Source: an optimization exercise on an open RTL-to-GDS flow (aim: small area and a short achievable clock period). Production flows keep margins and buffers that such runs may drop. RTL that was checked went through simulation tests only; none was proved equivalent to the original. Not every run is shown, and edits may drop behaviour that the tests do not exercise. No functional check of the RTL was part of runs 1 and 10.

--- flow/design.v: outline only ---
// module ROTATING_VECTORING: 6370 lines
// module addc0: 20 lines
// module add01: 23 lines
module ROTATING_VECTORING(clk,xi,yi,xf,yf);
  // ...
==> flow/flow/run.sh <==
#!/bin/bash
# Own layout flow: the standard ORFS flow, with timing repair aimed at a
# slack margin below the clock period and stronger port buffers.
set -euo pipefail
export SETUP_SLACK_MARGIN=8.4
export BUFFER_PORTS_ARGS="-buffer_cell sky130_fd_sc_hd__buf_2"
export CTS_ARGS="-sink_clustering_enable -repair_clock_nets -dont_use_dummy_load -sink_clustering_size 20 -sink_clustering_max_diameter 50 -buf_list {sky130_fd_sc_hd__clkbuf_8 sky130_fd_sc_hd__clkbuf_16}"
bash standard.sh > standard_flow.log 2>&1
==> flow/standard.sh <==
#!/bin/bash
# synth_recipe.tcl (not shown) runs the flow's synth.tcl, then flattens the netlist and writes it again
# the make line also repeats each setting of config.mk as NAME=value (left out here)
make -C /OpenROAD-flow-scripts/flow DESIGN_CONFIG=/design/flow/config.mk WORK_HOME=/design/flow/orfs CLKGATE_MAP_FILE= SYNTH_SCRIPT=/design/flow/synth_recipe.tcl "${@:-finish}"
==> flow/config.mk <==
export PLATFORM = sky130hd
export DESIGN_NAME = ROTATING_VECTORING
export DESIGN_NICKNAME = ROTATING_VECTORING
export VERILOG_FILES = /design/flow/design.v
export SDC_FILE = /design/flow/constraint.sdc
export NUM_CORES = 4
export LEC_CHECK = 0
export CAP_MARGIN = 20
export CORE_MARGIN = 2
export CORE_UTILIZATION = 40
export SLEW_MARGIN = 20
export SYNTH_HIERARCHICAL = 1
==> flow/constraint.sdc <==
create_clock -name core_clock -period 12.0 [get_ports {clk}]
set_input_delay 2.4000 -clock core_clock [delete_from_list [all_inputs] [get_ports {clk}]]
set_output_delay 2.4000 -clock core_clock [all_outputs]
set_load 0.01 [all_outputs]
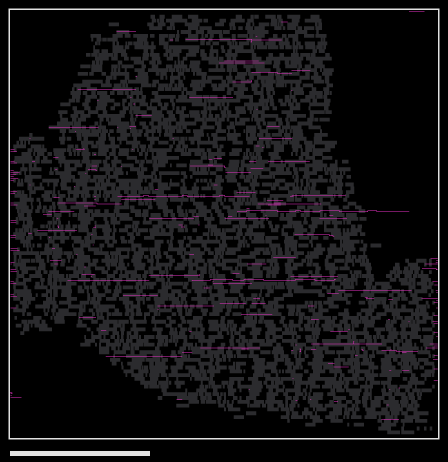
(run_1/layer_met3.png)
Bar = 100 um.
The layer carries 2130 um of wire. The longest straight run is 58.0 um. The wires run mostly horizontal. The layer holds 2.9% of the routed length. 133 nets have wire on it.

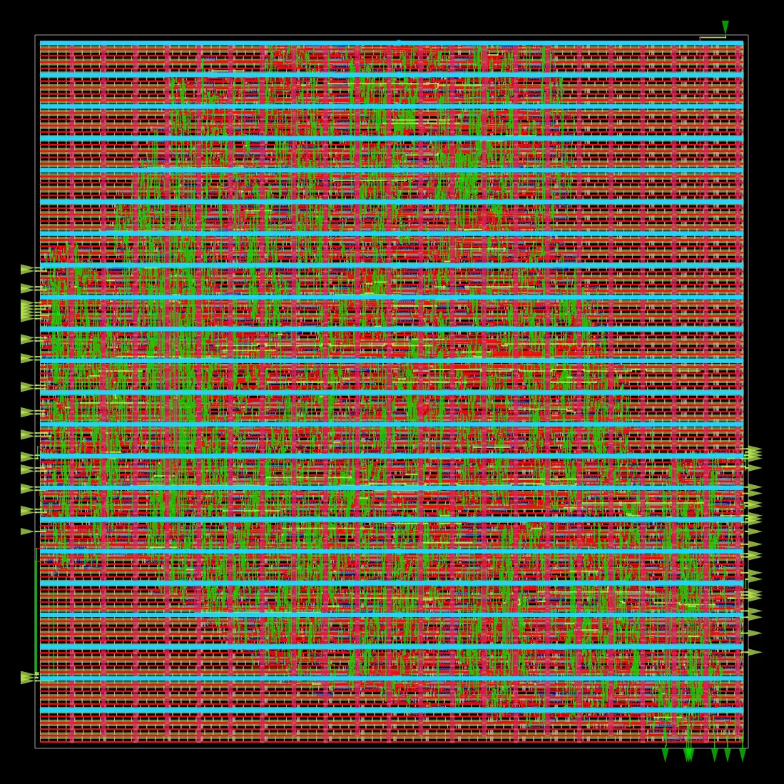
(run_1/chip.png)
die width: 305 um
Die Area: 93300 sq um

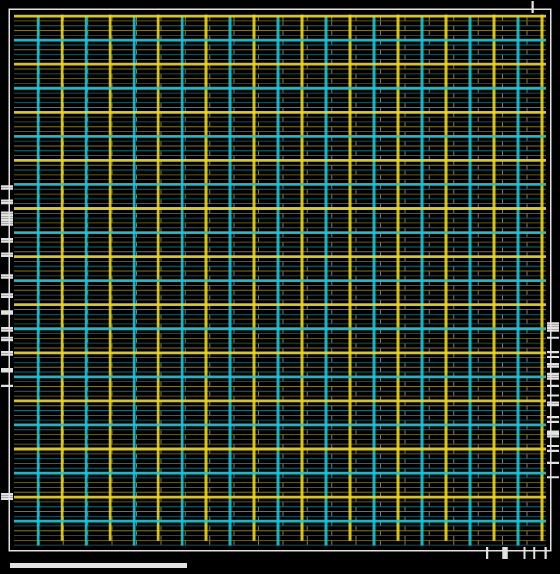
(run_1/power_grid.png)
Bar = 100 um. Pins as bars on the die edge. Tap cells in grey.
VSS: in cyan. VDD: in yellow.
The core has 110 rows. 1176 tap cells. 111 met1 rails follow the rows. 65 signal pins sit on the boundary. 22 straps on met5.
area of the core region: 90000 sq um

==> results.json, run 1 <==
{
  "cp.depth": 8,
  "critPathSlowestCell": "ha_1",
  "area_of_all_placed_cells_without_fillers_sq_um": 40900,
  "path_class": "in2reg",
  "number_of_synthesized_flops_with_an_enable_pin": 0,
  "detailed_place.area_sq_um": 38300,
  "synth_top_area_share_pct": 30.0,
  "start_util_pct": 40.4,
  "gp_congestion": 0.890,
  "io_buffer_count": 64,
  "synth.distinct_cells": 87,
  "crit_buf_inv": 2,
  "synth.area.top_cells": "dfxtp_1 30%, ha_1 17%, xnor2_1 10%",
  "area_delta_synth_final_pct": 12.6,
  "rows": 110,
  "vias_in_the_first_global_route": 25100,
  "rsz_0062_raised_after_global_routing": "yes",
  "timing.critical_path.max_delay_family": "simple AND/OR/NAND/NOR gates",
  "clock_skew_ns": 0.0741,
  "run_status": "finished clean",
  "post_drt_wl_per_cell_um": 14.3,
  "post-synth-top-count-cell": "dfxtp_1",
  "syn_area_per_cell_sq_um": 9.38,
  "final_min_period_over_clock_period_pct": 29.5,
  "max-cap-violations": 0,
  "finalHoldViolations": 0,
  "required_ns": 12.49,
  "final.setup.worst_slack_ns": 8.46,
  "worst-r2r-cell-count": 12,
  "pre_cts_slack_ns": 7.72,
  "synth.top_cells.by_count": "544 x dfxtp_1, 485 x ha_1, 419 x xnor2_1",
  "critPathCaptureType": "flop",
  "crit_arrival_ns": 4.03,
  "detailedRoute.firstIterationViolations": 928,
  "maxSlewHeadroom_pct": 31.2,
  "diodes": 0,
  "synth_flop_cell": "dfxtp_1",
  "buffer_type_at_the_clock_tree_root": "clkbuf_16",
  "wire_length_of_the_first_global_routing_pass_um": 122000,
  "nets": 4601,
  "detail_route.drc_violations": 0,
  "grt_antenna_before_repair": 0,
  "max_slew.worst_pin.slew_ns": 1.03,
  "drive_above_1_share_pct": 9.94,
  "overflow": 0,
  "timing.final.setup_violations": 0,
  "synth.yosys.warnings": 21,
  "route.detailed.vias_per_inst": 4.94,
  "netlist_area_sq_um": 36300,
  "globalRouteTotalUtil_pct": 15.7,
  "max_freq_ghz": 0.282,
  "grt_max_degree": 47,
  "ys_seq_elements": 544,
  "start_kind": "input port",
  "via_count": 25500,
  "worst-r2r-setup-slack_ns": 8.49,
  "dpl.hpwl_um": 59100,
  "clock_sinks": 544,
  "share_of_async_settable_or_async_resettable_flops_after_synthesis_pct": 0,
  "drt_pass_1_iters": 4,
  "worstPathCellList": "buf_2, inv_1, ha_1, nand2_1, o21ai_1, nor3b_1, a21boi_1, or3b_1",
  "top_level_ports": 65,
  "max-clock-path-buffers": 3,
  "netlist.top_cell.by_area": "dfxtp_1",
  "postSynthCellCount": 3873,
  "yosysSeqAreaShare_pct": 30.0,
  "clk_latency_ns": 0.62,
  "tritoncts": "built",
  "clkTransAtPathRegs_ns": 0.07,
  "critical_path_peak_fanout": 6,
  "cts_hold_repair.buffers": 0,
  "worstHoldPathCells": 0,
  "finalMaxSlewViolations": 0,
  "finalSetupTns_ns": 0,
  "drtAntennaViolNets": 0,
  "clock_buffers_created_by_tritoncts": 70,
  "cp_slowest_stage_delay_ns": 0.42,
  "cts_max_level": 3,
  "worstHoldPathType": "reg2reg",
  "final_critical_path_required_period_ns": 3.54,
  "drt_wl_total_um": 73800
}
==> run 1: final cells by class <==
cell class | count | area, sq um
well taps | 1176 | 1470
multi-input cells | 2873 | 24400
flip-flops and latches | 544 | 10900
repair buffers | 125 | 905
fillers | 8641 | 49100
inverters | 371 | 1430
clock buffers | 70 | 1750
==> run 1: metrics by stage <==
stage	hold slack, ns	utilization, %	cells
CTS	0.330	44.8	5132
finish	0.329	45.5	5159
global placement	0.310	42.6	5048
global route	0.336	45.5	5159
floorplan	0.310	-	3876
detailed placement	0.313	42.6	5048
==> run 1: logic make-up after synthesis <==
group | Yosys count | synth area share, %
fa+ha+maj | 587 | 22.2
buf+inv | 459 | 4.82
xor+xnor | 675 | 16.3
mux | 63 | 1.83
compound gates | 777 | 14.1
simple gates | 766 | 10.7
other cells | 2 | 0.0207
flops | 544 | 30.0
==> run 1: routing by layer <==
| metal | global-route usage [%] | wire [um] | up-vias |
|---|---|---|---|
| li1 | - | - | 13400 |
| met1 | 19.6 | 34400 | 11700 |
| met2 | 27.5 | 35100 | 282 |
| met3 | 2.14 | 2130 | 130 |
| met4 | 5.28 | 2100 | 0 |
| met5 | 0 | 0 | - |
==> run 1: what timing repair did <==
action                                  CTS  global route
resized for setup                        49            76
pin swaps                                18            34
buffers inserted                         14            25
gates cloned                              0             2
endpoints found under the setup margin   45            45
==> run 1: cell usage in the layout (no fill, tap or decap), types with 29 or more instances in the layout <==
cell type and n:
a21boi_0 33, a21o_1 81, a21oi_1 218, buf_2 62
buf_4 49, clkbuf_16 72, dfxtp_1 528, fa_1 89
ha_1 465, inv_1 359, mux2i_1 32, nand2_1 101
nand2b_1 75, nand3_1 64, nand4_1 29, nor2_1 252
nor2b_1 66, nor3_1 39, o21a_1 57, o21ai_0 120
xnor2_1 415, xor2_1 252
==> run_1/layer_met4.png <==
Supply wires on this layer in grey.
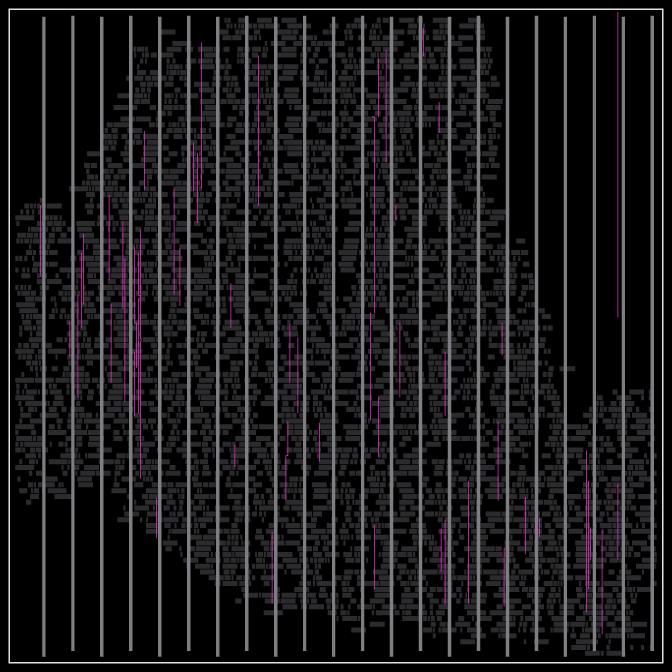

==> run 2: too many edits to list; what changed since run 1 <==
flow/design.v: 6413 -> 5523 lines; modules unchanged: 2
  ROTATING_VECTORING: edited, 6370 -> 5480 lines
==> flow/flow/run.sh (replaced) <==
#!/bin/bash
# Own layout flow: the standard ORFS flow, with timing repair aimed at a
# slack margin below the clock period and stronger port buffers.
set -euo pipefail
export SETUP_SLACK_MARGIN=8.6
export BUFFER_PORTS_ARGS="-buffer_cell sky130_fd_sc_hd__buf_2"
export CTS_ARGS="-sink_clustering_enable -repair_clock_nets -dont_use_dummy_load -buf_list {sky130_fd_sc_hd__clkbuf_4 sky130_fd_sc_hd__clkbuf_8}"
bash standard.sh > standard_flow.log 2>&1
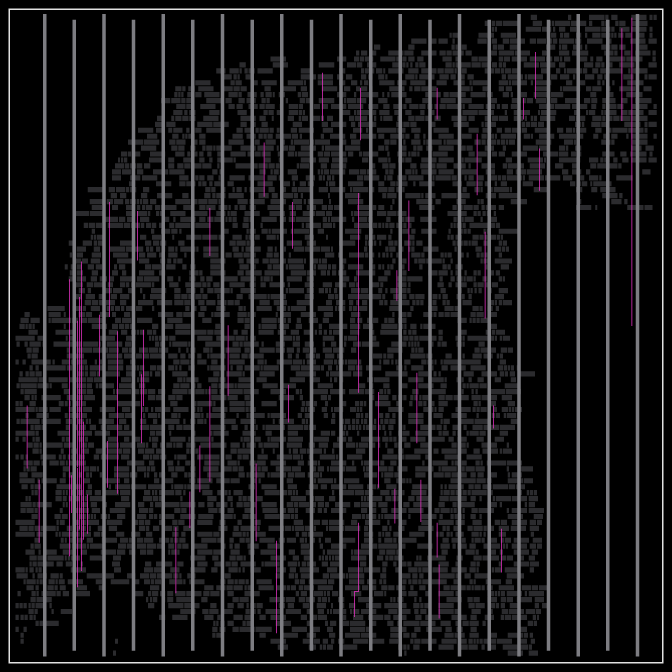
(run_2/layer_met4.png)
Supply wires on this layer in grey.
The longest straight run is 141 um. The layer carries 1930 um of wire.

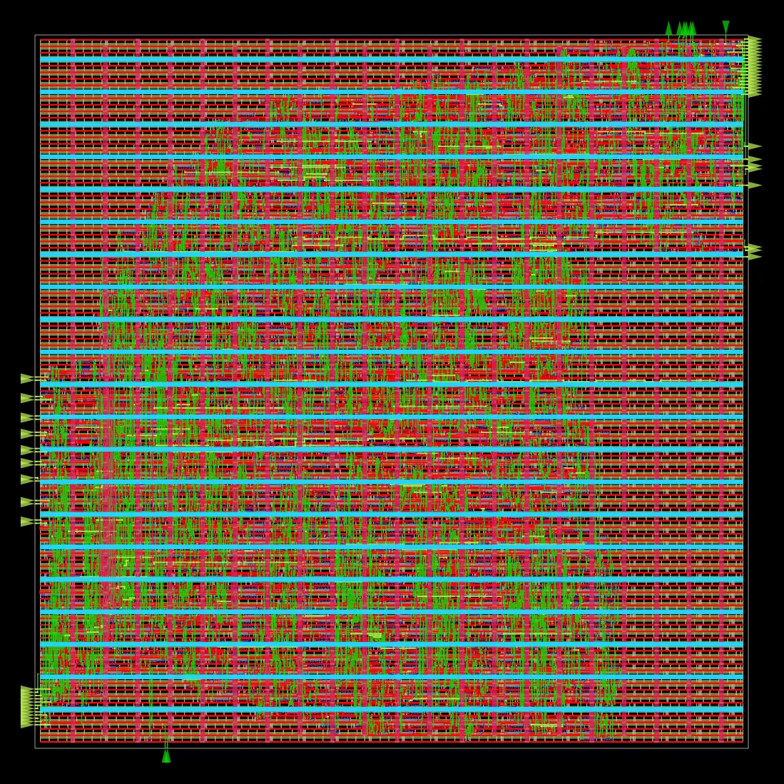
(run_2/chip.png)
non-filler cells, final: 4984
die width: 299 um
wire length after detailed routing: 70600 um

==> results.json, run 2 <==
{
  "overflow": 0,
  "dpl.hpwl_um": 56000,
  "synth.top_cells.by_count": "501 x dfxtp_1, 457 x ha_1, 407 x xnor2_1",
  "clk_latency_ns": 0.72,
  "maxSlewHeadroom_pct": 40.3,
  "max-cap-violations": 0,
  "critPathSlowestCell": "dfxtp_2",
  "post-synth-top-count-cell": "dfxtp_1",
  "drtAntennaViolNets": 0,
  "top_level_ports": 65,
  "final_critical_path_required_period_ns": 3.48,
  "cp_slowest_stage_delay_ns": 0.32,
  "cp.depth": 1,
  "globalRoute.busiestLayer": "met2",
  "finalMaxSlewViolations": 0,
  "netlist.top_cell.by_area": "dfxtp_1",
  "crit_arrival_ns": 1.08,
  "final_min_period_over_clock_period_pct": 29.0,
  "worst-r2r-cell-count": 12,
  "grt_antenna_before_repair": 2,
  "number_of_synthesized_flops_with_an_enable_pin": 0,
  "postSynthCellCount": 3709,
  "clock_buffers_created_by_tritoncts": 90,
  "ys_seq_elements": 501,
  "run_status": "finished clean",
  "timing.critical_path.max_delay_family": "flip-flops",
  "synth.area.top_cells": "dfxtp_1 29%, ha_1 16%, xnor2_1 10%",
  "max_freq_ghz": 0.287,
  "via_count": 24300,
  "wire_length_of_the_first_global_routing_pass_um": 118000,
  "clock_sinks": 501,
  "globalRouteMet1Util_pct": 20.3,
  "use_met2_pct": 27.4,
  "clkTransAtPathRegs_ns": 0.06,
  "max-clock-path-buffers": 3,
  "critPathCaptureType": "output port",
  "start_util_pct": 40.2,
  "synth_flop_cell": "dfxtp_1",
  "grt_max_degree": 39,
  "yosysSeqAreaShare_pct": 28.9,
  "start_kind": "flop",
  "dieArea_sq_um": 89100,
  "worstPathCellList": "buf_6",
  "critical_path_peak_fanout": 1,
  "clock_skew_ns": 0.108,
  "path_class": "reg2out",
  "finalHoldViolations": 0,
  "area_delta_synth_final_pct": 11.7,
  "synth.yosys.warnings": 7,
  "detailed_place.area_sq_um": 36600,
  "final_cell_mix": "475 x dfxtp_1, 434 x ha_1, 403 x xnor2_1",
  "area_of_all_placed_cells_without_fillers_sq_um": 38700,
  "globalRouteTotalUtil_pct": 15.8,
  "crit_buf_inv": 1
}
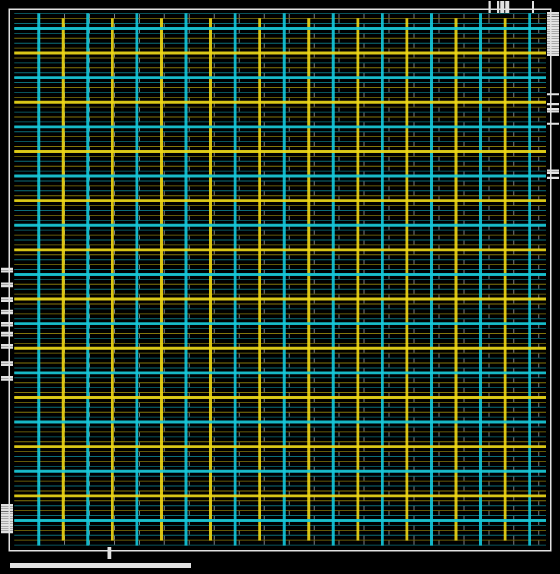
(run_2/power_grid.png)
Bar = 100 um. Pins as bars on the die edge. Tap cells in grey.
area of the core region: 86300 sq um
die height: 299 um

[run 2: changes by cell type in the layout (fill, tap and decap cells not counted), moves of 31 or more]
cell       previous run  this run
nand2_1             101       138
clkbuf_8              1        90
nor2b_1              66        35
xor2_1              252       285
dfxtp_1             528       475
nor2_1              252       172
clkbuf_16            72         3
ha_1                465       434
[run 2: repair_timing]
action / in CTS / in global routing
endpoints found under the setup margin: 98 / 107
hold buffers: 0 / 0
pin swaps: 8 / 19
setup buffers: 5 / 32
cloned: 1 / 3
resized for setup: 55 / 84
[run 2: cell families after synthesis]
kind of cell               Yosys count  share of synthesized area [%]
and+or+nand+nor                    666                           9.63
muxes                               58                           1.92
adders and majority gates          560                           22.3
buffers and inverters              476                           5.26
other                                2                         0.0216
AOI/OAI and AO/OA                  750                           14.3
DFF                                501                           28.9
xor gates and xnor gates           696                           17.7
[run 2: layer usage]
| layer | share of wire, % | vias to the layer above |
|---|---|---|
| li1 | - | 12800 |
| met1 | 47 | 11000 |
| met2 | 47 | 342 |
| met3 | 3.2 | 120 |
| met4 | 2.7 | 0 |
| met5 | 0 | - |
[run 2: area by class of cell]
cell class / count / area [sq um]
diodes: 1 / 2.50
clock buffers: 90 / 1240
fillers: 8270 / 47600
inverters: 382 / 1470
multi-input cells: 2734 / 23500
flip-flops and latches: 501 / 10100
well taps: 1155 / 1450
repair buffers: 121 / 1060
[run 2: stage by stage]
stage | utilization (%) | worst slack [ns] | instances | hold WS [ns]
after floorplan | - | 8.12 | 3711 | 0.310
after global placement | 42.4 | 7.75 | 4852 | 0.313
after detailed placement | 42.4 | 7.74 | 4852 | 0.313
after CTS | 44.1 | 8.44 | 4948 | 0.326
after global routing | 44.9 | 8.45 | 4984 | 0.341
final | 44.9 | 8.52 | 4984 | 0.327
==> run_2/layer_met3.png <==
Bar = 100 um.
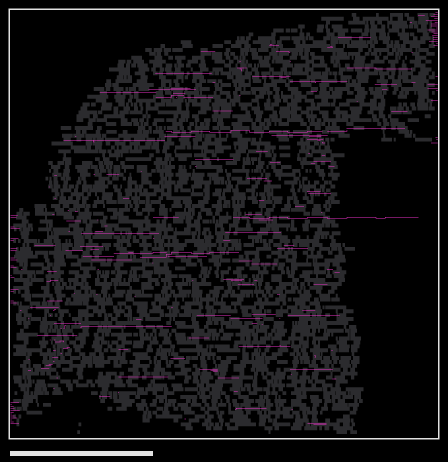

==> run 3: changes to the inputs <==
--- a/flow/config.mk
+++ b/flow/config.mk
@@ -7,6 +7,6 @@
 export LEC_CHECK = 0
 export CAP_MARGIN = 20
 export CORE_MARGIN = 2
-export CORE_UTILIZATION = 40
+export CORE_UTILIZATION = 50
 export SLEW_MARGIN = 20
 export SYNTH_HIERARCHICAL = 1
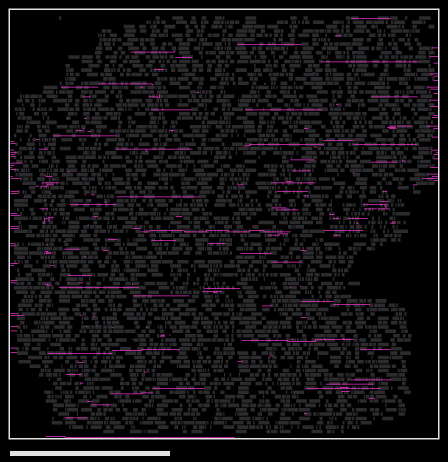
(run_3/layer_met3.png)
Bar = 100 um.
The longest straight run is 106 um. The wires run mostly horizontal. The layer holds 3.0% of the routed length.
wire length after detailed routing: 70000 um
routed vias: 24.1k

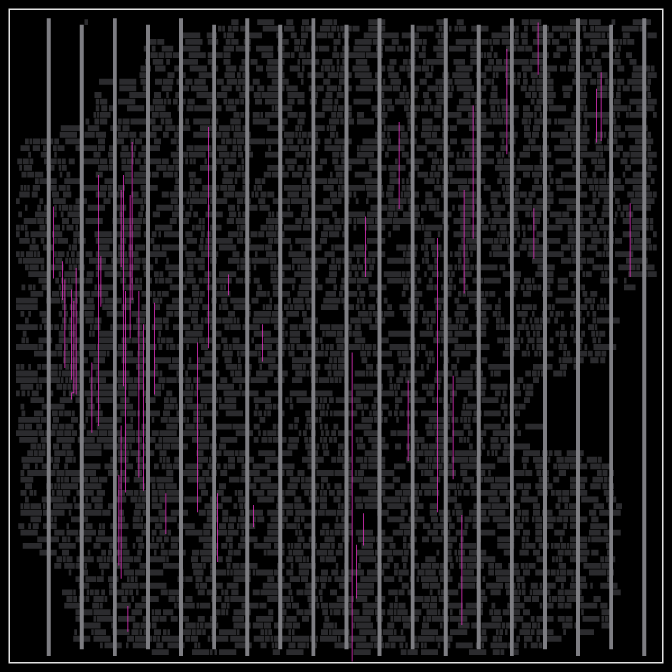
(run_3/layer_met4.png)
Supply wires on this layer in grey.

==> results.json, run 3 <==
{
  "share_of_async_settable_or_async_resettable_flops_after_synthesis_pct": 0,
  "vias_in_the_first_global_route": 23800,
  "detailedRoute.firstIterationViolations": 943,
  "finalSetupTns_ns": 0,
  "crit_arrival_ns": 1.09,
  "drt_pass_1_iters": 5,
  "synth.top_cells.by_count": "501 x dfxtp_1, 457 x ha_1, 407 x xnor2_1",
  "ys_seq_elements": 501,
  "detailed_place.area_sq_um": 36300,
  "start_util_pct": 50.5,
  "clock_skew_ns": 0.0626,
  "route.detailed.vias_per_inst": 5.06,
  "worstHoldPathCells": 0,
  "tritoncts": "built",
  "max_freq_ghz": 0.286,
  "run_status": "finished clean",
  "cp.depth": 1,
  "cts_max_level": 3,
  "area_of_all_placed_cells_without_fillers_sq_um": 38500,
  "synth_top_area_share_pct": 28.9,
  "clock_sinks": 501,
  "final_cell_mix": "478 x dfxtp_1, 432 x ha_1, 403 x xnor2_1",
  "netlist_area_sq_um": 34700,
  "io_buffer_count": 64,
  "overflow": 0,
  "timing.final.setup_violations": 0,
  "core-area_sq_um": 68700,
  "postSynthCellCount": 3709,
  "synth.distinct_cells": 104,
  "rsz_0062_raised_after_global_routing": "yes",
  "path_class": "reg2out",
  "yosysSeqAreaShare_pct": 28.9,
  "synth.area.top_cells": "dfxtp_1 29%, ha_1 16%, xnor2_1 10%",
  "place_inst": 4628,
  "start_kind": "flop",
  "worstHoldPathType": "reg2reg",
  "final_min_period_over_clock_period_pct": 29.1,
  "cp_slowest_stage_delay_ns": 0.31,
  "finalHoldViolations": 0,
  "max-clock-path-buffers": 3,
  "drtAntennaViolNets": 0,
  "clkTransAtPathRegs_ns": 0.05,
  "dpl.hpwl_um": 55700,
  "critPathSlowestCell": "dfxtp_2",
  "syn_area_per_cell_sq_um": 9.35,
  "timing.critical_path.max_delay_family": "flip-flops",
  "nets": 4420,
  "post-synth-top-count-cell": "dfxtp_1",
  "maxSlewHeadroom_pct": 35.2,
  "grt_max_degree": 39,
  "clock_buffers_created_by_tritoncts": 87,
  "synth_flop_cell": "dfxtp_1",
  "netlist.top_cell.by_area": "dfxtp_1",
  "drive_above_1_share_pct": 11.1,
  "top_level_ports": 65,
  "grt_antenna_before_repair": 1,
  "clk_latency_ns": 0.68,
  "crit_buf_inv": 1,
  "critical_path_peak_fanout": 1,
  "post_drt_wl_per_cell_um": 14.7
}
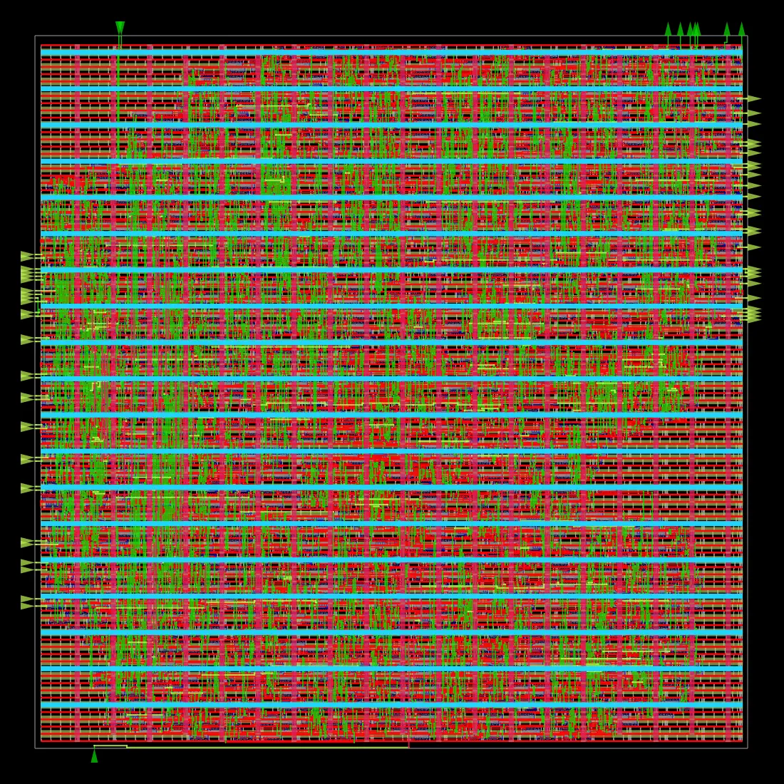
(run_3/chip.png)
die width: 267 um
non-filler cells, final: 4762
Die Area: 71500 sq um

-- run 3: cell types whose count changed in the layout (fill, tap and decap cells not counted), sizes merged --
cell / previous run / this run
clkbuf: 93 / 92
clkinvlp: 1 / 3
inv: 380 / 378
buf: 117 / 121
bufbuf: 1 / 0
-- run 3: logic make-up (layout without fill, tap and decap cells) --
kind of cell               Yosys count  count (layout)  synth area share, %
adders and majority gates          560             560                 22.3
buffers and inverters              476             595                 5.26
AOI/OAI and AO/OA                  750             750                 14.3
DFF                                501             501                 28.9
xor gates and xnor gates           696             696                 17.7
other                                2               5               0.0216
muxes                               58              58                 1.92
and+or+nand+nor                    666             666                 9.63
-- run 3: what timing repair did --
item | 4_1_cts | 5_1_grt
endpoints found under the hold margin | 0 | 0
pin swaps | 8 | 31
resized for setup | 46 | 102
cloned | 0 | 4
hold buffers | 0 | 0
buffers inserted | 10 | 32
setup endpoints to repair | 109 | 96
-- run 3: layout make-up --
cell class	instances	area [sq um]
diodes	1	2.50
clock buffers	87	1200
well taps	931	1160
inverters	382	1470
flip-flops and latches	501	10100
fillers	6325	30200
multi-input cells	2734	23600
repair buffers	126	1060
-- run 3: layer usage --
metal  share of wire [%]  global-route usage, %  routed length (um)
met2                  48                   34.5               33300
met5                   0                      0                   0
met3                 3.0                   2.61                2100
met4                 2.7                   7.02                1930
met1                  47                   24.5               32700
-- run 3: metrics by stage --
step           hold WS [ns]  utilization, %  worst slack, ns
2_1_floorplan         0.310               -             8.12
3_3_place_gp          0.311            52.9             7.74
3_5_place_dp          0.312            52.9             7.72
4_1_cts               0.320            55.0             8.42
5_1_grt               0.324            56.1             8.43
6_report              0.320            56.1             8.51
==> run_3/routing.png <==
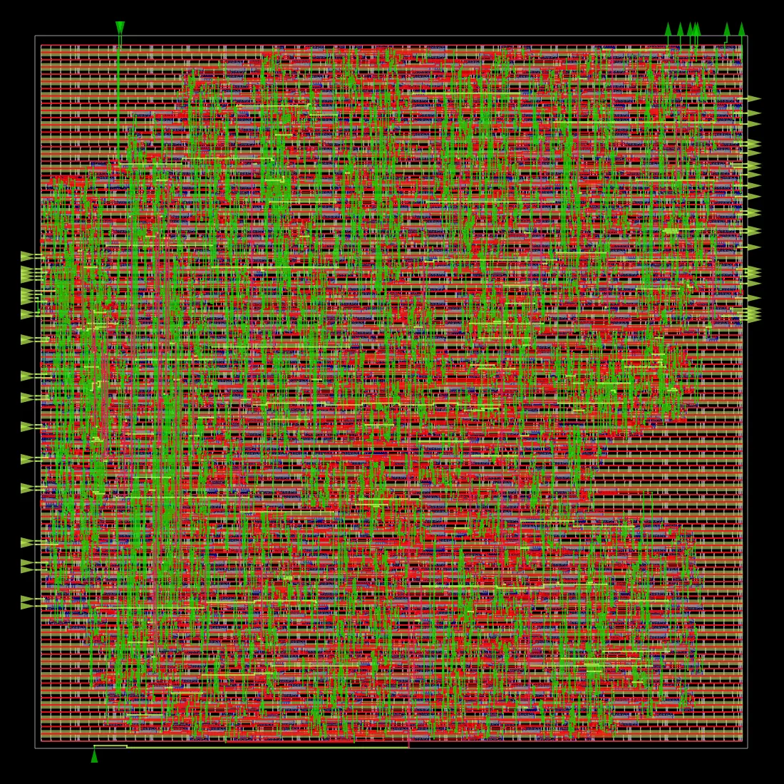

==> run 4: changes to the inputs <==
==> flow/flow/run.sh (replaced) <==
#!/bin/bash
# Own layout flow: the standard ORFS flow, with timing repair aimed at a
# slack margin below the clock period and stronger port buffers.
set -euo pipefail
export SETUP_SLACK_MARGIN=8.4
export BUFFER_PORTS_ARGS="-buffer_cell sky130_fd_sc_hd__buf_2"
export CTS_ARGS="-sink_clustering_enable -repair_clock_nets -dont_use_dummy_load -buf_list {sky130_fd_sc_hd__clkbuf_4 sky130_fd_sc_hd__clkbuf_8}"
bash standard.sh > standard_flow.log 2>&1
--- a/flow/config.mk
+++ b/flow/config.mk
@@ -7,6 +7,6 @@
 export LEC_CHECK = 0
 export CAP_MARGIN = 20
 export CORE_MARGIN = 2
-export CORE_UTILIZATION = 50
+export CORE_UTILIZATION = 40
 export SLEW_MARGIN = 20
 export SYNTH_HIERARCHICAL = 1
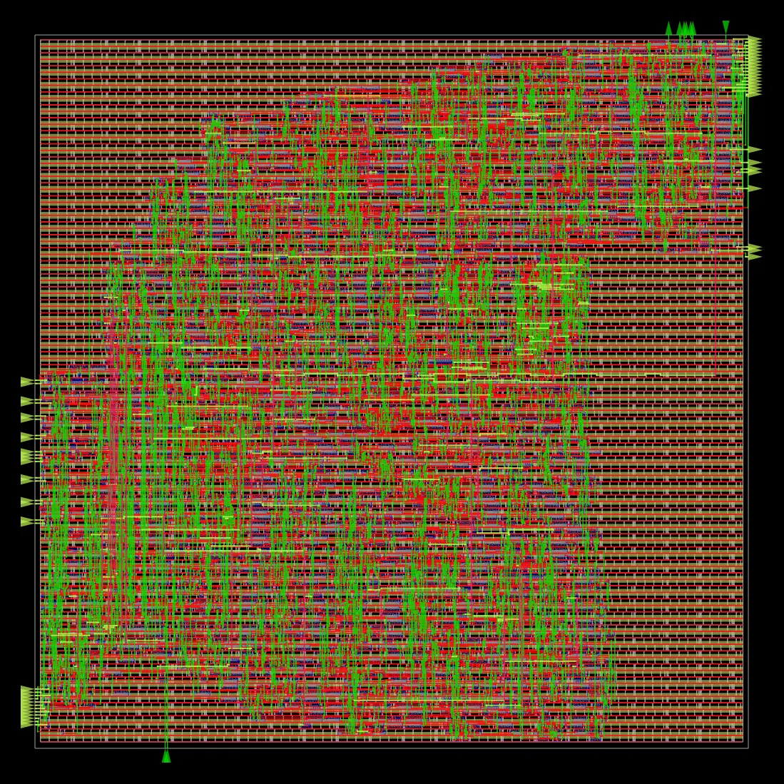
(run_4/routing.png)
DR WL met2: 32100 um
wire length after detailed routing: 69700 um

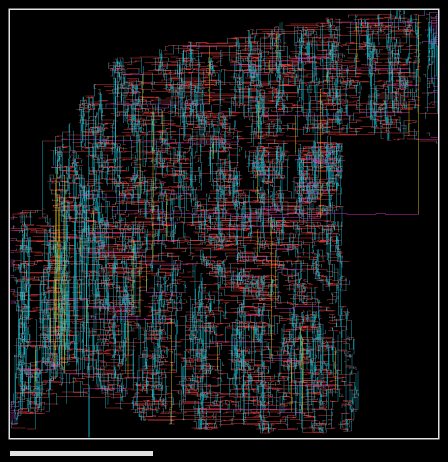
(run_4/wires.png)
Bar = 100 um.
metal 4: in yellow, wire length 1930 um. metal 3: in magenta, wire length 2300 um. metal 1: in red, wire length 33.4 mm. metal 2: in cyan, wire length 32.1 mm.
routed vias: 23.9k
average wire per standard cell: 14.1 um
total global routing track utilization: 15.7%

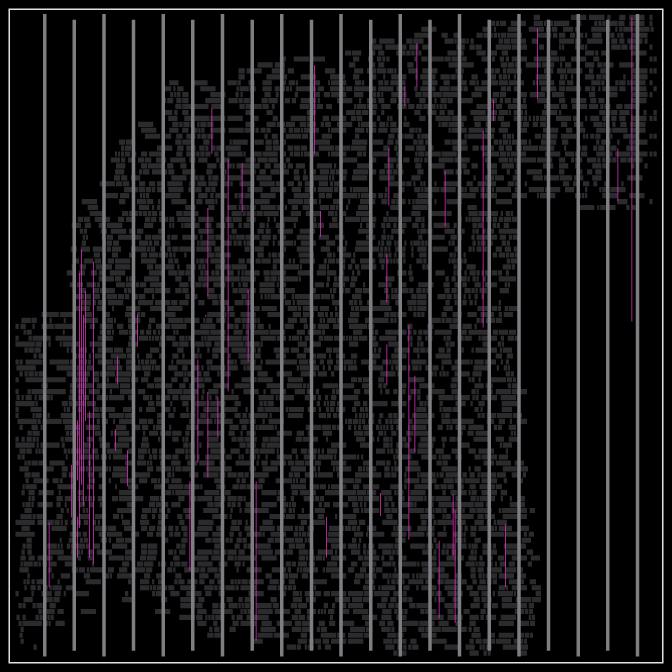
(run_4/layer_met4.png)
Supply wires on this layer in grey.

==> results.json, run 4 <==
{
  "run_status": "finished clean",
  "synth.area.top_cells": "dfxtp_1 29%, ha_1 16%, xnor2_1 10%",
  "final_cell_mix": "495 x dfxtp_1, 438 x ha_1, 407 x xnor2_1",
  "synth_top_area_share_pct": 28.9,
  "cts_max_level": 3,
  "yosysSeqAreaShare_pct": 28.9,
  "max-clock-path-buffers": 3,
  "wire_length_of_the_first_global_routing_pass_um": 117000,
  "cp.depth": 1,
  "vias_in_the_first_global_route": 23600,
  "dominant_combinational_cell_family_by_area_after_synthesis": "adder cells",
  "nets": 4391,
  "number_of_synthesized_flops_with_an_enable_pin": 0,
  "yosys.area_share.simple_pct": 9.63,
  "post-synth-top-count-cell": "dfxtp_1",
  "max-cap-violations": 0,
  "drtAntennaViolNets": 0,
  "die_width_um": 299,
  "clkTransAtPathRegs_ns": 0.06,
  "path_class": "reg2out",
  "netlist_area_sq_um": 34700,
  "crit_buf_inv": 1,
  "start_kind": "flop",
  "rows": 108,
  "max_slew.worst_pin.slew_ns": 0.934,
  "layout_commonest_cell": "dfxtp_1",
  "synth_flop_cell": "dfxtp_1",
  "start_util_pct": 40.2,
  "maxSlewHeadroom_pct": 37.7,
  "syn_area_per_cell_sq_um": 9.35,
  "synth_compound_gate_area_share_pct": 14.3,
  "final_min_period_over_clock_period_pct": 29.2,
  "finish.utilization_pct": 44.1,
  "detailedRoute.firstIterationViolations": 799,
  "overflow": 0,
  "share_of_async_settable_or_async_resettable_flops_after_synthesis_pct": 0,
  "critPathCaptureType": "output port",
  "finalHoldViolations": 0,
  "synth_xor_area_share_pct": 17.7,
  "critical_path_peak_fanout": 1,
  "finalMaxSlewViolations": 0,
  "core-area_sq_um": 86300,
  "die_height_um": 299,
  "required_ns": 9.60,
  "io_buffer_count": 64,
  "tritoncts": "built",
  "cts_hold_repair.buffers": 0,
  "drive_above_1_share_pct": 8.73,
  "area_delta_synth_final_pct": 9.79,
  "dieArea_sq_um": 89100,
  "grt_max_degree": 39,
  "detail_route.drc_violations": 0,
  "final.fill_count": 8380,
  "timing.critical_path.max_delay_family": "flip-flops",
  "synth.yosys.warnings": 7,
  "yosys.area_share.adder_pct": 22.3,
  "cp_slowest_stage_delay_ns": 0.32,
  "final_critical_path_required_period_ns": 3.50
}
## run 4: cell counts after synthesis
No cell type changed its count.
## run 4: kinds of logic (layout without fill, tap and decap cells)
logic type / after synthesis / in the layout
fa+ha+maj: 560 / 560
buf+inv: 476 / 566
mux: 58 / 58
xor+xnor: 696 / 696
flops: 501 / 501
compound gates: 750 / 750
other cells: 2 / 5
simple gates: 666 / 666
## run 4: what timing repair did
| item | 4_1_cts | 5_1_grt |
|---|---|---|
| endpoints found under the hold margin | 0 | 0 |
| resized for setup | 13 | 26 |
| setup endpoints to repair | 37 | 47 |
| setup buffers | 1 | 12 |
| pin swaps | 0 | 3 |
| gates cloned | 0 | 1 |
## run 4: layout make-up
cell class              count  area, sq um  share of cell area, %
diodes                      1         2.50                0.00657
multi-input cells        2734        23300                   61.1
inverters                 382         1470                   3.85
repair buffers             94          631                   1.66
well taps                1155         1450                   3.79
flip-flops and latches    501        10000                   26.4
clock buffers              90         1240                   3.25
## run 4: per-layer routing
metal | up-vias | routed length [um] | part of all wire [%] | track usage, %
met5 | - | 0 | 0 | 0
met4 | 0 | 1930 | 2.8 | 5.35
met3 | 111 | 2300 | 3.3 | 2.27
met2 | 307 | 32100 | 46 | 26.9
met1 | 10700 | 33400 | 48 | 20.1
li1 | 12700 | - | - | -
## run 4: through the flow
step           hold slack, ns  instances  area, sq um  setup slack [ns]
2_1_floorplan           0.310       3711        35100              8.12
3_3_place_gp            0.312       4852        36600              7.73
3_5_place_dp            0.317       4852        36600              7.71
4_1_cts                 0.318       4943        37900              8.41
5_1_grt                 0.325       4957        38100              8.28
6_report                0.317       4957        38100              8.50
==> run_4/layer_met3.png <==
Bar = 100 um.
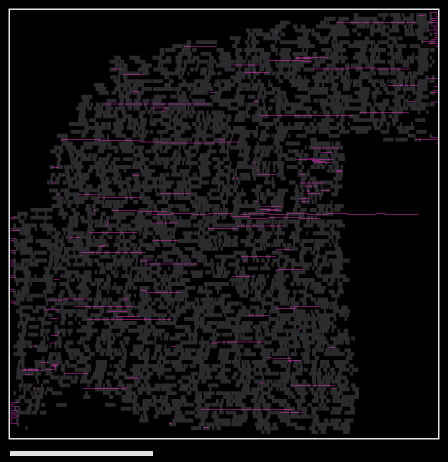

==> run 5: changes to the inputs <==
==> flow/flow/run.sh (replaced) <==
#!/bin/bash
# Own layout flow: the standard ORFS flow, with timing repair aimed at a
# slack margin below the clock period and stronger port buffers.
set -euo pipefail
export SETUP_SLACK_MARGIN=8.4
export BUFFER_PORTS_ARGS="-buffer_cell sky130_fd_sc_hd__buf_2"
export CTS_ARGS="-sink_clustering_enable -repair_clock_nets -dont_use_dummy_load -sink_clustering_size 16 -sink_clustering_max_diameter 50 -buf_list {sky130_fd_sc_hd__clkbuf_4 sky130_fd_sc_hd__clkbuf_8}"
bash standard.sh > standard_flow.log 2>&1
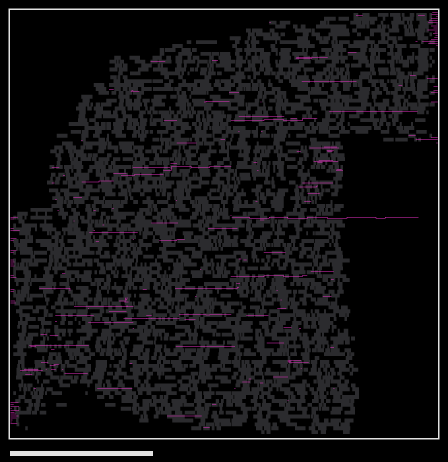
(run_5/layer_met3.png)
Bar = 100 um.
routed vias: 23.8k
met3 track demand over resource: 2.06%
wire length after detailed routing: 69100 um

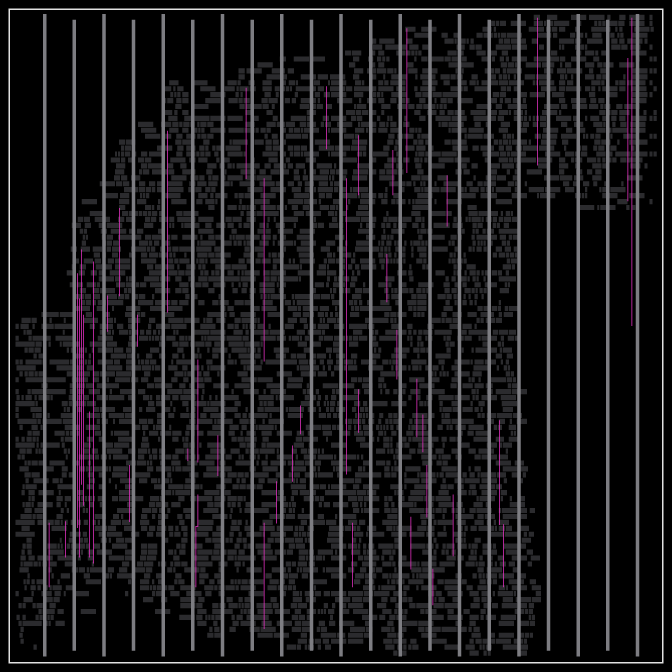
(run_5/layer_met4.png)
Supply wires on this layer in grey.
23 nets have wire on it. The layer carries 2070 um of wire. The longest straight run is 141 um.

==> results.json, run 5 <==
{
  "max-clock-path-buffers": 3,
  "crit_buf_inv": 2,
  "start_kind": "input port",
  "clock_skew_ns": 0.0773,
  "netlist_area_sq_um": 34700,
  "detailed_place.area_sq_um": 36600,
  "cts_max_level": 3,
  "buffer_type_at_the_clock_tree_root": "clkbuf_8",
  "route.detailed.vias_per_inst": 4.83,
  "area_delta_synth_final_pct": 8.76,
  "globalRouteTotalUtil_pct": 15.6,
  "dpl.hpwl_um": 56000,
  "netlist.top_cell.by_area": "dfxtp_1",
  "met1_length_um": 33400,
  "cp.depth": 8,
  "place_inst": 4852,
  "dieArea_sq_um": 89100,
  "syn_area_per_cell_sq_um": 9.35,
  "route.top_layer_used": "met4",
  "cts_hold_repair.buffers": 0,
  "post_layout_nonfiller_instances": 4929,
  "run_status": "finished clean",
  "multi_input_area_sq_um": 23300,
  "max-cap-violations": 0,
  "drive_above_1_share_pct": 8.06,
  "final_min_period_over_clock_period_pct": 29.5,
  "final_cell_mix": "495 x dfxtp_1, 438 x ha_1, 407 x xnor2_1",
  "number_of_synthesized_flops_with_an_enable_pin": 0,
  "rows": 108,
  "crit_arrival_ns": 4.08,
  "cp_slowest_stage_delay_ns": 0.40,
  "tritoncts": "built",
  "worstHoldPathCells": 0,
  "synth.distinct_cells": 104,
  "drtAntennaViolNets": 0,
  "timing.critical_path.max_delay_family": "compound AO/OA/AOI/OAI gates",
  "die_width_um": 299,
  "core-area_sq_um": 86300,
  "start_util_pct": 40.2,
  "max_freq_ghz": 0.282,
  "met2WireLength_um": 31900,
  "timing.final.setup_violations": 0,
  "wire_length_of_the_first_global_routing_pass_um": 116000,
  "grt_antenna_before_repair": 2,
  "required_ns": 12.54,
  "path_class": "in2reg",
  "worst-r2r-cell-count": 12,
  "critical_path_peak_fanout": 7,
  "max_slew.worst_pin.slew_ns": 0.964,
  "clock_buffers_created_by_tritoncts": 69,
  "finish.utilization_pct": 43.7,
  "area_of_all_placed_cells_without_fillers_sq_um": 37700,
  "routed-wl-met3_um": 1740,
  "overflow": 0,
  "worstPathCellList": "buf_2, inv_1, ha_1, a21oi_2, o21ai_1, nor2b_1, a31oi_1, or3b_1",
  "final_critical_path_required_period_ns": 3.54,
  "post_drt_wl_per_cell_um": 14.0,
  "finalMaxSlewViolations": 0,
  "finalSetupTns_ns": 0,
  "grt_max_degree": 39,
  "yosysSeqAreaShare_pct": 28.9,
  "worst-r2r-setup-slack_ns": 8.58,
  "top_level_ports": 65,
  "postSynthCellCount": 3709,
  "synth.area.top_cells": "dfxtp_1 29%, ha_1 16%, xnor2_1 10%",
  "die_height_um": 299,
  "drt_pass_1_iters": 5,
  "synth.yosys.warnings": 7,
  "critPathCaptureType": "flop",
  "finalHoldViolations": 0,
  "layout_commonest_cell": "dfxtp_1",
  "maxSlewHeadroom_pct": 35.3,
  "worstHoldPathType": "reg2reg",
  "synth_top_area_share_pct": 28.9,
  "io_buffer_count": 64,
  "synth_flop_cell": "dfxtp_1",
  "synth.top_cells.by_count": "501 x dfxtp_1, 457 x ha_1, 407 x xnor2_1",
  "gp_congestion": 0.830,
  "ys_seq_elements": 501,
  "nets": 4362,
  "detailedRoute.firstIterationViolations": 819,
  "post-synth-top-count-cell": "dfxtp_1",
  "final.fill_count": 8387,
  "clock_sinks": 501,
  "register_area_sq_um": 10000,
  "clk_latency_ns": 0.63,
  "share_of_async_settable_or_async_resettable_flops_after_synthesis_pct": 0,
  "detail_route.drc_violations": 0,
  "rsz_0062_raised_after_global_routing": "yes",
  "clkTransAtPathRegs_ns": 0.06,
  "vias_in_the_first_global_route": 23400,
  "critPathSlowestCell": "ha_1"
}
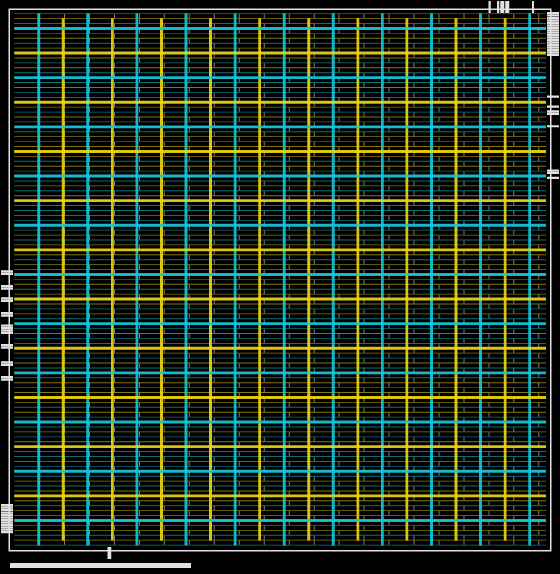
(run_5/power_grid.png)
Bar = 100 um. Pins as bars on the die edge. Tap cells in grey.
VSS: in cyan. VDD: in yellow.
The core has 108 rows. 1155 tap cells. 109 met1 rails follow the rows. 21 straps on met4.

run 5: cell counts after synthesis:
No cell type changed its count.
run 5: kinds of logic (layout without fill, tap and decap cells):
logic type      after synthesis  in the layout  share of synthesized area [%]
other cells                   2              6                         0.0216
simple gates                666            666                           9.63
xor+xnor                    696            696                           17.7
fa+ha+maj                   560            560                           22.3
buf+inv                     476            537                           5.26
mux                          58             58                           1.92
flops                       501            501                           28.9
compound gates              750            750                           14.3
run 5: what timing repair did:
action | 4_1_cts | 5_1_grt
setup buffers | 1 | 5
resized for setup | 15 | 26
endpoints found under the setup margin | 39 | 42
pin swaps | 0 | 4
run 5: cell type report:
cell class	instances	share of cell area, %
Sequential cell	501	26.6
Inverter	382	3.88
Tap cell	1155	3.83
Clock buffer	69	2.52
Multi-Input combinational cell	2734	61.7
Antenna cell	2	0.0133
Timing Repair Buffer	86	1.47
run 5: per-layer routing:
layer	track usage (%)	up-vias
met5	0	-
met4	5.00	0
met3	2.06	108
met2	26.9	275
met1	20.0	10800
li1	-	12700
run 5: through the flow:
| step | hold WS, ns | worst slack, ns |
|---|---|---|
| final | 0.280 | 8.46 |
| after global routing | 0.288 | 8.28 |
| after CTS | 0.277 | 8.40 |
| after detailed placement | 0.317 | 7.71 |
| after global placement | 0.312 | 7.73 |
| after floorplan | 0.310 | 8.12 |
==> run_5/wires.png <==
Bar = 100 um.
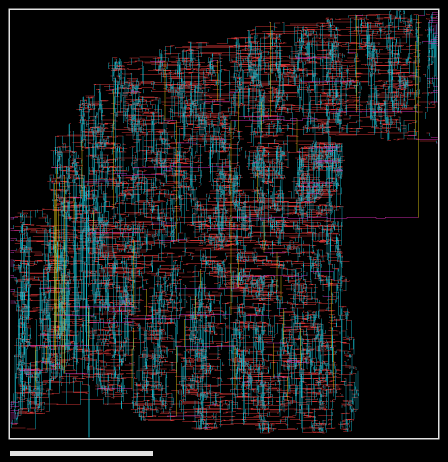

==> run 6: changes to the inputs <==
==> flow/flow/run.sh (replaced) <==
#!/bin/bash
# Own layout flow: the standard ORFS flow, with timing repair aimed at a
# slack margin below the clock period and stronger port buffers.
set -euo pipefail
export SETUP_SLACK_MARGIN=8.4
export BUFFER_PORTS_ARGS="-buffer_cell sky130_fd_sc_hd__buf_2"
export CTS_ARGS="-sink_clustering_enable -repair_clock_nets -dont_use_dummy_load -sink_clustering_size 12 -sink_clustering_max_diameter 50 -buf_list {sky130_fd_sc_hd__clkbuf_4 sky130_fd_sc_hd__clkbuf_8}"
bash standard.sh > standard_flow.log 2>&1
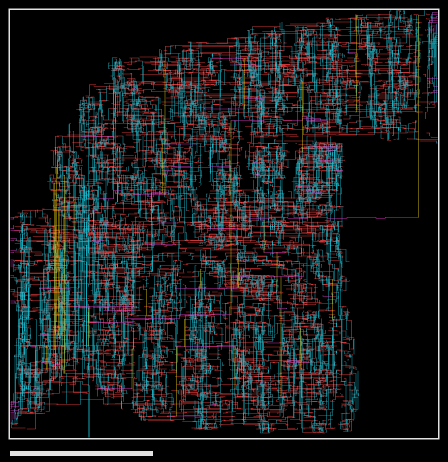
(run_6/wires.png)
Bar = 100 um.
metal 2: in cyan, wire length 32.0 mm. metal 1: in red, wire length 33.5 mm. metal 3: in magenta, wire length 1730 um. metal 4: in yellow, wire length 2060 um.

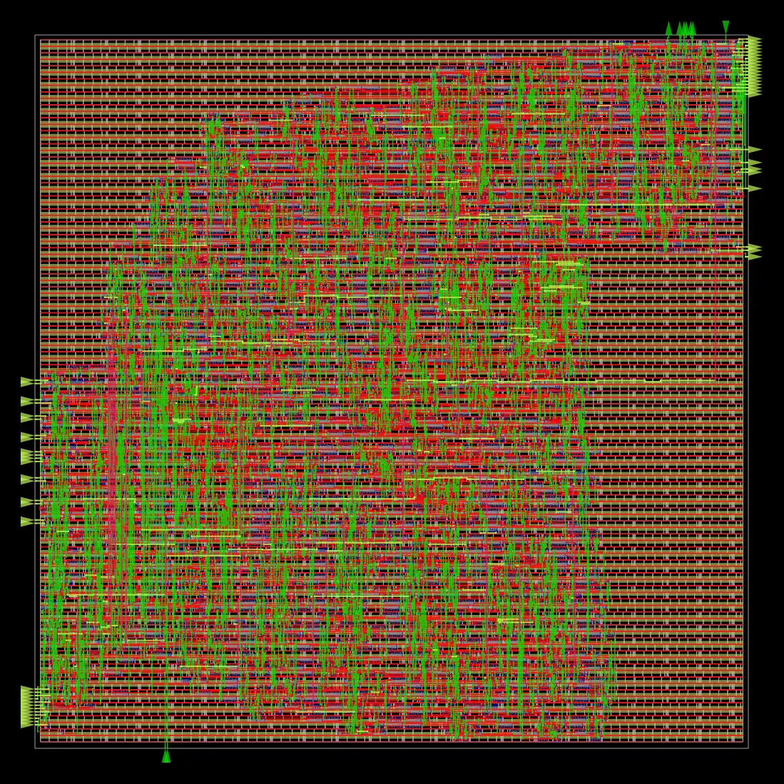
(run_6/routing.png)
highest metal used: met4
DR WL met2: 32000 um
routed vias: 23.8k

==> results.json, run 6 <==
{
  "worst-r2r-setup-slack_ns": 8.59,
  "timing.final.setup_violations": 0,
  "worstHoldPathType": "reg2reg",
  "detailedRoute.firstIterationViolations": 797,
  "vias_in_the_first_global_route": 23500,
  "globalRouteTotalUtil_pct": 15.6,
  "synth.top_cells.by_count": "501 x dfxtp_1, 457 x ha_1, 407 x xnor2_1",
  "synth.area.top_cells": "dfxtp_1 29%, ha_1 16%, xnor2_1 10%",
  "die_height_um": 299,
  "worst-r2r-cell-count": 13,
  "final_critical_path_required_period_ns": 3.54,
  "tritoncts": "built",
  "finalHoldViolations": 0,
  "drtAntennaViolNets": 0,
  "path_class": "in2reg",
  "max_slew.worst_pin.slew_ns": 0.963,
  "final_cell_mix": "495 x dfxtp_1, 438 x ha_1, 407 x xnor2_1",
  "syn_area_per_cell_sq_um": 9.35,
  "postSynthCellCount": 3709,
  "route.detailed.vias_per_inst": 4.82,
  "start_util_pct": 40.2,
  "share_of_async_settable_or_async_resettable_flops_after_synthesis_pct": 0,
  "synth.yosys.warnings": 7,
  "area_delta_synth_final_pct": 8.82,
  "netlist.top_cell.by_area": "dfxtp_1",
  "clk_latency_ns": 0.67,
  "final.setup.worst_slack_ns": 8.46,
  "clock_skew_ns": 0.0842,
  "critical_path_peak_fanout": 7,
  "synth_flop_cell": "dfxtp_1",
  "max-clock-path-buffers": 3,
  "synth.distinct_cells": 104,
  "ys_seq_elements": 501,
  "grt_max_degree": 39,
  "overflow": 0,
  "cts_max_level": 3,
  "detail_route.drc_violations": 0,
  "yosysSeqAreaShare_pct": 28.9,
  "number_of_synthesized_flops_with_an_enable_pin": 0,
  "post-synth-top-count-cell": "dfxtp_1",
  "required_ns": 12.54,
  "clkTransAtPathRegs_ns": 0.07,
  "dpl.hpwl_um": 56000,
  "post_drt_wl_per_cell_um": 14.0,
  "rsz_0062_raised_after_global_routing": "yes",
  "register_area_sq_um": 10000,
  "drive_above_1_share_pct": 8.08,
  "buffer_type_at_the_clock_tree_root": "clkbuf_8",
  "cp_slowest_stage_delay_ns": 0.40,
  "io_buffer_count": 64,
  "clock_buffers_created_by_tritoncts": 71,
  "gp_congestion": 0.830,
  "grt_antenna_before_repair": 2,
  "critPathSlowestCell": "ha_1",
  "finalSetupTns_ns": 0,
  "rows": 108,
  "run_status": "finished clean",
  "die_width_um": 299,
  "hold-worst-slack_ns": 0.305,
  "multi_input_area_sq_um": 23300,
  "finalMaxSlewViolations": 0,
  "finish.utilization_pct": 43.7,
  "critPathCaptureType": "flop",
  "pre_cts_slack_ns": 7.71,
  "core-area_sq_um": 86300,
  "netlist_area_sq_um": 34700,
  "max-cap-violations": 0,
  "cts_hold_repair.buffers": 0,
  "max_freq_ghz": 0.283,
  "start_kind": "input port",
  "final_min_period_over_clock_period_pct": 29.5,
  "synth_top_area_share_pct": 28.9,
  "worstHoldPathCells": 0,
  "final.fill_count": 8391,
  "layout_commonest_cell": "dfxtp_1",
  "crit_arrival_ns": 4.08,
  "nets": 4364,
  "worstPathCellList": "buf_2, inv_1, ha_1, a21oi_2, o21ai_1, nor2b_1, a31oi_1, or3b_1",
  "maxSlewHeadroom_pct": 35.3,
  "drt_pass_1_iters": 5,
  "clock_sinks": 501,
  "wire_length_of_the_first_global_routing_pass_um": 116000
}
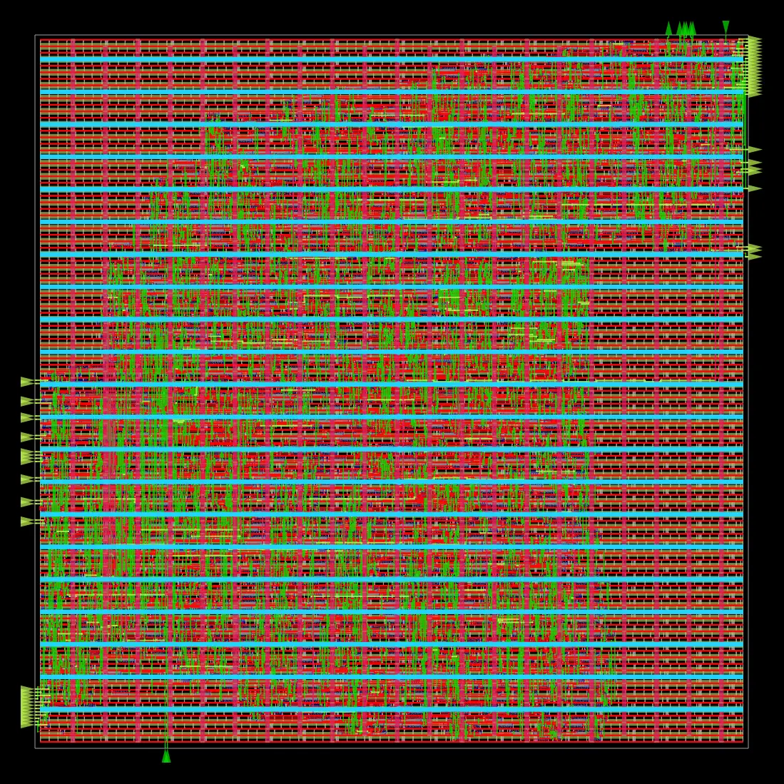
(run_6/chip.png)
Die Area: 89100 sq um
area of all placed cells without fillers: 37800 sq um
non-filler cells, final: 4931
Top Ports: 65
wire length after detailed routing: 69300 um

## run 6: critical path, delay by kind of cell
kind / cells / cell delay (ns)
and+or+nand+nor: 2 / 0.53
buffers and inverters: 2 / 0.16
adders and majority gates: 1 / 0.40
AOI/OAI and AO/OA: 3 / 0.60
## run 6: layer usage
| metal | vias to the layer above | share of wire [%] | GRT usage [%] |
|---|---|---|---|
| met4 | 0 | 3.0 | 5.01 |
| met2 | 270 | 46 | 26.9 |
| met3 | 107 | 2.5 | 2.13 |
| li1 | 12700 | - | - |
| met5 | - | 0 | 0 |
| met1 | 10700 | 48 | 20.1 |
## run 6: cell type report
cell class              instances  share of cell area [%]
inverters                     382                    3.88
diodes                          2                  0.0133
well taps                    1155                    3.83
clock buffers                  71                    2.59
flip-flops and latches        501                    26.6
repair buffers                 86                    1.46
multi-input cells            2734                    61.6
## run 6: kinds of logic after synthesis
group,Yosys count,share of synthesized area (%)
compound gates,750,14.3
xor+xnor,696,17.7
simple gates,666,9.63
fa+ha+maj,560,22.3
flops,501,28.9
buf+inv,476,5.26
mux,58,1.92
other cells,2,0.0216
## run 6: repair_timing
item | CTS | global route
cloned | 0 | 0
setup buffers | 1 | 5
setup endpoints to repair | 37 | 45
pin swaps | 0 | 4
resized for setup | 14 | 25
## run 6: per-stage QoR
| step | instances | area, sq um |
|---|---|---|
| 4_1_cts | 4924 | 37600 |
| 3_5_place_dp | 4852 | 36600 |
| 2_1_floorplan | 3711 | 35100 |
| 6_report | 4931 | 37800 |
| 5_1_grt | 4931 | 37800 |
| 3_3_place_gp | 4852 | 36600 |
==> run_6/layer_met3.png <==
Bar = 100 um.
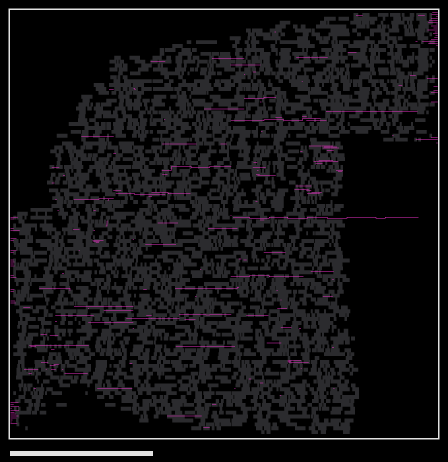

==> run 7: changes to the inputs <==
==> flow/flow/run.sh (replaced) <==
#!/bin/bash
# Own layout flow: the standard ORFS flow, with timing repair aimed at a
# slack margin below the clock period and stronger port buffers.
set -euo pipefail
export SETUP_SLACK_MARGIN=8.6
export BUFFER_PORTS_ARGS="-buffer_cell sky130_fd_sc_hd__buf_2"
export CTS_ARGS="-sink_clustering_enable -repair_clock_nets -dont_use_dummy_load -sink_clustering_size 12 -sink_clustering_max_diameter 50 -buf_list {sky130_fd_sc_hd__clkbuf_4 sky130_fd_sc_hd__clkbuf_8}"
bash standard.sh > standard_flow.log 2>&1
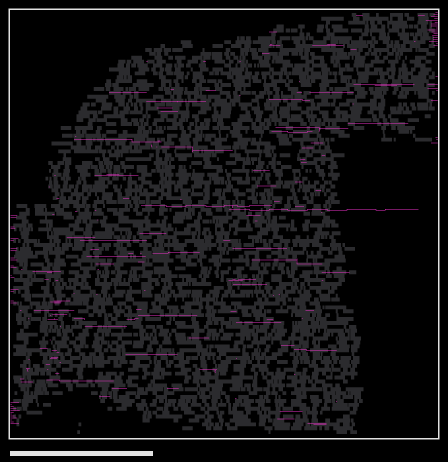
(run_7/layer_met3.png)
Bar = 100 um.
The layer holds 2.8% of the routed length. The longest straight run is 46.5 um. 127 nets have wire on it. The wires run mostly horizontal.
wire length after detailed routing: 69600 um
met3 track demand over resource: 1.94%
routed vias: 24.1k

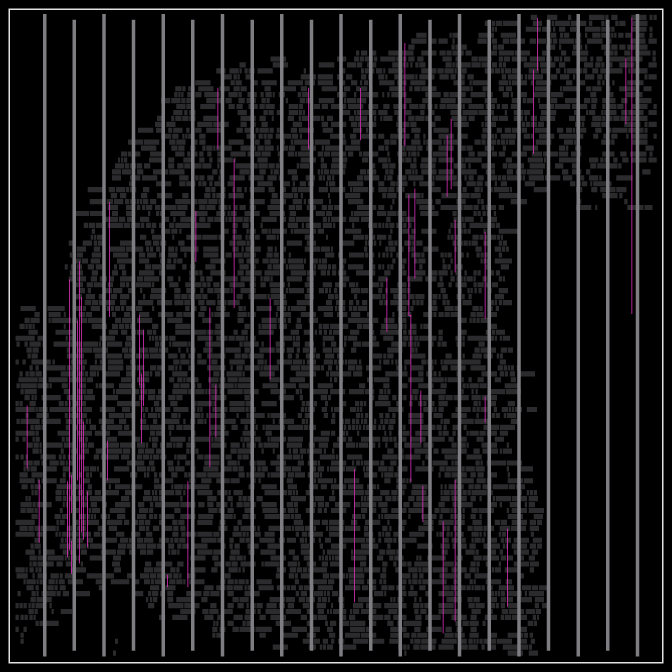
(run_7/layer_met4.png)
Supply wires on this layer in grey.
The wires run mostly vertical. 26 nets have wire on it. The layer holds 2.9% of the routed length. The longest straight run is 138 um.

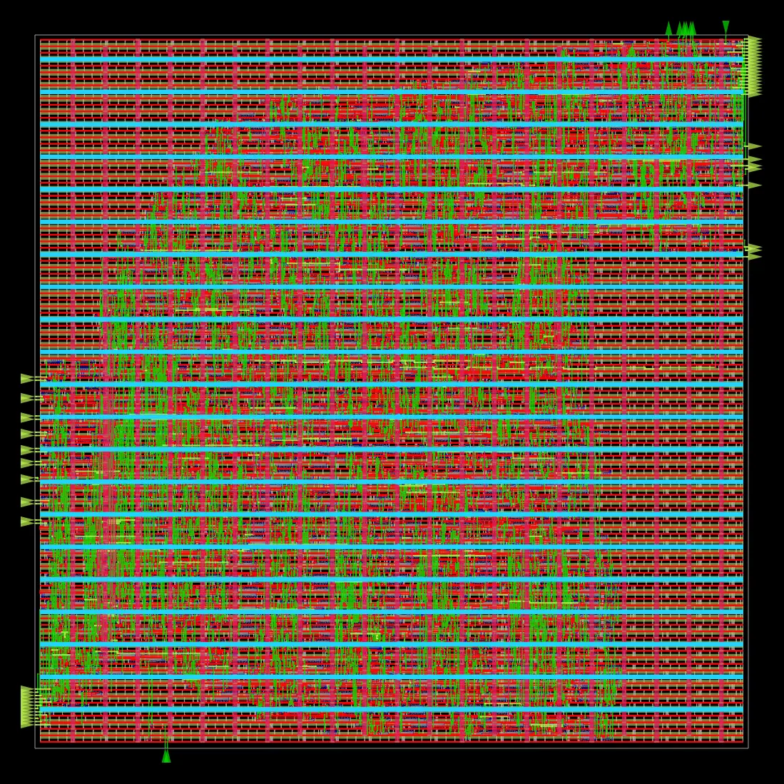
(run_7/chip.png)
area of all placed cells without fillers: 38400 sq um
die width: 299 um

==> results.json, run 7 <==
{
  "path_class": "reg2out",
  "synth_flop_cell": "dfxtp_1",
  "gp_congestion": 0.836,
  "dominant_combinational_cell_family_by_area_after_synthesis": "adder cells",
  "layout_commonest_cell": "dfxtp_1",
  "clock_sinks": 501,
  "cts_max_level": 3,
  "final_critical_path_required_period_ns": 3.48,
  "synth_top_area_share_pct": 28.9,
  "worst-r2r-setup-slack_ns": 8.73,
  "grt_max_degree": 39,
  "grt_antenna_before_repair": 2,
  "synth_compound_gate_area_share_pct": 14.3,
  "cts_hold_repair.buffers": 0,
  "area_delta_synth_final_pct": 10.6,
  "nets": 4395,
  "synth.yosys.warnings": 7,
  "run_status": "finished clean",
  "detailedRoute.firstIterationViolations": 756,
  "netlist.top_cell.by_area": "dfxtp_1",
  "synth.distinct_cells": 104,
  "timing.final.setup_violations": 0,
  "max-clock-path-buffers": 3,
  "multi_input_area_sq_um": 23500,
  "postSynthCellCount": 3709,
  "timing.critical_path.max_delay_family": "flip-flops",
  "drive_above_1_share_pct": 10.1,
  "rows": 108,
  "top_level_ports": 65,
  "core-area_sq_um": 86300,
  "number_of_synthesized_flops_with_an_enable_pin": 0,
  "drtAntennaViolNets": 0,
  "final.fill_count": 8294,
  "yosys.area_share.adder_pct": 22.3,
  "dpl.hpwl_um": 56000,
  "finish.utilization_pct": 44.4,
  "clock_skew_ns": 0.115,
  "worst-r2r-cell-count": 13,
  "max_slew.worst_pin.slew_ns": 0.889,
  "clock_buffers_created_by_tritoncts": 68,
  "place_inst": 4852,
  "cp_slowest_stage_delay_ns": 0.32,
  "crit_buf_inv": 1,
  "critical_path_peak_fanout": 1,
  "finalHoldViolations": 0,
  "critPathCaptureType": "output port",
  "wire_length_of_the_first_global_routing_pass_um": 117000,
  "final_min_period_over_clock_period_pct": 29.0,
  "netlist_area_sq_um": 34700,
  "synth_xor_area_share_pct": 17.7,
  "start_kind": "flop",
  "critPathSlowestCell": "dfxtp_2",
  "cp.depth": 1,
  "post-synth-top-count-cell": "dfxtp_1",
  "ys_seq_elements": 501,
  "crit_arrival_ns": 1.08,
  "finalSetupTns_ns": 0,
  "tritoncts": "built",
  "globalRouteTotalUtil_pct": 15.6,
  "max_freq_ghz": 0.287,
  "clkTransAtPathRegs_ns": 0.07,
  "yosys.area_share.simple_pct": 9.63,
  "syn_area_per_cell_sq_um": 9.35,
  "yosysSeqAreaShare_pct": 28.9,
  "post_drt_wl_per_cell_um": 14.0,
  "worstHoldPathCells": 0,
  "required_ns": 9.60,
  "maxSlewHeadroom_pct": 40.7,
  "rsz_0062_raised_after_global_routing": "yes"
}
## run 7: metal layers
metal / up-vias / part of all wire [%] / track usage (%)
met5: - / 0 / 0
met1: 10900 / 48 / 20.2
met2: 280 / 47 / 27.0
li1: 12800 / - / -
met4: 0 / 2.9 / 5.05
met3: 109 / 2.8 / 1.94
## run 7: cell families (layout without fill, tap and decap cells)
kind of cell,after synthesis,count (layout)
AO/OA/AOI/OAI,750,750
XOR/XNOR,696,696
AND/OR/NAND/NOR,666,666
adder cells (fa/ha/maj),560,560
flip-flops,501,501
buffers and inverters,476,570
multiplexers,58,58
other,2,7
## run 7: cell type report
type	count	area share, %
flip-flops and latches	501	26.2
multi-input cells	2734	61.1
inverters	382	3.82
clock buffers	68	2.44
well taps	1155	3.77
repair buffers	120	2.58
diodes	3	0.0196
## run 7: repair_timing
| action | 4_1_cts | 5_1_grt |
|---|---|---|
| cloned | 0 | 2 |
| resized for setup | 59 | 77 |
| endpoints found under the setup margin | 102 | 105 |
| pin swaps | 8 | 17 |
| buffers inserted | 6 | 32 |
## run 7: stage by stage
stage	hold WS (ns)	worst slack (ns)
5_1_grt	0.314	8.45
3_5_place_dp	0.313	7.74
6_report	0.304	8.52
2_1_floorplan	0.310	8.12
3_3_place_gp	0.313	7.75
4_1_cts	0.308	8.44
==> run_7/wires.png <==
Bar = 100 um.
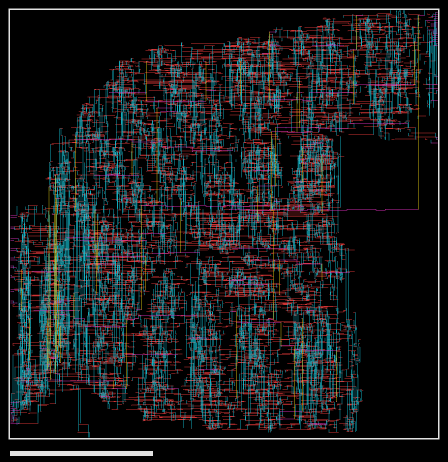

==> run 8: changes to the inputs <==
==> flow/flow/run.sh (replaced) <==
#!/bin/bash
# Own layout flow: the standard ORFS flow, with timing repair aimed at a
# slack margin below the clock period and stronger port buffers.
set -euo pipefail
export SETUP_SLACK_MARGIN=8.6
export BUFFER_PORTS_ARGS="-buffer_cell sky130_fd_sc_hd__buf_2"
export CTS_ARGS="-sink_clustering_enable -repair_clock_nets -dont_use_dummy_load -root_buf sky130_fd_sc_hd__clkbuf_16 -tree_buf sky130_fd_sc_hd__clkbuf_16 -sink_clustering_size 12 -sink_clustering_max_diameter 50 -buf_list {sky130_fd_sc_hd__clkbuf_4 sky130_fd_sc_hd__clkbuf_8}"
bash standard.sh > standard_flow.log 2>&1
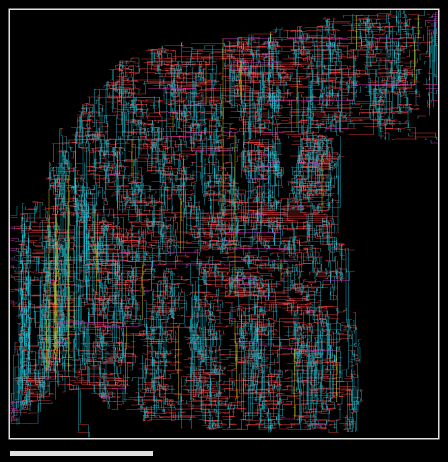
(run_8/wires.png)
Bar = 100 um.
metal 2: in cyan, wire length 33.3 mm. metal 4: in yellow, wire length 1860 um. metal 1: in red, wire length 33.2 mm. metal 3: in magenta, wire length 2130 um.

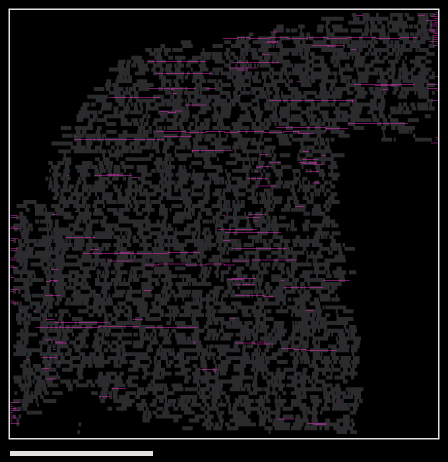
(run_8/layer_met3.png)
Bar = 100 um.
The layer carries 2130 um of wire. The wires run mostly horizontal.

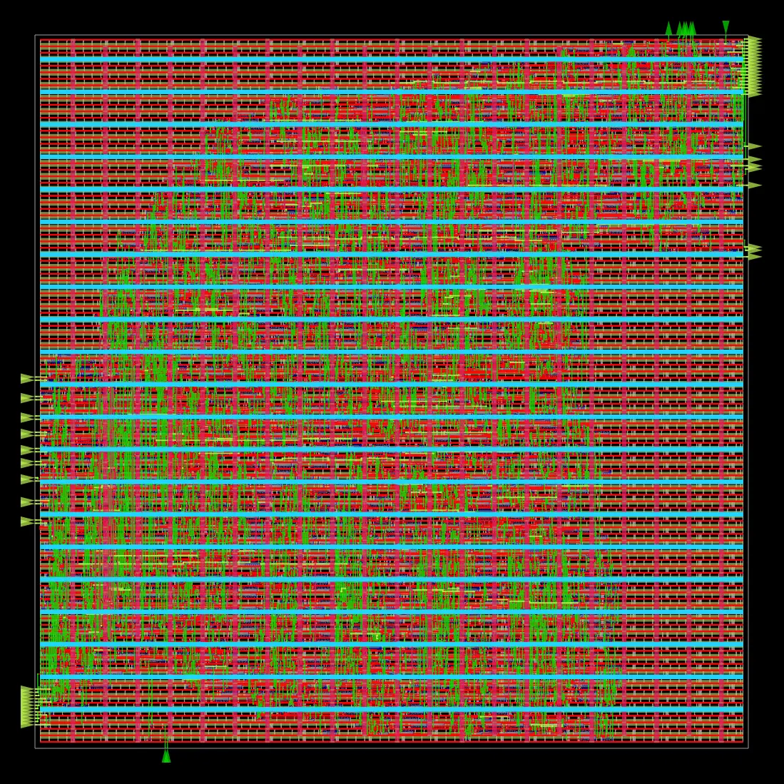
(run_8/chip.png)
placement row count: 108
area of all placed cells without fillers: 38800 sq um
non-filler cells, final: 4980
wire length after detailed routing: 70500 um
utilization of the core after routing: 44.9%

==> results.json, run 8 <==
{
  "io_buffer_count": 64,
  "met2WireLength_um": 33300,
  "grt_antenna_before_repair": 0,
  "dieArea_sq_um": 89100,
  "buffer_type_at_the_clock_tree_root": "clkbuf_16",
  "layout_commonest_cell": "dfxtp_1",
  "gp_congestion": 0.836,
  "synth.area.top_cells": "dfxtp_1 29%, ha_1 16%, xnor2_1 10%",
  "detail_route.drc_violations": 0,
  "worstPathCellList": "buf_12, inv_12, ha_4, inv_2, fa_2, nor2b_2, nor3_1, o31a_1, o21bai_1, xor2_1, inv_1",
  "detailedRoute.firstIterationViolations": 777,
  "vias_in_the_first_global_route": 23700,
  "max-clock-path-buffers": 3,
  "post-synth-top-count-cell": "dfxtp_1",
  "finalHoldViolations": 0,
  "drive_above_1_share_pct": 11.1,
  "netlist_area_sq_um": 34700,
  "clkTransAtPathRegs_ns": 0.08,
  "clk_latency_ns": 0.58,
  "path_class": "in2reg",
  "routed-wl-met3_um": 2130,
  "die_height_um": 299,
  "finalMaxSlewViolations": 0,
  "cp_slowest_stage_delay_ns": 0.37,
  "final_cell_mix": "476 x dfxtp_1, 429 x ha_1, 404 x xnor2_1",
  "overflow": 0,
  "area_delta_synth_final_pct": 11.8,
  "worst-r2r-setup-slack_ns": 8.74,
  "run_status": "finished clean",
  "required_ns": 12.50,
  "critPathCaptureType": "flop",
  "rsz_0062_raised_after_global_routing": "yes",
  "top_level_ports": 65,
  "via_count": 24200,
  "clock_skew_ns": 0.0848,
  "maxSlewHeadroom_pct": 40.6,
  "synth.top_cells.by_count": "501 x dfxtp_1, 457 x ha_1, 407 x xnor2_1",
  "clock_buffers_created_by_tritoncts": 68,
  "final_min_period_over_clock_period_pct": 29.3,
  "diodes": 0,
  "synth.distinct_cells": 104,
  "drt_pass_1_iters": 5,
  "route.detailed.vias_per_inst": 4.87,
  "route.top_layer_used": "met4",
  "critPathSlowestCell": "fa_2",
  "synth_top_area_share_pct": 28.9,
  "dpl.hpwl_um": 56000,
  "tritoncts": "built",
  "wire_length_of_the_first_global_routing_pass_um": 117000,
  "max_freq_ghz": 0.284,
  "max-cap-violations": 0,
  "finalSetupTns_ns": 0,
  "timing.final.setup_violations": 0,
  "postSynthCellCount": 3709,
  "met1_length_um": 33200,
  "synth_flop_cell": "dfxtp_1",
  "worst-r2r-cell-count": 13,
  "post_drt_wl_per_cell_um": 14.1,
  "max_slew.worst_pin.slew_ns": 0.889,
  "grt_max_degree": 39,
  "cts_hold_repair.buffers": 0,
  "worstHoldPathType": "reg2reg",
  "core-area_sq_um": 86300,
  "nets": 4415,
  "netlist.top_cell.by_area": "dfxtp_1",
  "start_kind": "input port",
  "die_width_um": 299,
  "start_util_pct": 40.2,
  "drtAntennaViolNets": 0,
  "worstHoldPathCells": 0,
  "cts_max_level": 3,
  "final_critical_path_required_period_ns": 3.52,
  "number_of_synthesized_flops_with_an_enable_pin": 0,
  "syn_area_per_cell_sq_um": 9.35,
  "clock_sinks": 501,
  "final.fill_count": 8257,
  "crit_arrival_ns": 4.02,
  "ys_seq_elements": 501,
  "critical_path_peak_fanout": 3,
  "share_of_async_settable_or_async_resettable_flops_after_synthesis_pct": 0,
  "synth.yosys.warnings": 7,
  "yosysSeqAreaShare_pct": 28.9,
  "globalRouteTotalUtil_pct": 15.7
}
[run 8: cell counts after synthesis]
Identical to the previous run, type by type.
[run 8: through the flow]
| stage | hold WS [ns] | util, % | setup slack, ns | cell area [sq um] | cells |
|---|---|---|---|---|---|
| after floorplan | 0.310 | - | 8.12 | 35100 | 3711 |
| after global routing | 0.314 | 44.9 | 8.44 | 38800 | 4980 |
| after detailed placement | 0.313 | 42.4 | 7.74 | 36600 | 4852 |
| after CTS | 0.308 | 44.0 | 8.47 | 38000 | 4937 |
| final | 0.304 | 44.9 | 8.48 | 38800 | 4980 |
| after global placement | 0.313 | 42.4 | 7.75 | 36600 | 4852 |
[run 8: kinds of logic (layout without fill, tap and decap cells)]
group                    count (synthesis)  in the layout  synth area share, %
other                                    2              4               0.0216
flip-flops                             501            501                 28.9
AO/OA/AOI/OAI                          750            750                 14.3
AND/OR/NAND/NOR                        666            666                 9.63
XOR/XNOR                               696            696                 17.7
buffers and inverters                  476            590                 5.26
multiplexers                            58             58                 1.92
adder cells (fa/ha/maj)                560            560                 22.3
[run 8: layer usage]
metal | vias to the layer above | global-route usage [%]
met1 | 11100 | 20.2
met3 | 105 | 2.12
met5 | - | 0
met4 | 0 | 4.85
li1 | 12800 | -
met2 | 284 | 27.1
[run 8: final cells by class]
class | count | area (sq um) | share of cell area [%]
clock buffers | 68 | 1040 | 2.67
multi-input cells | 2734 | 23600 | 60.8
inverters | 382 | 1470 | 3.78
well taps | 1155 | 1450 | 3.73
repair buffers | 140 | 1190 | 3.06
flip-flops and latches | 501 | 10100 | 26.0
[run 8: worst max-delay path: cells and delay by family]
family / cells / cell delay, ns
fa+ha+maj: 2 / 0.49
compound gates: 2 / 0.54
xor+xnor: 1 / 0.16
buf+inv: 4 / 0.24
simple gates: 2 / 0.20
[run 8: what timing repair did]
| action | 4_1_cts | 5_1_grt |
|---|---|---|
| setup endpoints to repair | 107 | 112 |
| gates resized for setup | 68 | 97 |
| pin swaps | 15 | 29 |
| buffers inserted | 17 | 39 |
| cloned | 0 | 4 |
==> run 9: changes to the inputs <==
==> flow/flow/run.sh (replaced) <==
#!/bin/bash
# Own layout flow: the standard ORFS flow, with timing repair aimed at a
# slack margin below the clock period and stronger port buffers.
set -euo pipefail
export SETUP_SLACK_MARGIN=8.6
export BUFFER_PORTS_ARGS="-buffer_cell sky130_fd_sc_hd__buf_2"
export CTS_ARGS="-sink_clustering_enable -repair_clock_nets -dont_use_dummy_load -root_buf sky130_fd_sc_hd__clkbuf_16 -sink_clustering_size 12 -sink_clustering_max_diameter 50 -buf_list {sky130_fd_sc_hd__clkbuf_4 sky130_fd_sc_hd__clkbuf_8}"
bash standard.sh > standard_flow.log 2>&1
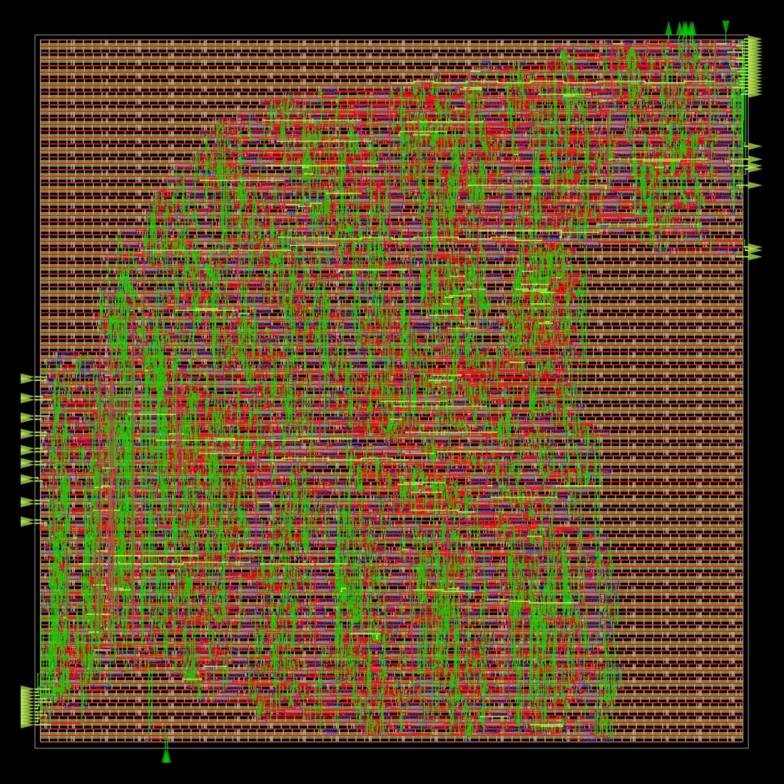
(run_9/routing.png)
average wire per standard cell: 14.1 um
detailed route wirelength on metal3: 2130 um
DR WL met2: 33300 um

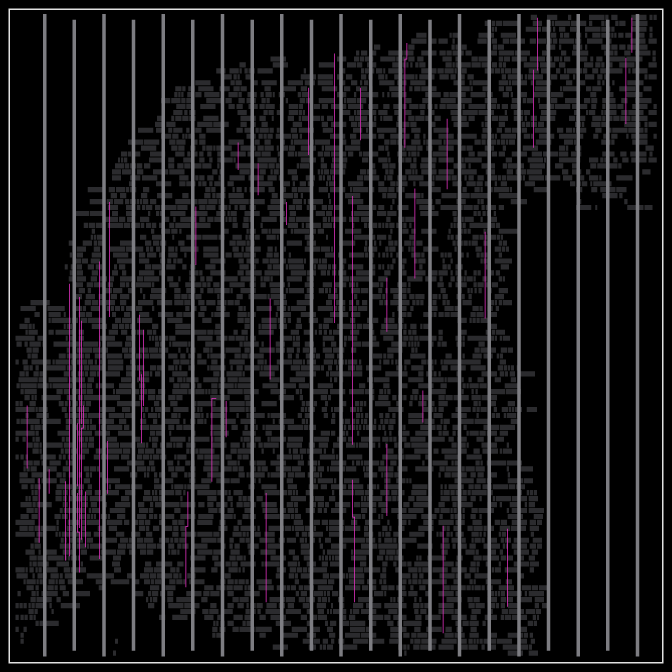
(run_9/layer_met4.png)
Supply wires on this layer in grey.
The wires run mostly vertical. The layer holds 2.6% of the routed length. The layer carries 1860 um of wire. The longest straight run is 136 um. 23 nets have wire on it.

==> results.json, run 9 <==
{
  "synth.yosys.warnings": 7,
  "max-clock-path-buffers": 3,
  "cts_max_level": 3,
  "synth.distinct_cells": 104,
  "top_level_ports": 65,
  "die_width_um": 299,
  "area_delta_synth_final_pct": 11.8,
  "synth_flop_cell": "dfxtp_1",
  "overflow": 0,
  "post-synth-top-count-cell": "dfxtp_1",
  "drt_wl_total_um": 70500,
  "die_height_um": 299,
  "globalRouteTotalUtil_pct": 15.7,
  "finalSetupTns_ns": 0,
  "final.fill_count": 8257,
  "drt_pass_1_iters": 5,
  "buffer_type_at_the_clock_tree_root": "clkbuf_16",
  "start_util_pct": 40.2,
  "maxSlewHeadroom_pct": 40.6,
  "max_freq_ghz": 0.284,
  "io_buffer_count": 64,
  "clock_sinks": 501,
  "crit_arrival_ns": 4.02,
  "critical_path_peak_fanout": 3,
  "max-cap-violations": 0,
  "finalMaxSlewViolations": 0,
  "vias_in_the_first_global_route": 23700,
  "ys_seq_elements": 501,
  "clock_buffers_created_by_tritoncts": 68,
  "route.top_layer_used": "met4",
  "share_of_async_settable_or_async_resettable_flops_after_synthesis_pct": 0,
  "gp_congestion": 0.836,
  "via_count": 24200,
  "drive_above_1_share_pct": 11.1,
  "required_ns": 12.50,
  "run_status": "finished clean",
  "final_min_period_over_clock_period_pct": 29.3,
  "synth.top_cells.by_count": "501 x dfxtp_1, 457 x ha_1, 407 x xnor2_1",
  "tritoncts": "built",
  "worst-r2r-setup-slack_ns": 8.74,
  "yosysSeqAreaShare_pct": 28.9,
  "number_of_synthesized_flops_with_an_enable_pin": 0,
  "worstHoldPathCells": 0,
  "finish.utilization_pct": 44.9,
  "grt_max_degree": 39,
  "detailedRoute.firstIterationViolations": 777,
  "register_area_sq_um": 10100,
  "syn_area_per_cell_sq_um": 9.35,
  "clkTransAtPathRegs_ns": 0.08,
  "nets": 4415,
  "rows": 108,
  "dieArea_sq_um": 89100,
  "worstHoldPathType": "reg2reg",
  "diodes": 0,
  "final_critical_path_required_period_ns": 3.52,
  "drtAntennaViolNets": 0,
  "clock_skew_ns": 0.0848,
  "dpl.hpwl_um": 56000,
  "core-area_sq_um": 86300,
  "cts_hold_repair.buffers": 0,
  "synth_top_area_share_pct": 28.9,
  "timing.final.setup_violations": 0,
  "clk_latency_ns": 0.58,
  "grt_antenna_before_repair": 0,
  "multi_input_area_sq_um": 23600,
  "layout_commonest_cell": "dfxtp_1",
  "route.detailed.vias_per_inst": 4.87,
  "path_class": "in2reg",
  "start_kind": "input port",
  "detail_route.drc_violations": 0,
  "netlist.top_cell.by_area": "dfxtp_1",
  "postSynthCellCount": 3709,
  "finalHoldViolations": 0,
  "netlist_area_sq_um": 34700,
  "wire_length_of_the_first_global_routing_pass_um": 117000,
  "critPathCaptureType": "flop",
  "worst-r2r-cell-count": 13,
  "synth.area.top_cells": "dfxtp_1 29%, ha_1 16%, xnor2_1 10%",
  "max_slew.worst_pin.slew_ns": 0.889,
  "rsz_0062_raised_after_global_routing": "yes",
  "final_cell_mix": "476 x dfxtp_1, 429 x ha_1, 404 x xnor2_1",
  "met1_length_um": 33200
}
==> run 9: cell counts in the layout (fill, tap and decap cells not counted) <==
Identical to the previous run, type by type.
==> run 9: what timing repair did <==
action / in CTS / in global routing
pin swaps: 15 / 29
endpoints found under the hold margin: 0 / 0
resized for setup: 68 / 97
setup endpoints to repair: 107 / 112
buffers inserted: 17 / 39
gates cloned: 0 / 4
==> run 9: per-layer routing <==
metal / vias to the layer above / GRT usage (%)
met4: 0 / 4.85
met2: 284 / 27.1
met3: 105 / 2.12
met5: - / 0
li1: 12800 / -
met1: 11100 / 20.2
==> run 9: cell families (layout without fill, tap and decap cells) <==
kind of cell,count (synthesis),in the layout,share of synthesized area (%)
other,2,4,0.0216
AOI/OAI and AO/OA,750,750,14.3
and+or+nand+nor,666,666,9.63
adders and majority gates,560,560,22.3
muxes,58,58,1.92
buffers and inverters,476,590,5.26
xor gates and xnor gates,696,696,17.7
DFF,501,501,28.9
==> run 9: final cells by class <==
cell class                      instances  area share, %
Clock buffer                           68           2.67
Inverter                              382           3.78
Multi-Input combinational cell       2734           60.8
Sequential cell                       501           26.0
Tap cell                             1155           3.73
Timing Repair Buffer                  140           3.06
==> run 9: critical path, stage by stage <==
cell,delay [ns]
buf_12,0.11
inv_12,0.04
ha_4,0.12
inv_2,0.03
fa_2,0.37
nor2b_2,0.14
nor3_1,0.06
o31a_1,0.34
o21bai_1,0.20
xor2_1,0.16
inv_1,0.06
==> run 9: metrics by stage <==
step	instance area, sq um	hold WS (ns)	std cells	setup slack, ns
after floorplan	35100	0.310	3711	8.12
after global placement	36600	0.313	4852	7.75
after detailed placement	36600	0.313	4852	7.74
after CTS	38000	0.308	4937	8.47
after global routing	38800	0.314	4980	8.44
final	38800	0.304	4980	8.48
==> run 10: changes to the inputs <==
--- a/flow/design.v
+++ b/flow/design.v
@@ -2,16 +2,15 @@
  input clk;
  input [15:0] xi,yi;
  output [15:0] xf,yf;
-  reg [15:0] a0, b0, c0;    
+  reg [15:0] a0, b0, d0;    
   reg        n0;            
-  wire [15:0] a0n, b0n, c0n;
-  wire [15:0] d0n;
+  wire [15:0] a0n, b0n, d0n;
   addc0 u_b0(.a(xi), .b(yi), .ci(1'b0), .s(b0n));
-  add01 u_a0(.a(xi), .b(~yi), .s0(d0n), .s1(a0n));
-  assign c0n = ~d0n;
+  sub01 u_a0(.a(xi), .b(yi), .s0(d0n), .s1(a0n));
   always @(posedge clk) begin
-    a0 <= a0n; b0 <= b0n; c0 <= c0n; n0 <= yi[15];
+    a0 <= a0n; b0 <= b0n; d0 <= d0n; n0 <= yi[15];
   end
+  wire [15:0] c0 = ~d0;     
   wire [15:0] vx0 = n0 ? a0 : b0;
   wire [15:0] vy0 = n0 ? b0 : c0;
   reg [15:0] vx1r, vy1r;
@@ -5498,10 +5497,10 @@
   endgenerate
   assign s = a ^ b ^ g[5*17+15:5*17];
 endmodule
-module add01(input [15:0] a, input [15:0] b, output [15:0] s0, output [15:0] s1);
+module sub01(input [15:0] a, input [15:0] b, output [15:0] s0, output [15:0] s1);
   wire [5*16-1:0] g, p;
-  assign g[15:0] = a & b;
-  assign p[15:0] = a ^ b;
+  assign g[15:0] = a & ~b;
+  assign p[15:0] = ~(a ^ b);
   genvar i, l;
   generate
     for (l = 0; l < 4; l = l + 1) begin : lv
==> flow/flow/run.sh (replaced) <==
#!/bin/bash
# Own layout flow: the standard ORFS flow, with timing repair aimed at a
# slack margin below the clock period and stronger port buffers.
set -euo pipefail
export SETUP_SLACK_MARGIN=8.6
export BUFFER_PORTS_ARGS="-buffer_cell sky130_fd_sc_hd__buf_2"
export CTS_ARGS="-sink_clustering_enable -repair_clock_nets -dont_use_dummy_load -sink_clustering_size 12 -sink_clustering_max_diameter 50 -buf_list {sky130_fd_sc_hd__clkbuf_4 sky130_fd_sc_hd__clkbuf_8}"
bash standard.sh > standard_flow.log 2>&1
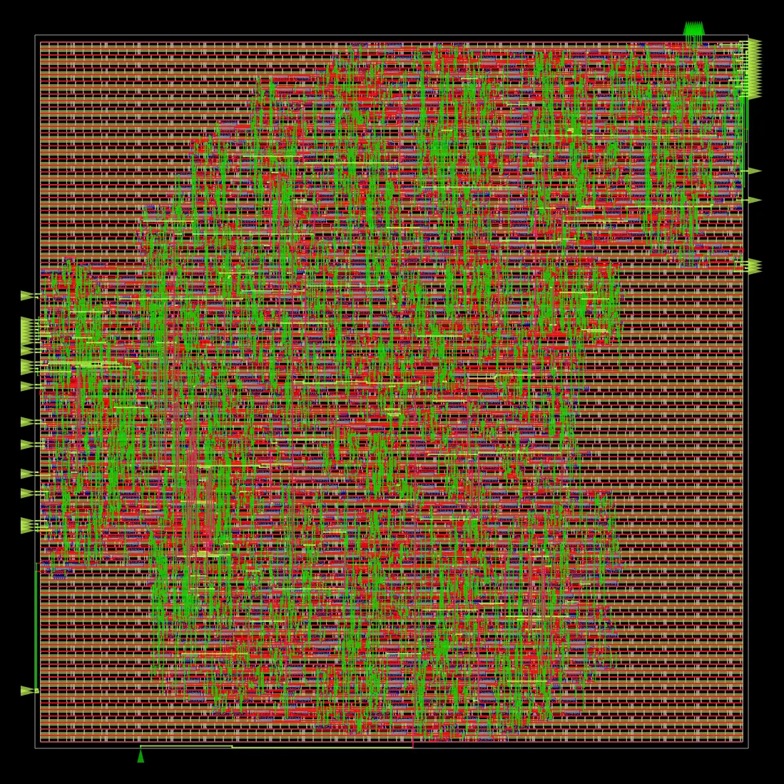
(run_10/routing.png)
average wire per standard cell: 14.3 um
length of routed wiring on met1: 33200 um
DR WL met2: 33700 um
routed vias: 24.3k
total global routing track utilization: 15.9%

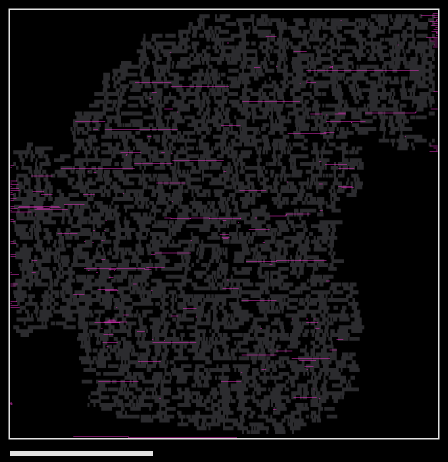
(run_10/layer_met3.png)
Bar = 100 um.
The layer holds 2.5% of the routed length. The layer carries 1790 um of wire. The longest straight run is 78.4 um.
wire length after detailed routing: 70900 um
met3 track demand over resource: 1.88%

==> results.json, run 10 <==
{
  "buffer_type_at_the_clock_tree_root": "clkbuf_8",
  "maxSlewHeadroom_pct": 38.8,
  "cp.depth": 1,
  "cts_max_level": 3,
  "share_of_async_settable_or_async_resettable_flops_after_synthesis_pct": 0,
  "max-cap-violations": 0,
  "path_class": "reg2out",
  "worst-r2r-cell-count": 12,
  "syn_area_per_cell_sq_um": 9.41,
  "synth_top_area_share_pct": 28.7,
  "timing.critical_path.max_delay_family": "flip-flops",
  "area_delta_synth_final_pct": 10.4,
  "yosysSeqAreaShare_pct": 28.7,
  "final_critical_path_required_period_ns": 3.50,
  "finalSetupTns_ns": 0,
  "critical_path_peak_fanout": 1,
  "dpl.hpwl_um": 57200,
  "crit_buf_inv": 1,
  "grt_antenna_before_repair": 1,
  "final.fill_count": 8385,
  "area_of_all_placed_cells_without_fillers_sq_um": 38600,
  "max_slew.worst_pin.slew_ns": 0.917,
  "layout_commonest_cell": "dfxtp_1",
  "number_of_synthesized_flops_with_an_enable_pin": 0,
  "start_util_pct": 40.3,
  "clk_latency_ns": 0.66,
  "final_min_period_over_clock_period_pct": 29.2,
  "finalHoldViolations": 0,
  "rsz_0062_raised_after_global_routing": "yes",
  "start_kind": "flop",
  "top_level_ports": 65,
  "ys_seq_elements": 501,
  "critPathCaptureType": "output port",
  "nets": 4378,
  "critPathSlowestCell": "dfxtp_1",
  "dieArea_sq_um": 89700,
  "timing.final.setup_violations": 0,
  "detailedRoute.firstIterationViolations": 840,
  "synth.yosys.warnings": 7,
  "synth.top_cells.by_count": "501 x dfxtp_1, 457 x ha_1, 438 x xnor2_1",
  "max_freq_ghz": 0.286,
  "finalMaxSlewViolations": 0,
  "synth.area.top_cells": "dfxtp_1 29%, ha_1 16%, xnor2_1 11%",
  "cp_slowest_stage_delay_ns": 0.31,
  "final_cell_mix": "477 x dfxtp_1, 437 x xnor2_1, 433 x ha_1",
  "required_ns": 9.60,
  "synth_flop_cell": "dfxtp_1",
  "core-area_sq_um": 86600,
  "clock_sinks": 501,
  "vias_in_the_first_global_route": 24500,
  "drt_pass_1_iters": 5,
  "postSynthCellCount": 3711,
  "crit_arrival_ns": 1.10,
  "route.detailed.vias_per_inst": 4.91,
  "worst-r2r-setup-slack_ns": 8.57,
  "die_height_um": 300,
  "worstHoldPathType": "reg2reg",
  "detail_route.drc_violations": 0,
  "io_buffer_count": 64,
  "synth.distinct_cells": 98,
  "wire_length_of_the_first_global_routing_pass_um": 119000,
  "netlist.top_cell.by_area": "dfxtp_1",
  "overflow": 0,
  "clock_buffers_created_by_tritoncts": 67,
  "worstPathCellList": "buf_2",
  "clock_skew_ns": 0.0772,
  "detailed_place.area_sq_um": 36900,
  "run_status": "finished clean",
  "tritoncts": "built",
  "clkTransAtPathRegs_ns": 0.07,
  "worstHoldPathCells": 0,
  "grt_max_degree": 37,
  "post-synth-top-count-cell": "dfxtp_1",
  "drtAntennaViolNets": 0,
  "die_width_um": 300,
  "netlist_area_sq_um": 34900,
  "drive_above_1_share_pct": 10.7,
  "gp_congestion": 0.842,
  "max-clock-path-buffers": 3,
  "rows": 108
}
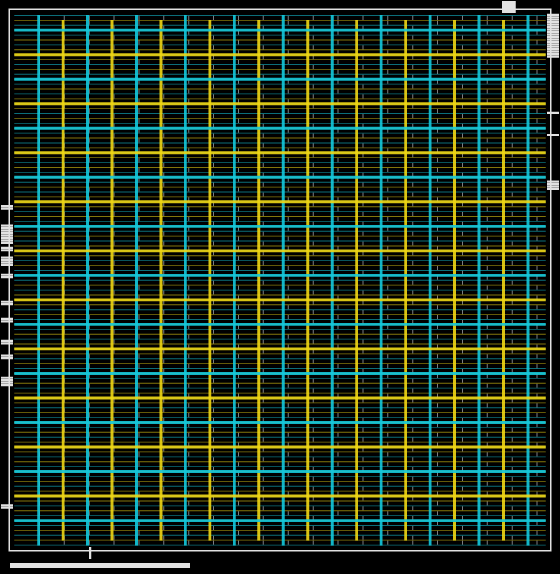
(run_10/power_grid.png)
Bar = 100 um. Pins as bars on the die edge. Tap cells in grey.
VDD: in yellow. VSS: in cyan.
65 signal pins sit on the boundary. 21 straps on met5.

-- run 10: cell count changes in the layout (fill, tap and decap cells not counted), moves of 20 or more --
cell,delta
xnor2_1,+33
xor2_1,-80
nand3_1,-22
buf_4,-37
a21oi_1,-61
nor2b_1,+38
a211o_1,-20
nand2_1,-44
nor2_1,+96
o21ai_0,-45
o21a_1,+94
a221o_1,+20
-- run 10: per-layer routing --
metal  vias up  wire [um]  global-route usage, %
li1      12800          -                      -
met1     11100      33200                   20.0
met2       262      33700                   27.9
met3       131       1790                   1.88
met4         0       2210                   5.79
met5         -          0                      0
-- run 10: per-stage QoR --
step | hold slack (ns) | util, % | worst slack (ns) | cells
after floorplan | 0.310 | - | 8.29 | 3713
after global placement | 0.312 | 42.6 | 7.66 | 4855
after detailed placement | 0.312 | 42.6 | 7.63 | 4855
after CTS | 0.329 | 43.9 | 8.43 | 4929
after global routing | 0.340 | 44.5 | 8.42 | 4944
final | 0.328 | 44.5 | 8.50 | 4945
-- run 10: cells by family (layout without fill, tap and decap cells) --
family                     count (synthesis)  after routing  synth area share, %
muxes                                     49             49                 1.47
other                                      2              6               0.0215
xor gates and xnor gates                 647            647                 16.3
AOI/OAI and AO/OA                        768            768                 15.9
and+or+nand+nor                          707            707                 10.1
DFF                                      501            501                 28.7
buffers and inverters                    474            549                 5.36
adders and majority gates                563            563                 22.2
-- run 10: layout make-up --
type	instances	area, sq um	area share (%)
multi-input combinational	2738	23800	61.7
sequential	501	10100	26.1
inverter	380	1490	3.87
tap	1155	1450	3.75
clock buffer	67	922	2.39
timing repair buffer	102	842	2.18
antenna	2	5.00	0.0130
-- run 10: what timing repair did --
action                                  4_1_cts  5_1_grt
pin swaps                                     1       14
cloned                                        1        1
endpoints found under the setup margin       70       77
setup buffers                                 6       13
hold buffers                                  0        0
gates resized for setup                      38       92
==> run_10/chip.png <==
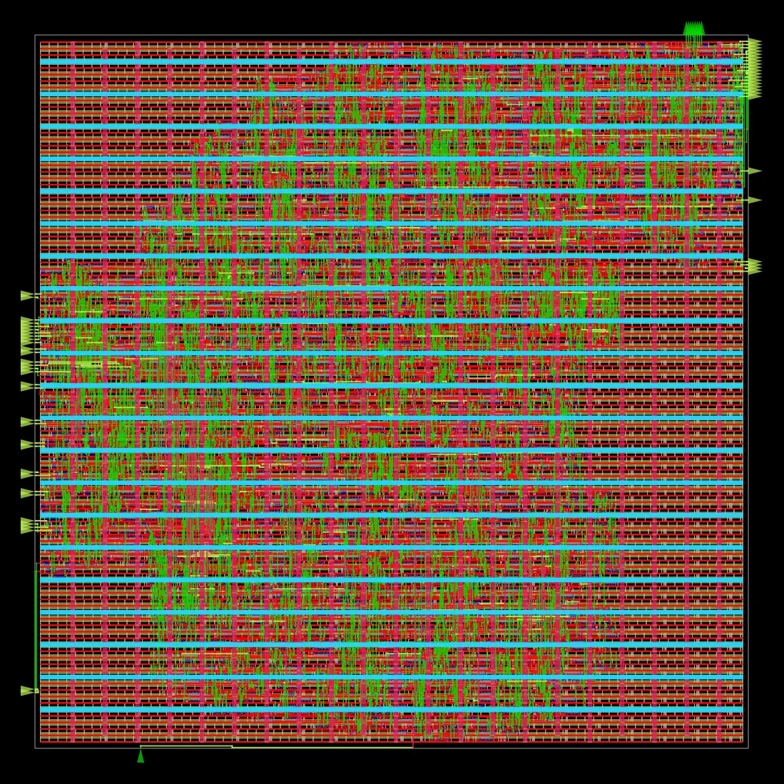

## Run 11: large edit since run 10, in outline
flow/design.v: 5522 -> 5248 lines; modules unchanged: 2
  ROTATING_VECTORING: edited, 5479 -> 5205 lines
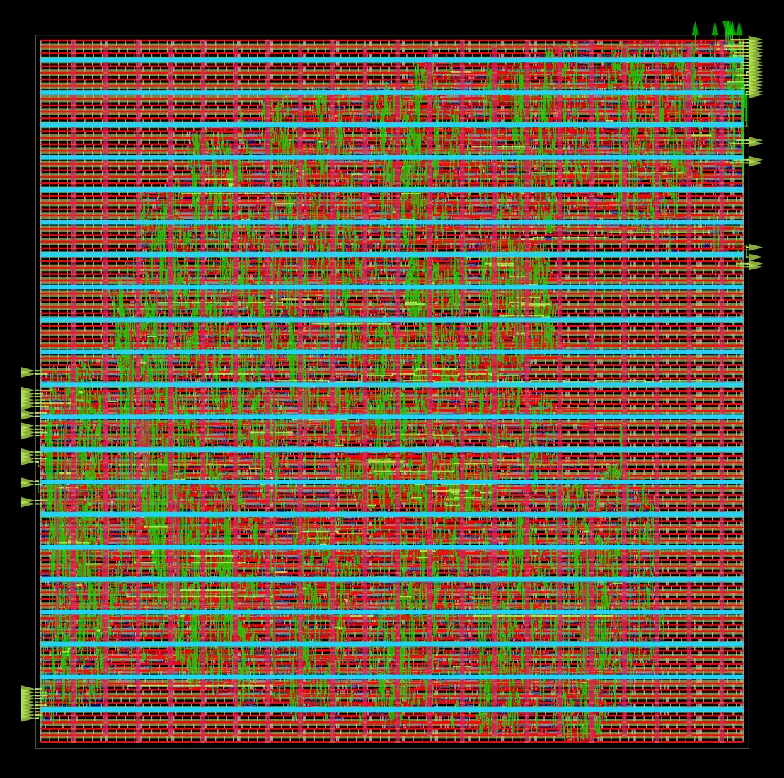
(run_11/chip.png)
wire length after detailed routing: 71900 um
non-filler cells, final: 5037

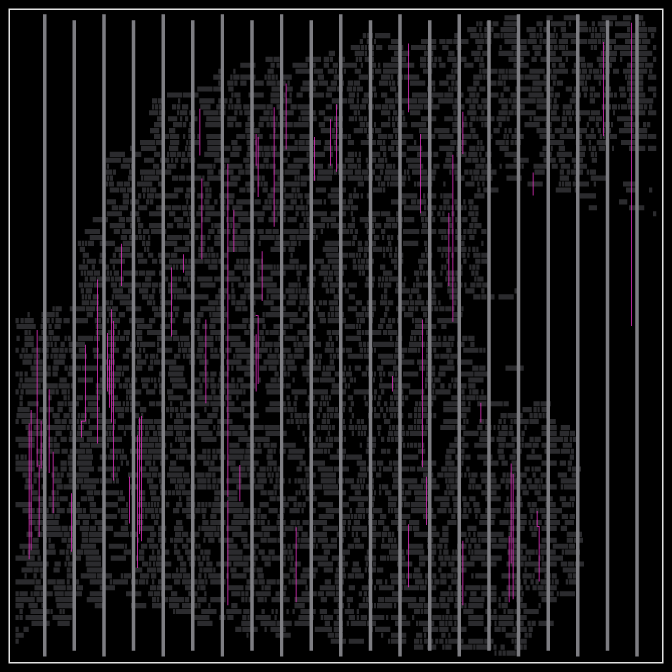
(run_11/layer_met4.png)
Supply wires on this layer in grey.
The layer holds 3.1% of the routed length. The layer carries 2240 um of wire. The longest straight run is 152 um. The wires run mostly vertical.
routed vias: 24.8k

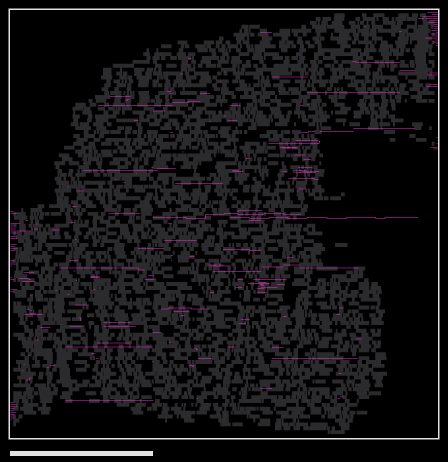
(run_11/layer_met3.png)
Bar = 100 um.
The layer carries 2000 um of wire. 154 nets have wire on it. The wires run mostly horizontal.
met3 track demand over resource: 1.83%

==> results.json, run 11 <==
{
  "layout_commonest_cell": "dfxtp_1",
  "cts_max_level": 3,
  "yosysSeqAreaShare_pct": 28.4,
  "number_of_synthesized_flops_with_an_enable_pin": 0,
  "max-cap-violations": 0,
  "area_delta_synth_final_pct": 9.90,
  "buffer_type_at_the_clock_tree_root": "clkbuf_8",
  "final_critical_path_required_period_ns": 3.49,
  "post-synth-top-count-cell": "dfxtp_1",
  "cp.depth": 1,
  "synth.yosys.warnings": 7,
  "io_buffer_count": 64,
  "drtAntennaViolNets": 0,
  "run_status": "finished clean",
  "share_of_async_settable_or_async_resettable_flops_after_synthesis_pct": 0,
  "critPathCaptureType": "output port",
  "clock_skew_ns": 0.118,
  "final_cell_mix": "462 x dfxtp_1, 433 x xnor2_1, 428 x ha_1",
  "path_class": "reg2out",
  "rsz_0062_raised_after_global_routing": "yes",
  "netlist_area_sq_um": 34700,
  "rows": 108,
  "finish.utilization_pct": 44.2,
  "netlist.top_cell.by_area": "dfxtp_1",
  "synth.distinct_cells": 104,
  "clock_buffers_created_by_tritoncts": 66,
  "finalHoldViolations": 0,
  "grt_max_degree": 43,
  "place_inst": 4953,
  "timing.critical_path.max_delay_family": "flip-flops",
  "finalMaxSlewViolations": 0,
  "dpl.hpwl_um": 58000,
  "max_slew.worst_pin.slew_ns": 0.855,
  "dieArea_sq_um": 89200,
  "cts_hold_repair.buffers": 0,
  "clock_sinks": 492,
  "clkTransAtPathRegs_ns": 0.08,
  "max_freq_ghz": 0.287,
  "die_height_um": 299,
  "globalRouteTotalUtil_pct": 16.2,
  "worst-r2r-setup-slack_ns": 8.76,
  "gp_congestion": 0.879,
  "crit_arrival_ns": 1.09,
  "crit_buf_inv": 1,
  "max-clock-path-buffers": 3,
  "cp_slowest_stage_delay_ns": 0.33,
  "top_level_ports": 65,
  "worstHoldPathType": "reg2reg",
  "route.detailed.vias_per_inst": 4.92,
  "timing.final.setup_violations": 0,
  "nets": 4465,
  "worstHoldPathCells": 0,
  "synth.area.top_cells": "dfxtp_1 28%, ha_1 16%, xnor2_1 11%",
  "tritoncts": "built",
  "clk_latency_ns": 0.69,
  "critical_path_peak_fanout": 1,
  "start_util_pct": 40.2,
  "required_ns": 9.60,
  "grt_antenna_before_repair": 1,
  "worstPathCellList": "buf_6",
  "detailedRoute.firstIterationViolations": 1085,
  "synth_flop_cell": "dfxtp_1",
  "ys_seq_elements": 492,
  "detail_route.drc_violations": 0,
  "wire_length_of_the_first_global_routing_pass_um": 121000,
  "syn_area_per_cell_sq_um": 9.10,
  "final_min_period_over_clock_period_pct": 29.1,
  "die_width_um": 299,
  "critPathSlowestCell": "dfxtp_2",
  "overflow": 0,
  "post_drt_wl_per_cell_um": 14.3,
  "drt_pass_1_iters": 5,
  "start_kind": "flop",
  "synth_top_area_share_pct": 28.4,
  "drive_above_1_share_pct": 8.97,
  "vias_in_the_first_global_route": 24400,
  "worst-r2r-cell-count": 12,
  "finalSetupTns_ns": 0,
  "maxSlewHeadroom_pct": 42.9,
  "core-area_sq_um": 86300,
  "hold-worst-slack_ns": 0.294,
  "synth.top_cells.by_count": "492 x dfxtp_1, 451 x ha_1, 433 x xnor2_1",
  "postSynthCellCount": 3815
}
==> run 11: cell types whose count changed after synthesis, sizes merged, moves of 50 or more <==
cell	delta
a21oi	+70
o21a	-101
nor2b	-50
o21ai	+62
nand2	+70
==> run 11: layer usage <==
layer  up-vias  wire length (um)  track usage [%]
li1      13100                 -                -
met1     11200             34600             21.3
met2       328             33000             27.3
met3       133              2000             1.83
met4         0              2240             5.96
met5         -                 0                0
==> run 11: repair_timing <==
action                                  4_1_cts  5_1_grt
endpoints found under the setup margin       70       74
gates resized for setup                      48       68
gates cloned                                  0        1
buffers inserted                              3       13
pin swaps                                     2       11
==> run 11: through the flow <==
stage | area [sq um] | setup WS, ns
global route | 38200 | 8.47
global placement | 36700 | 7.79
CTS | 37800 | 8.45
finish | 38200 | 8.51
detailed placement | 36700 | 7.72
floorplan | 35200 | 8.29
==> run 11: layout make-up <==
class / count / area [sq um]
inverter: 385 / 1520
tap: 1155 / 1450
timing repair buffer: 97 / 792
antenna: 1 / 2.50
sequential: 492 / 9890
clock buffer: 66 / 908
fill: 8365 / 48200
multi-input combinational: 2841 / 23600
==> run 11: worst register-to-register path: cells and delay by family, from the launching register on <==
family	cells	cell delay, ns
mux	1	0.20
fa+ha+maj	1	0.48
flops	1	0.38
xor+xnor	1	0.14
compound gates	5	1.19
buf+inv	1	0.19
simple gates	3	0.56
==> run 11: logic make-up after synthesis <==
kind of cell               after synthesis  share of synthesized area (%)
AOI/OAI and AO/OA                      745                           14.1
xor gates and xnor gates               660                           16.7
adders and majority gates              555                           22.1
buffers and inverters                  484                           5.52
DFF                                    492                           28.4
muxes                                   47                           1.40
other                                    2                         0.0216
and+or+nand+nor                        830                           11.8
==> run_11/wires.png <==
Bar = 100 um.
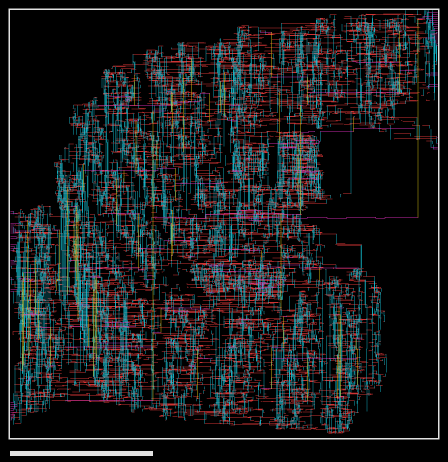

==> run 12: changes to the inputs <==
==> flow/flow/run.sh (replaced) <==
#!/bin/bash
# Own layout flow: the standard ORFS flow, with timing repair aimed at a
# slack margin below the clock period and stronger port buffers.
set -euo pipefail
export SETUP_SLACK_MARGIN=8.8
export BUFFER_PORTS_ARGS="-buffer_cell sky130_fd_sc_hd__buf_2"
export CTS_ARGS="-sink_clustering_enable -repair_clock_nets -dont_use_dummy_load -sink_clustering_size 12 -sink_clustering_max_diameter 50 -buf_list {sky130_fd_sc_hd__clkbuf_4 sky130_fd_sc_hd__clkbuf_8}"
bash standard.sh > standard_flow.log 2>&1
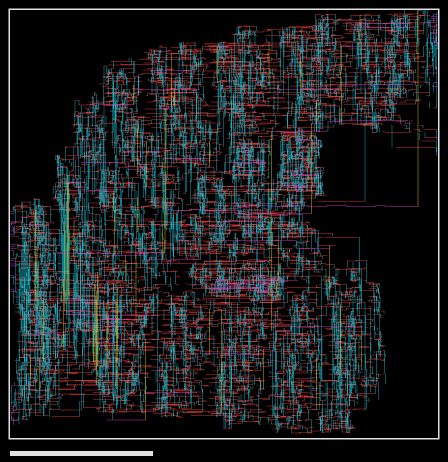
(run_12/wires.png)
Bar = 100 um.
metal 4: in yellow, wire length 2120 um. metal 2: in cyan, wire length 35.0 mm. metal 1: in red, wire length 35.3 mm. metal 3: in magenta, wire length 2180 um.

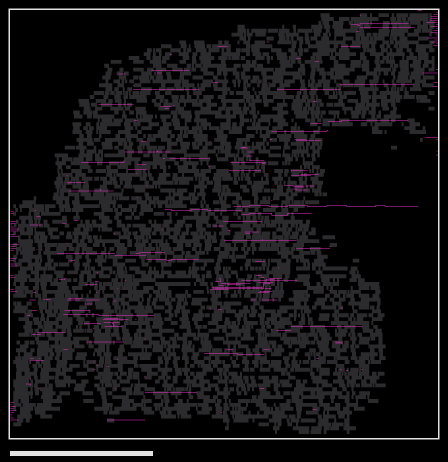
(run_12/layer_met3.png)
Bar = 100 um.
met3 track demand over resource: 2.14%
routed vias: 25.2k
wire length after detailed routing: 74600 um

==> results.json, run 12 <==
{
  "run_status": "finished clean",
  "clock_skew_ns": 0.0969,
  "timing.critical_path.max_delay_family": "flip-flops",
  "start_util_pct": 40.2,
  "critPathCaptureType": "output port",
  "route.detailed.vias_per_inst": 4.93,
  "overflow": 0,
  "rsz_0062_raised_after_global_routing": "yes",
  "post_drt_wl_per_cell_um": 14.6,
  "synth_flop_cell": "dfxtp_1",
  "clock_buffers_created_by_tritoncts": 68,
  "number_of_synthesized_flops_with_an_enable_pin": 0,
  "yosys.area_share.simple_pct": 11.8,
  "synth.area.top_cells": "dfxtp_1 28%, ha_1 16%, xnor2_1 11%",
  "worstHoldPathType": "reg2reg",
  "maxSlewHeadroom_pct": 41.0,
  "dieArea_sq_um": 89200,
  "share_of_async_settable_or_async_resettable_flops_after_synthesis_pct": 0,
  "worstHoldPathCells": 0,
  "drive_above_1_share_pct": 12.9,
  "worst-r2r-setup-slack_ns": 8.81,
  "detailedRoute.firstIterationViolations": 1073,
  "cts_max_level": 3,
  "core-area_sq_um": 86300,
  "drt_pass_1_iters": 7,
  "netlist.top_cell.by_area": "dfxtp_1",
  "clock_sinks": 492,
  "synth.distinct_cells": 104,
  "dpl.hpwl_um": 58300,
  "crit_arrival_ns": 1.08,
  "critPathSlowestCell": "dfxtp_2",
  "final_min_period_over_clock_period_pct": 29.0,
  "io_buffer_count": 64,
  "synth_top_area_share_pct": 28.4,
  "final_cell_mix": "457 x dfxtp_1, 428 x xnor2_1, 420 x ha_1",
  "crit_buf_inv": 1,
  "rows": 108,
  "synth.yosys.warnings": 7,
  "tritoncts": "built",
  "max-cap-violations": 0,
  "finalSetupTns_ns": 0,
  "yosys.area_share.adder_pct": 22.1,
  "area_delta_synth_final_pct": 13.8,
  "wire_length_of_the_first_global_routing_pass_um": 124000,
  "dominant_combinational_cell_family_by_area_after_synthesis": "adder cells",
  "top_level_ports": 65,
  "drtAntennaViolNets": 0,
  "final_critical_path_required_period_ns": 3.48,
  "grt_max_degree": 43,
  "max_freq_ghz": 0.288,
  "post-synth-top-count-cell": "dfxtp_1",
  "globalRouteTotalUtil_pct": 16.6,
  "finalHoldViolations": 0,
  "max-clock-path-buffers": 3,
  "detail_route.drc_violations": 0,
  "cts_hold_repair.buffers": 0,
  "cp.depth": 1,
  "layout_commonest_cell": "dfxtp_1",
  "clkTransAtPathRegs_ns": 0.07,
  "synth.top_cells.by_count": "492 x dfxtp_1, 451 x ha_1, 433 x xnor2_1",
  "syn_area_per_cell_sq_um": 9.10,
  "synth_compound_gate_area_share_pct": 14.1,
  "timing.final.setup_violations": 0,
  "clk_latency_ns": 0.67,
  "ys_seq_elements": 492,
  "max_slew.worst_pin.slew_ns": 0.884,
  "worstPathCellList": "buf_6",
  "buffer_type_at_the_clock_tree_root": "clkbuf_8",
  "nets": 4534,
  "grt_antenna_before_repair": 1,
  "cp_slowest_stage_delay_ns": 0.32,
  "path_class": "reg2out",
  "netlist_area_sq_um": 34700,
  "critical_path_peak_fanout": 1,
  "synth_xor_area_share_pct": 16.7,
  "required_ns": 9.60,
  "worst-r2r-cell-count": 11,
  "vias_in_the_first_global_route": 25000,
  "hold-worst-slack_ns": 0.329,
  "synth_mux_area_share_pct": 1.40,
  "postSynthCellCount": 3815,
  "finalMaxSlewViolations": 0,
  "yosysSeqAreaShare_pct": 28.4,
  "start_kind": "flop",
  "gp_congestion": 0.878
}
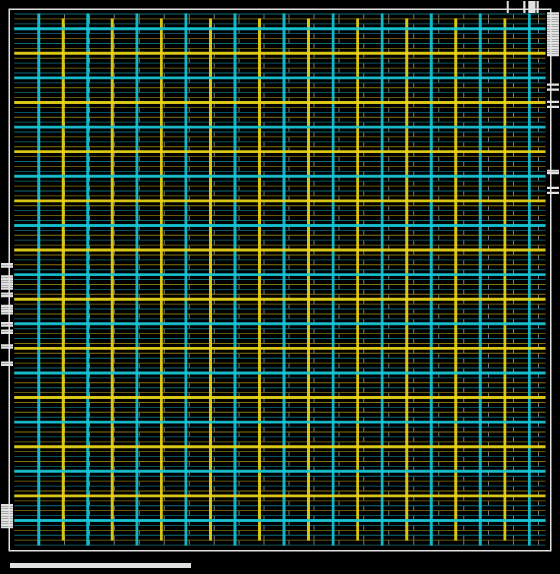
(run_12/power_grid.png)
Bar = 100 um. Pins as bars on the die edge. Tap cells in grey.
VDD: in yellow. VSS: in cyan.
109 met1 rails follow the rows. The core has 108 rows. 21 straps on met4. 65 signal pins sit on the boundary. 21 straps on met5.
die width: 299 um

-- run 12: layer usage --
metal / global-route usage [%] / share of wire [%] / wire length, um / vias up
met1: 21.4 / 47 / 35300 / 11500
li1: - / - / - / 13200
met2: 28.6 / 47 / 35000 / 344
met3: 2.14 / 2.9 / 2180 / 116
met5: 0 / 0 / 0 / -
met4: 5.46 / 2.8 / 2120 / 0
-- run 12: layout make-up --
class	instances	area [sq um]
inverters	385	1530
well taps	1155	1450
clock buffers	68	936
multi-input cells	2841	24200
repair buffers	164	1520
flip-flops and latches	492	9900
fillers	8333	46800
diodes	2	5.00
-- run 12: cell families (layout without fill, tap and decap cells) --
logic type | Yosys count | after routing
adders and majority gates | 555 | 555
other | 2 | 6
and+or+nand+nor | 830 | 830
AOI/OAI and AO/OA | 745 | 745
xor gates and xnor gates | 660 | 660
DFF | 492 | 492
buffers and inverters | 484 | 617
muxes | 47 | 47
-- run 12: timing repair --
action	CTS	global route
gates resized for setup	114	155
endpoints found under the setup margin	118	115
setup buffers	30	47
pin swaps	30	78
gates cloned	4	1
-- run 12: through the flow --
stage	cells	util [%]	instance area [sq um]	setup WS [ns]
after floorplan	3817	-	35300	8.29
after global placement	4955	42.5	36700	7.85
after detailed placement	4955	42.5	36700	7.83
after CTS	5057	44.5	38400	8.45
after global routing	5107	45.8	39500	8.46
final	5107	45.8	39500	8.52

==> port drivers added, routing unchanged <==
No port has a modelled driver above. Below, the same layouts with a new extraction and two added sets of constraints.
Step 1 assumes that a clkbuf_16 drives the clock port and a buf_2 every other input.
Step 2 moves the port delays by t, midway between the first and last clock arrival at a register: inputs arrive t later, outputs are due t later. That takes back most of the time a late clock gives input paths.
Three values: ideal ports, drivers, drivers and shift; two values: the first two.
run | t, ns | setup WS [ns] | worst setup path after step 2 | worst slew at a driven data input, ns
run 1 | 0.647 | 8.459 / 8.488 / 7.854 | input to register | 0.07
run 2 | 0.715 | 8.518 / 8.455 / 7.905 | input to register | 0.04
run 3 | 0.697 | 8.509 / 8.455 / 7.859 | input to register | 0.06
run 4 | 0.714 | 8.501 / 8.438 / 7.828 | input to register | 0.04
run 5 | 0.675 | 8.456 / 8.451 / 7.823 | input to register | 0.04
run 6 | 0.678 | 8.461 / 8.429 / 7.825 | input to register | 0.04
run 7 | 0.689 | 8.517 / 8.452 / 7.920 | input to register | 0.06
run 8 | 0.616 | 8.483 / 8.503 / 7.887 | input to register | 0.06
run 9 | 0.616 | 8.483 / 8.503 / 7.887 | input to register | 0.06
run 10 | 0.682 | 8.502 / 8.445 / 7.954 | input to register | 0.07
run 11 | 0.686 | 8.511 / 8.450 / 7.991 | input to register | 0.04
run 12 | 0.684 | 8.522 / 8.462 / 8.006 | input to register | 0.06
After both steps setup and hold are still met in every run listed. The setup slack of run 4, which loses most, moves by -0.063 ns with the drivers and by -0.673 ns with both steps.
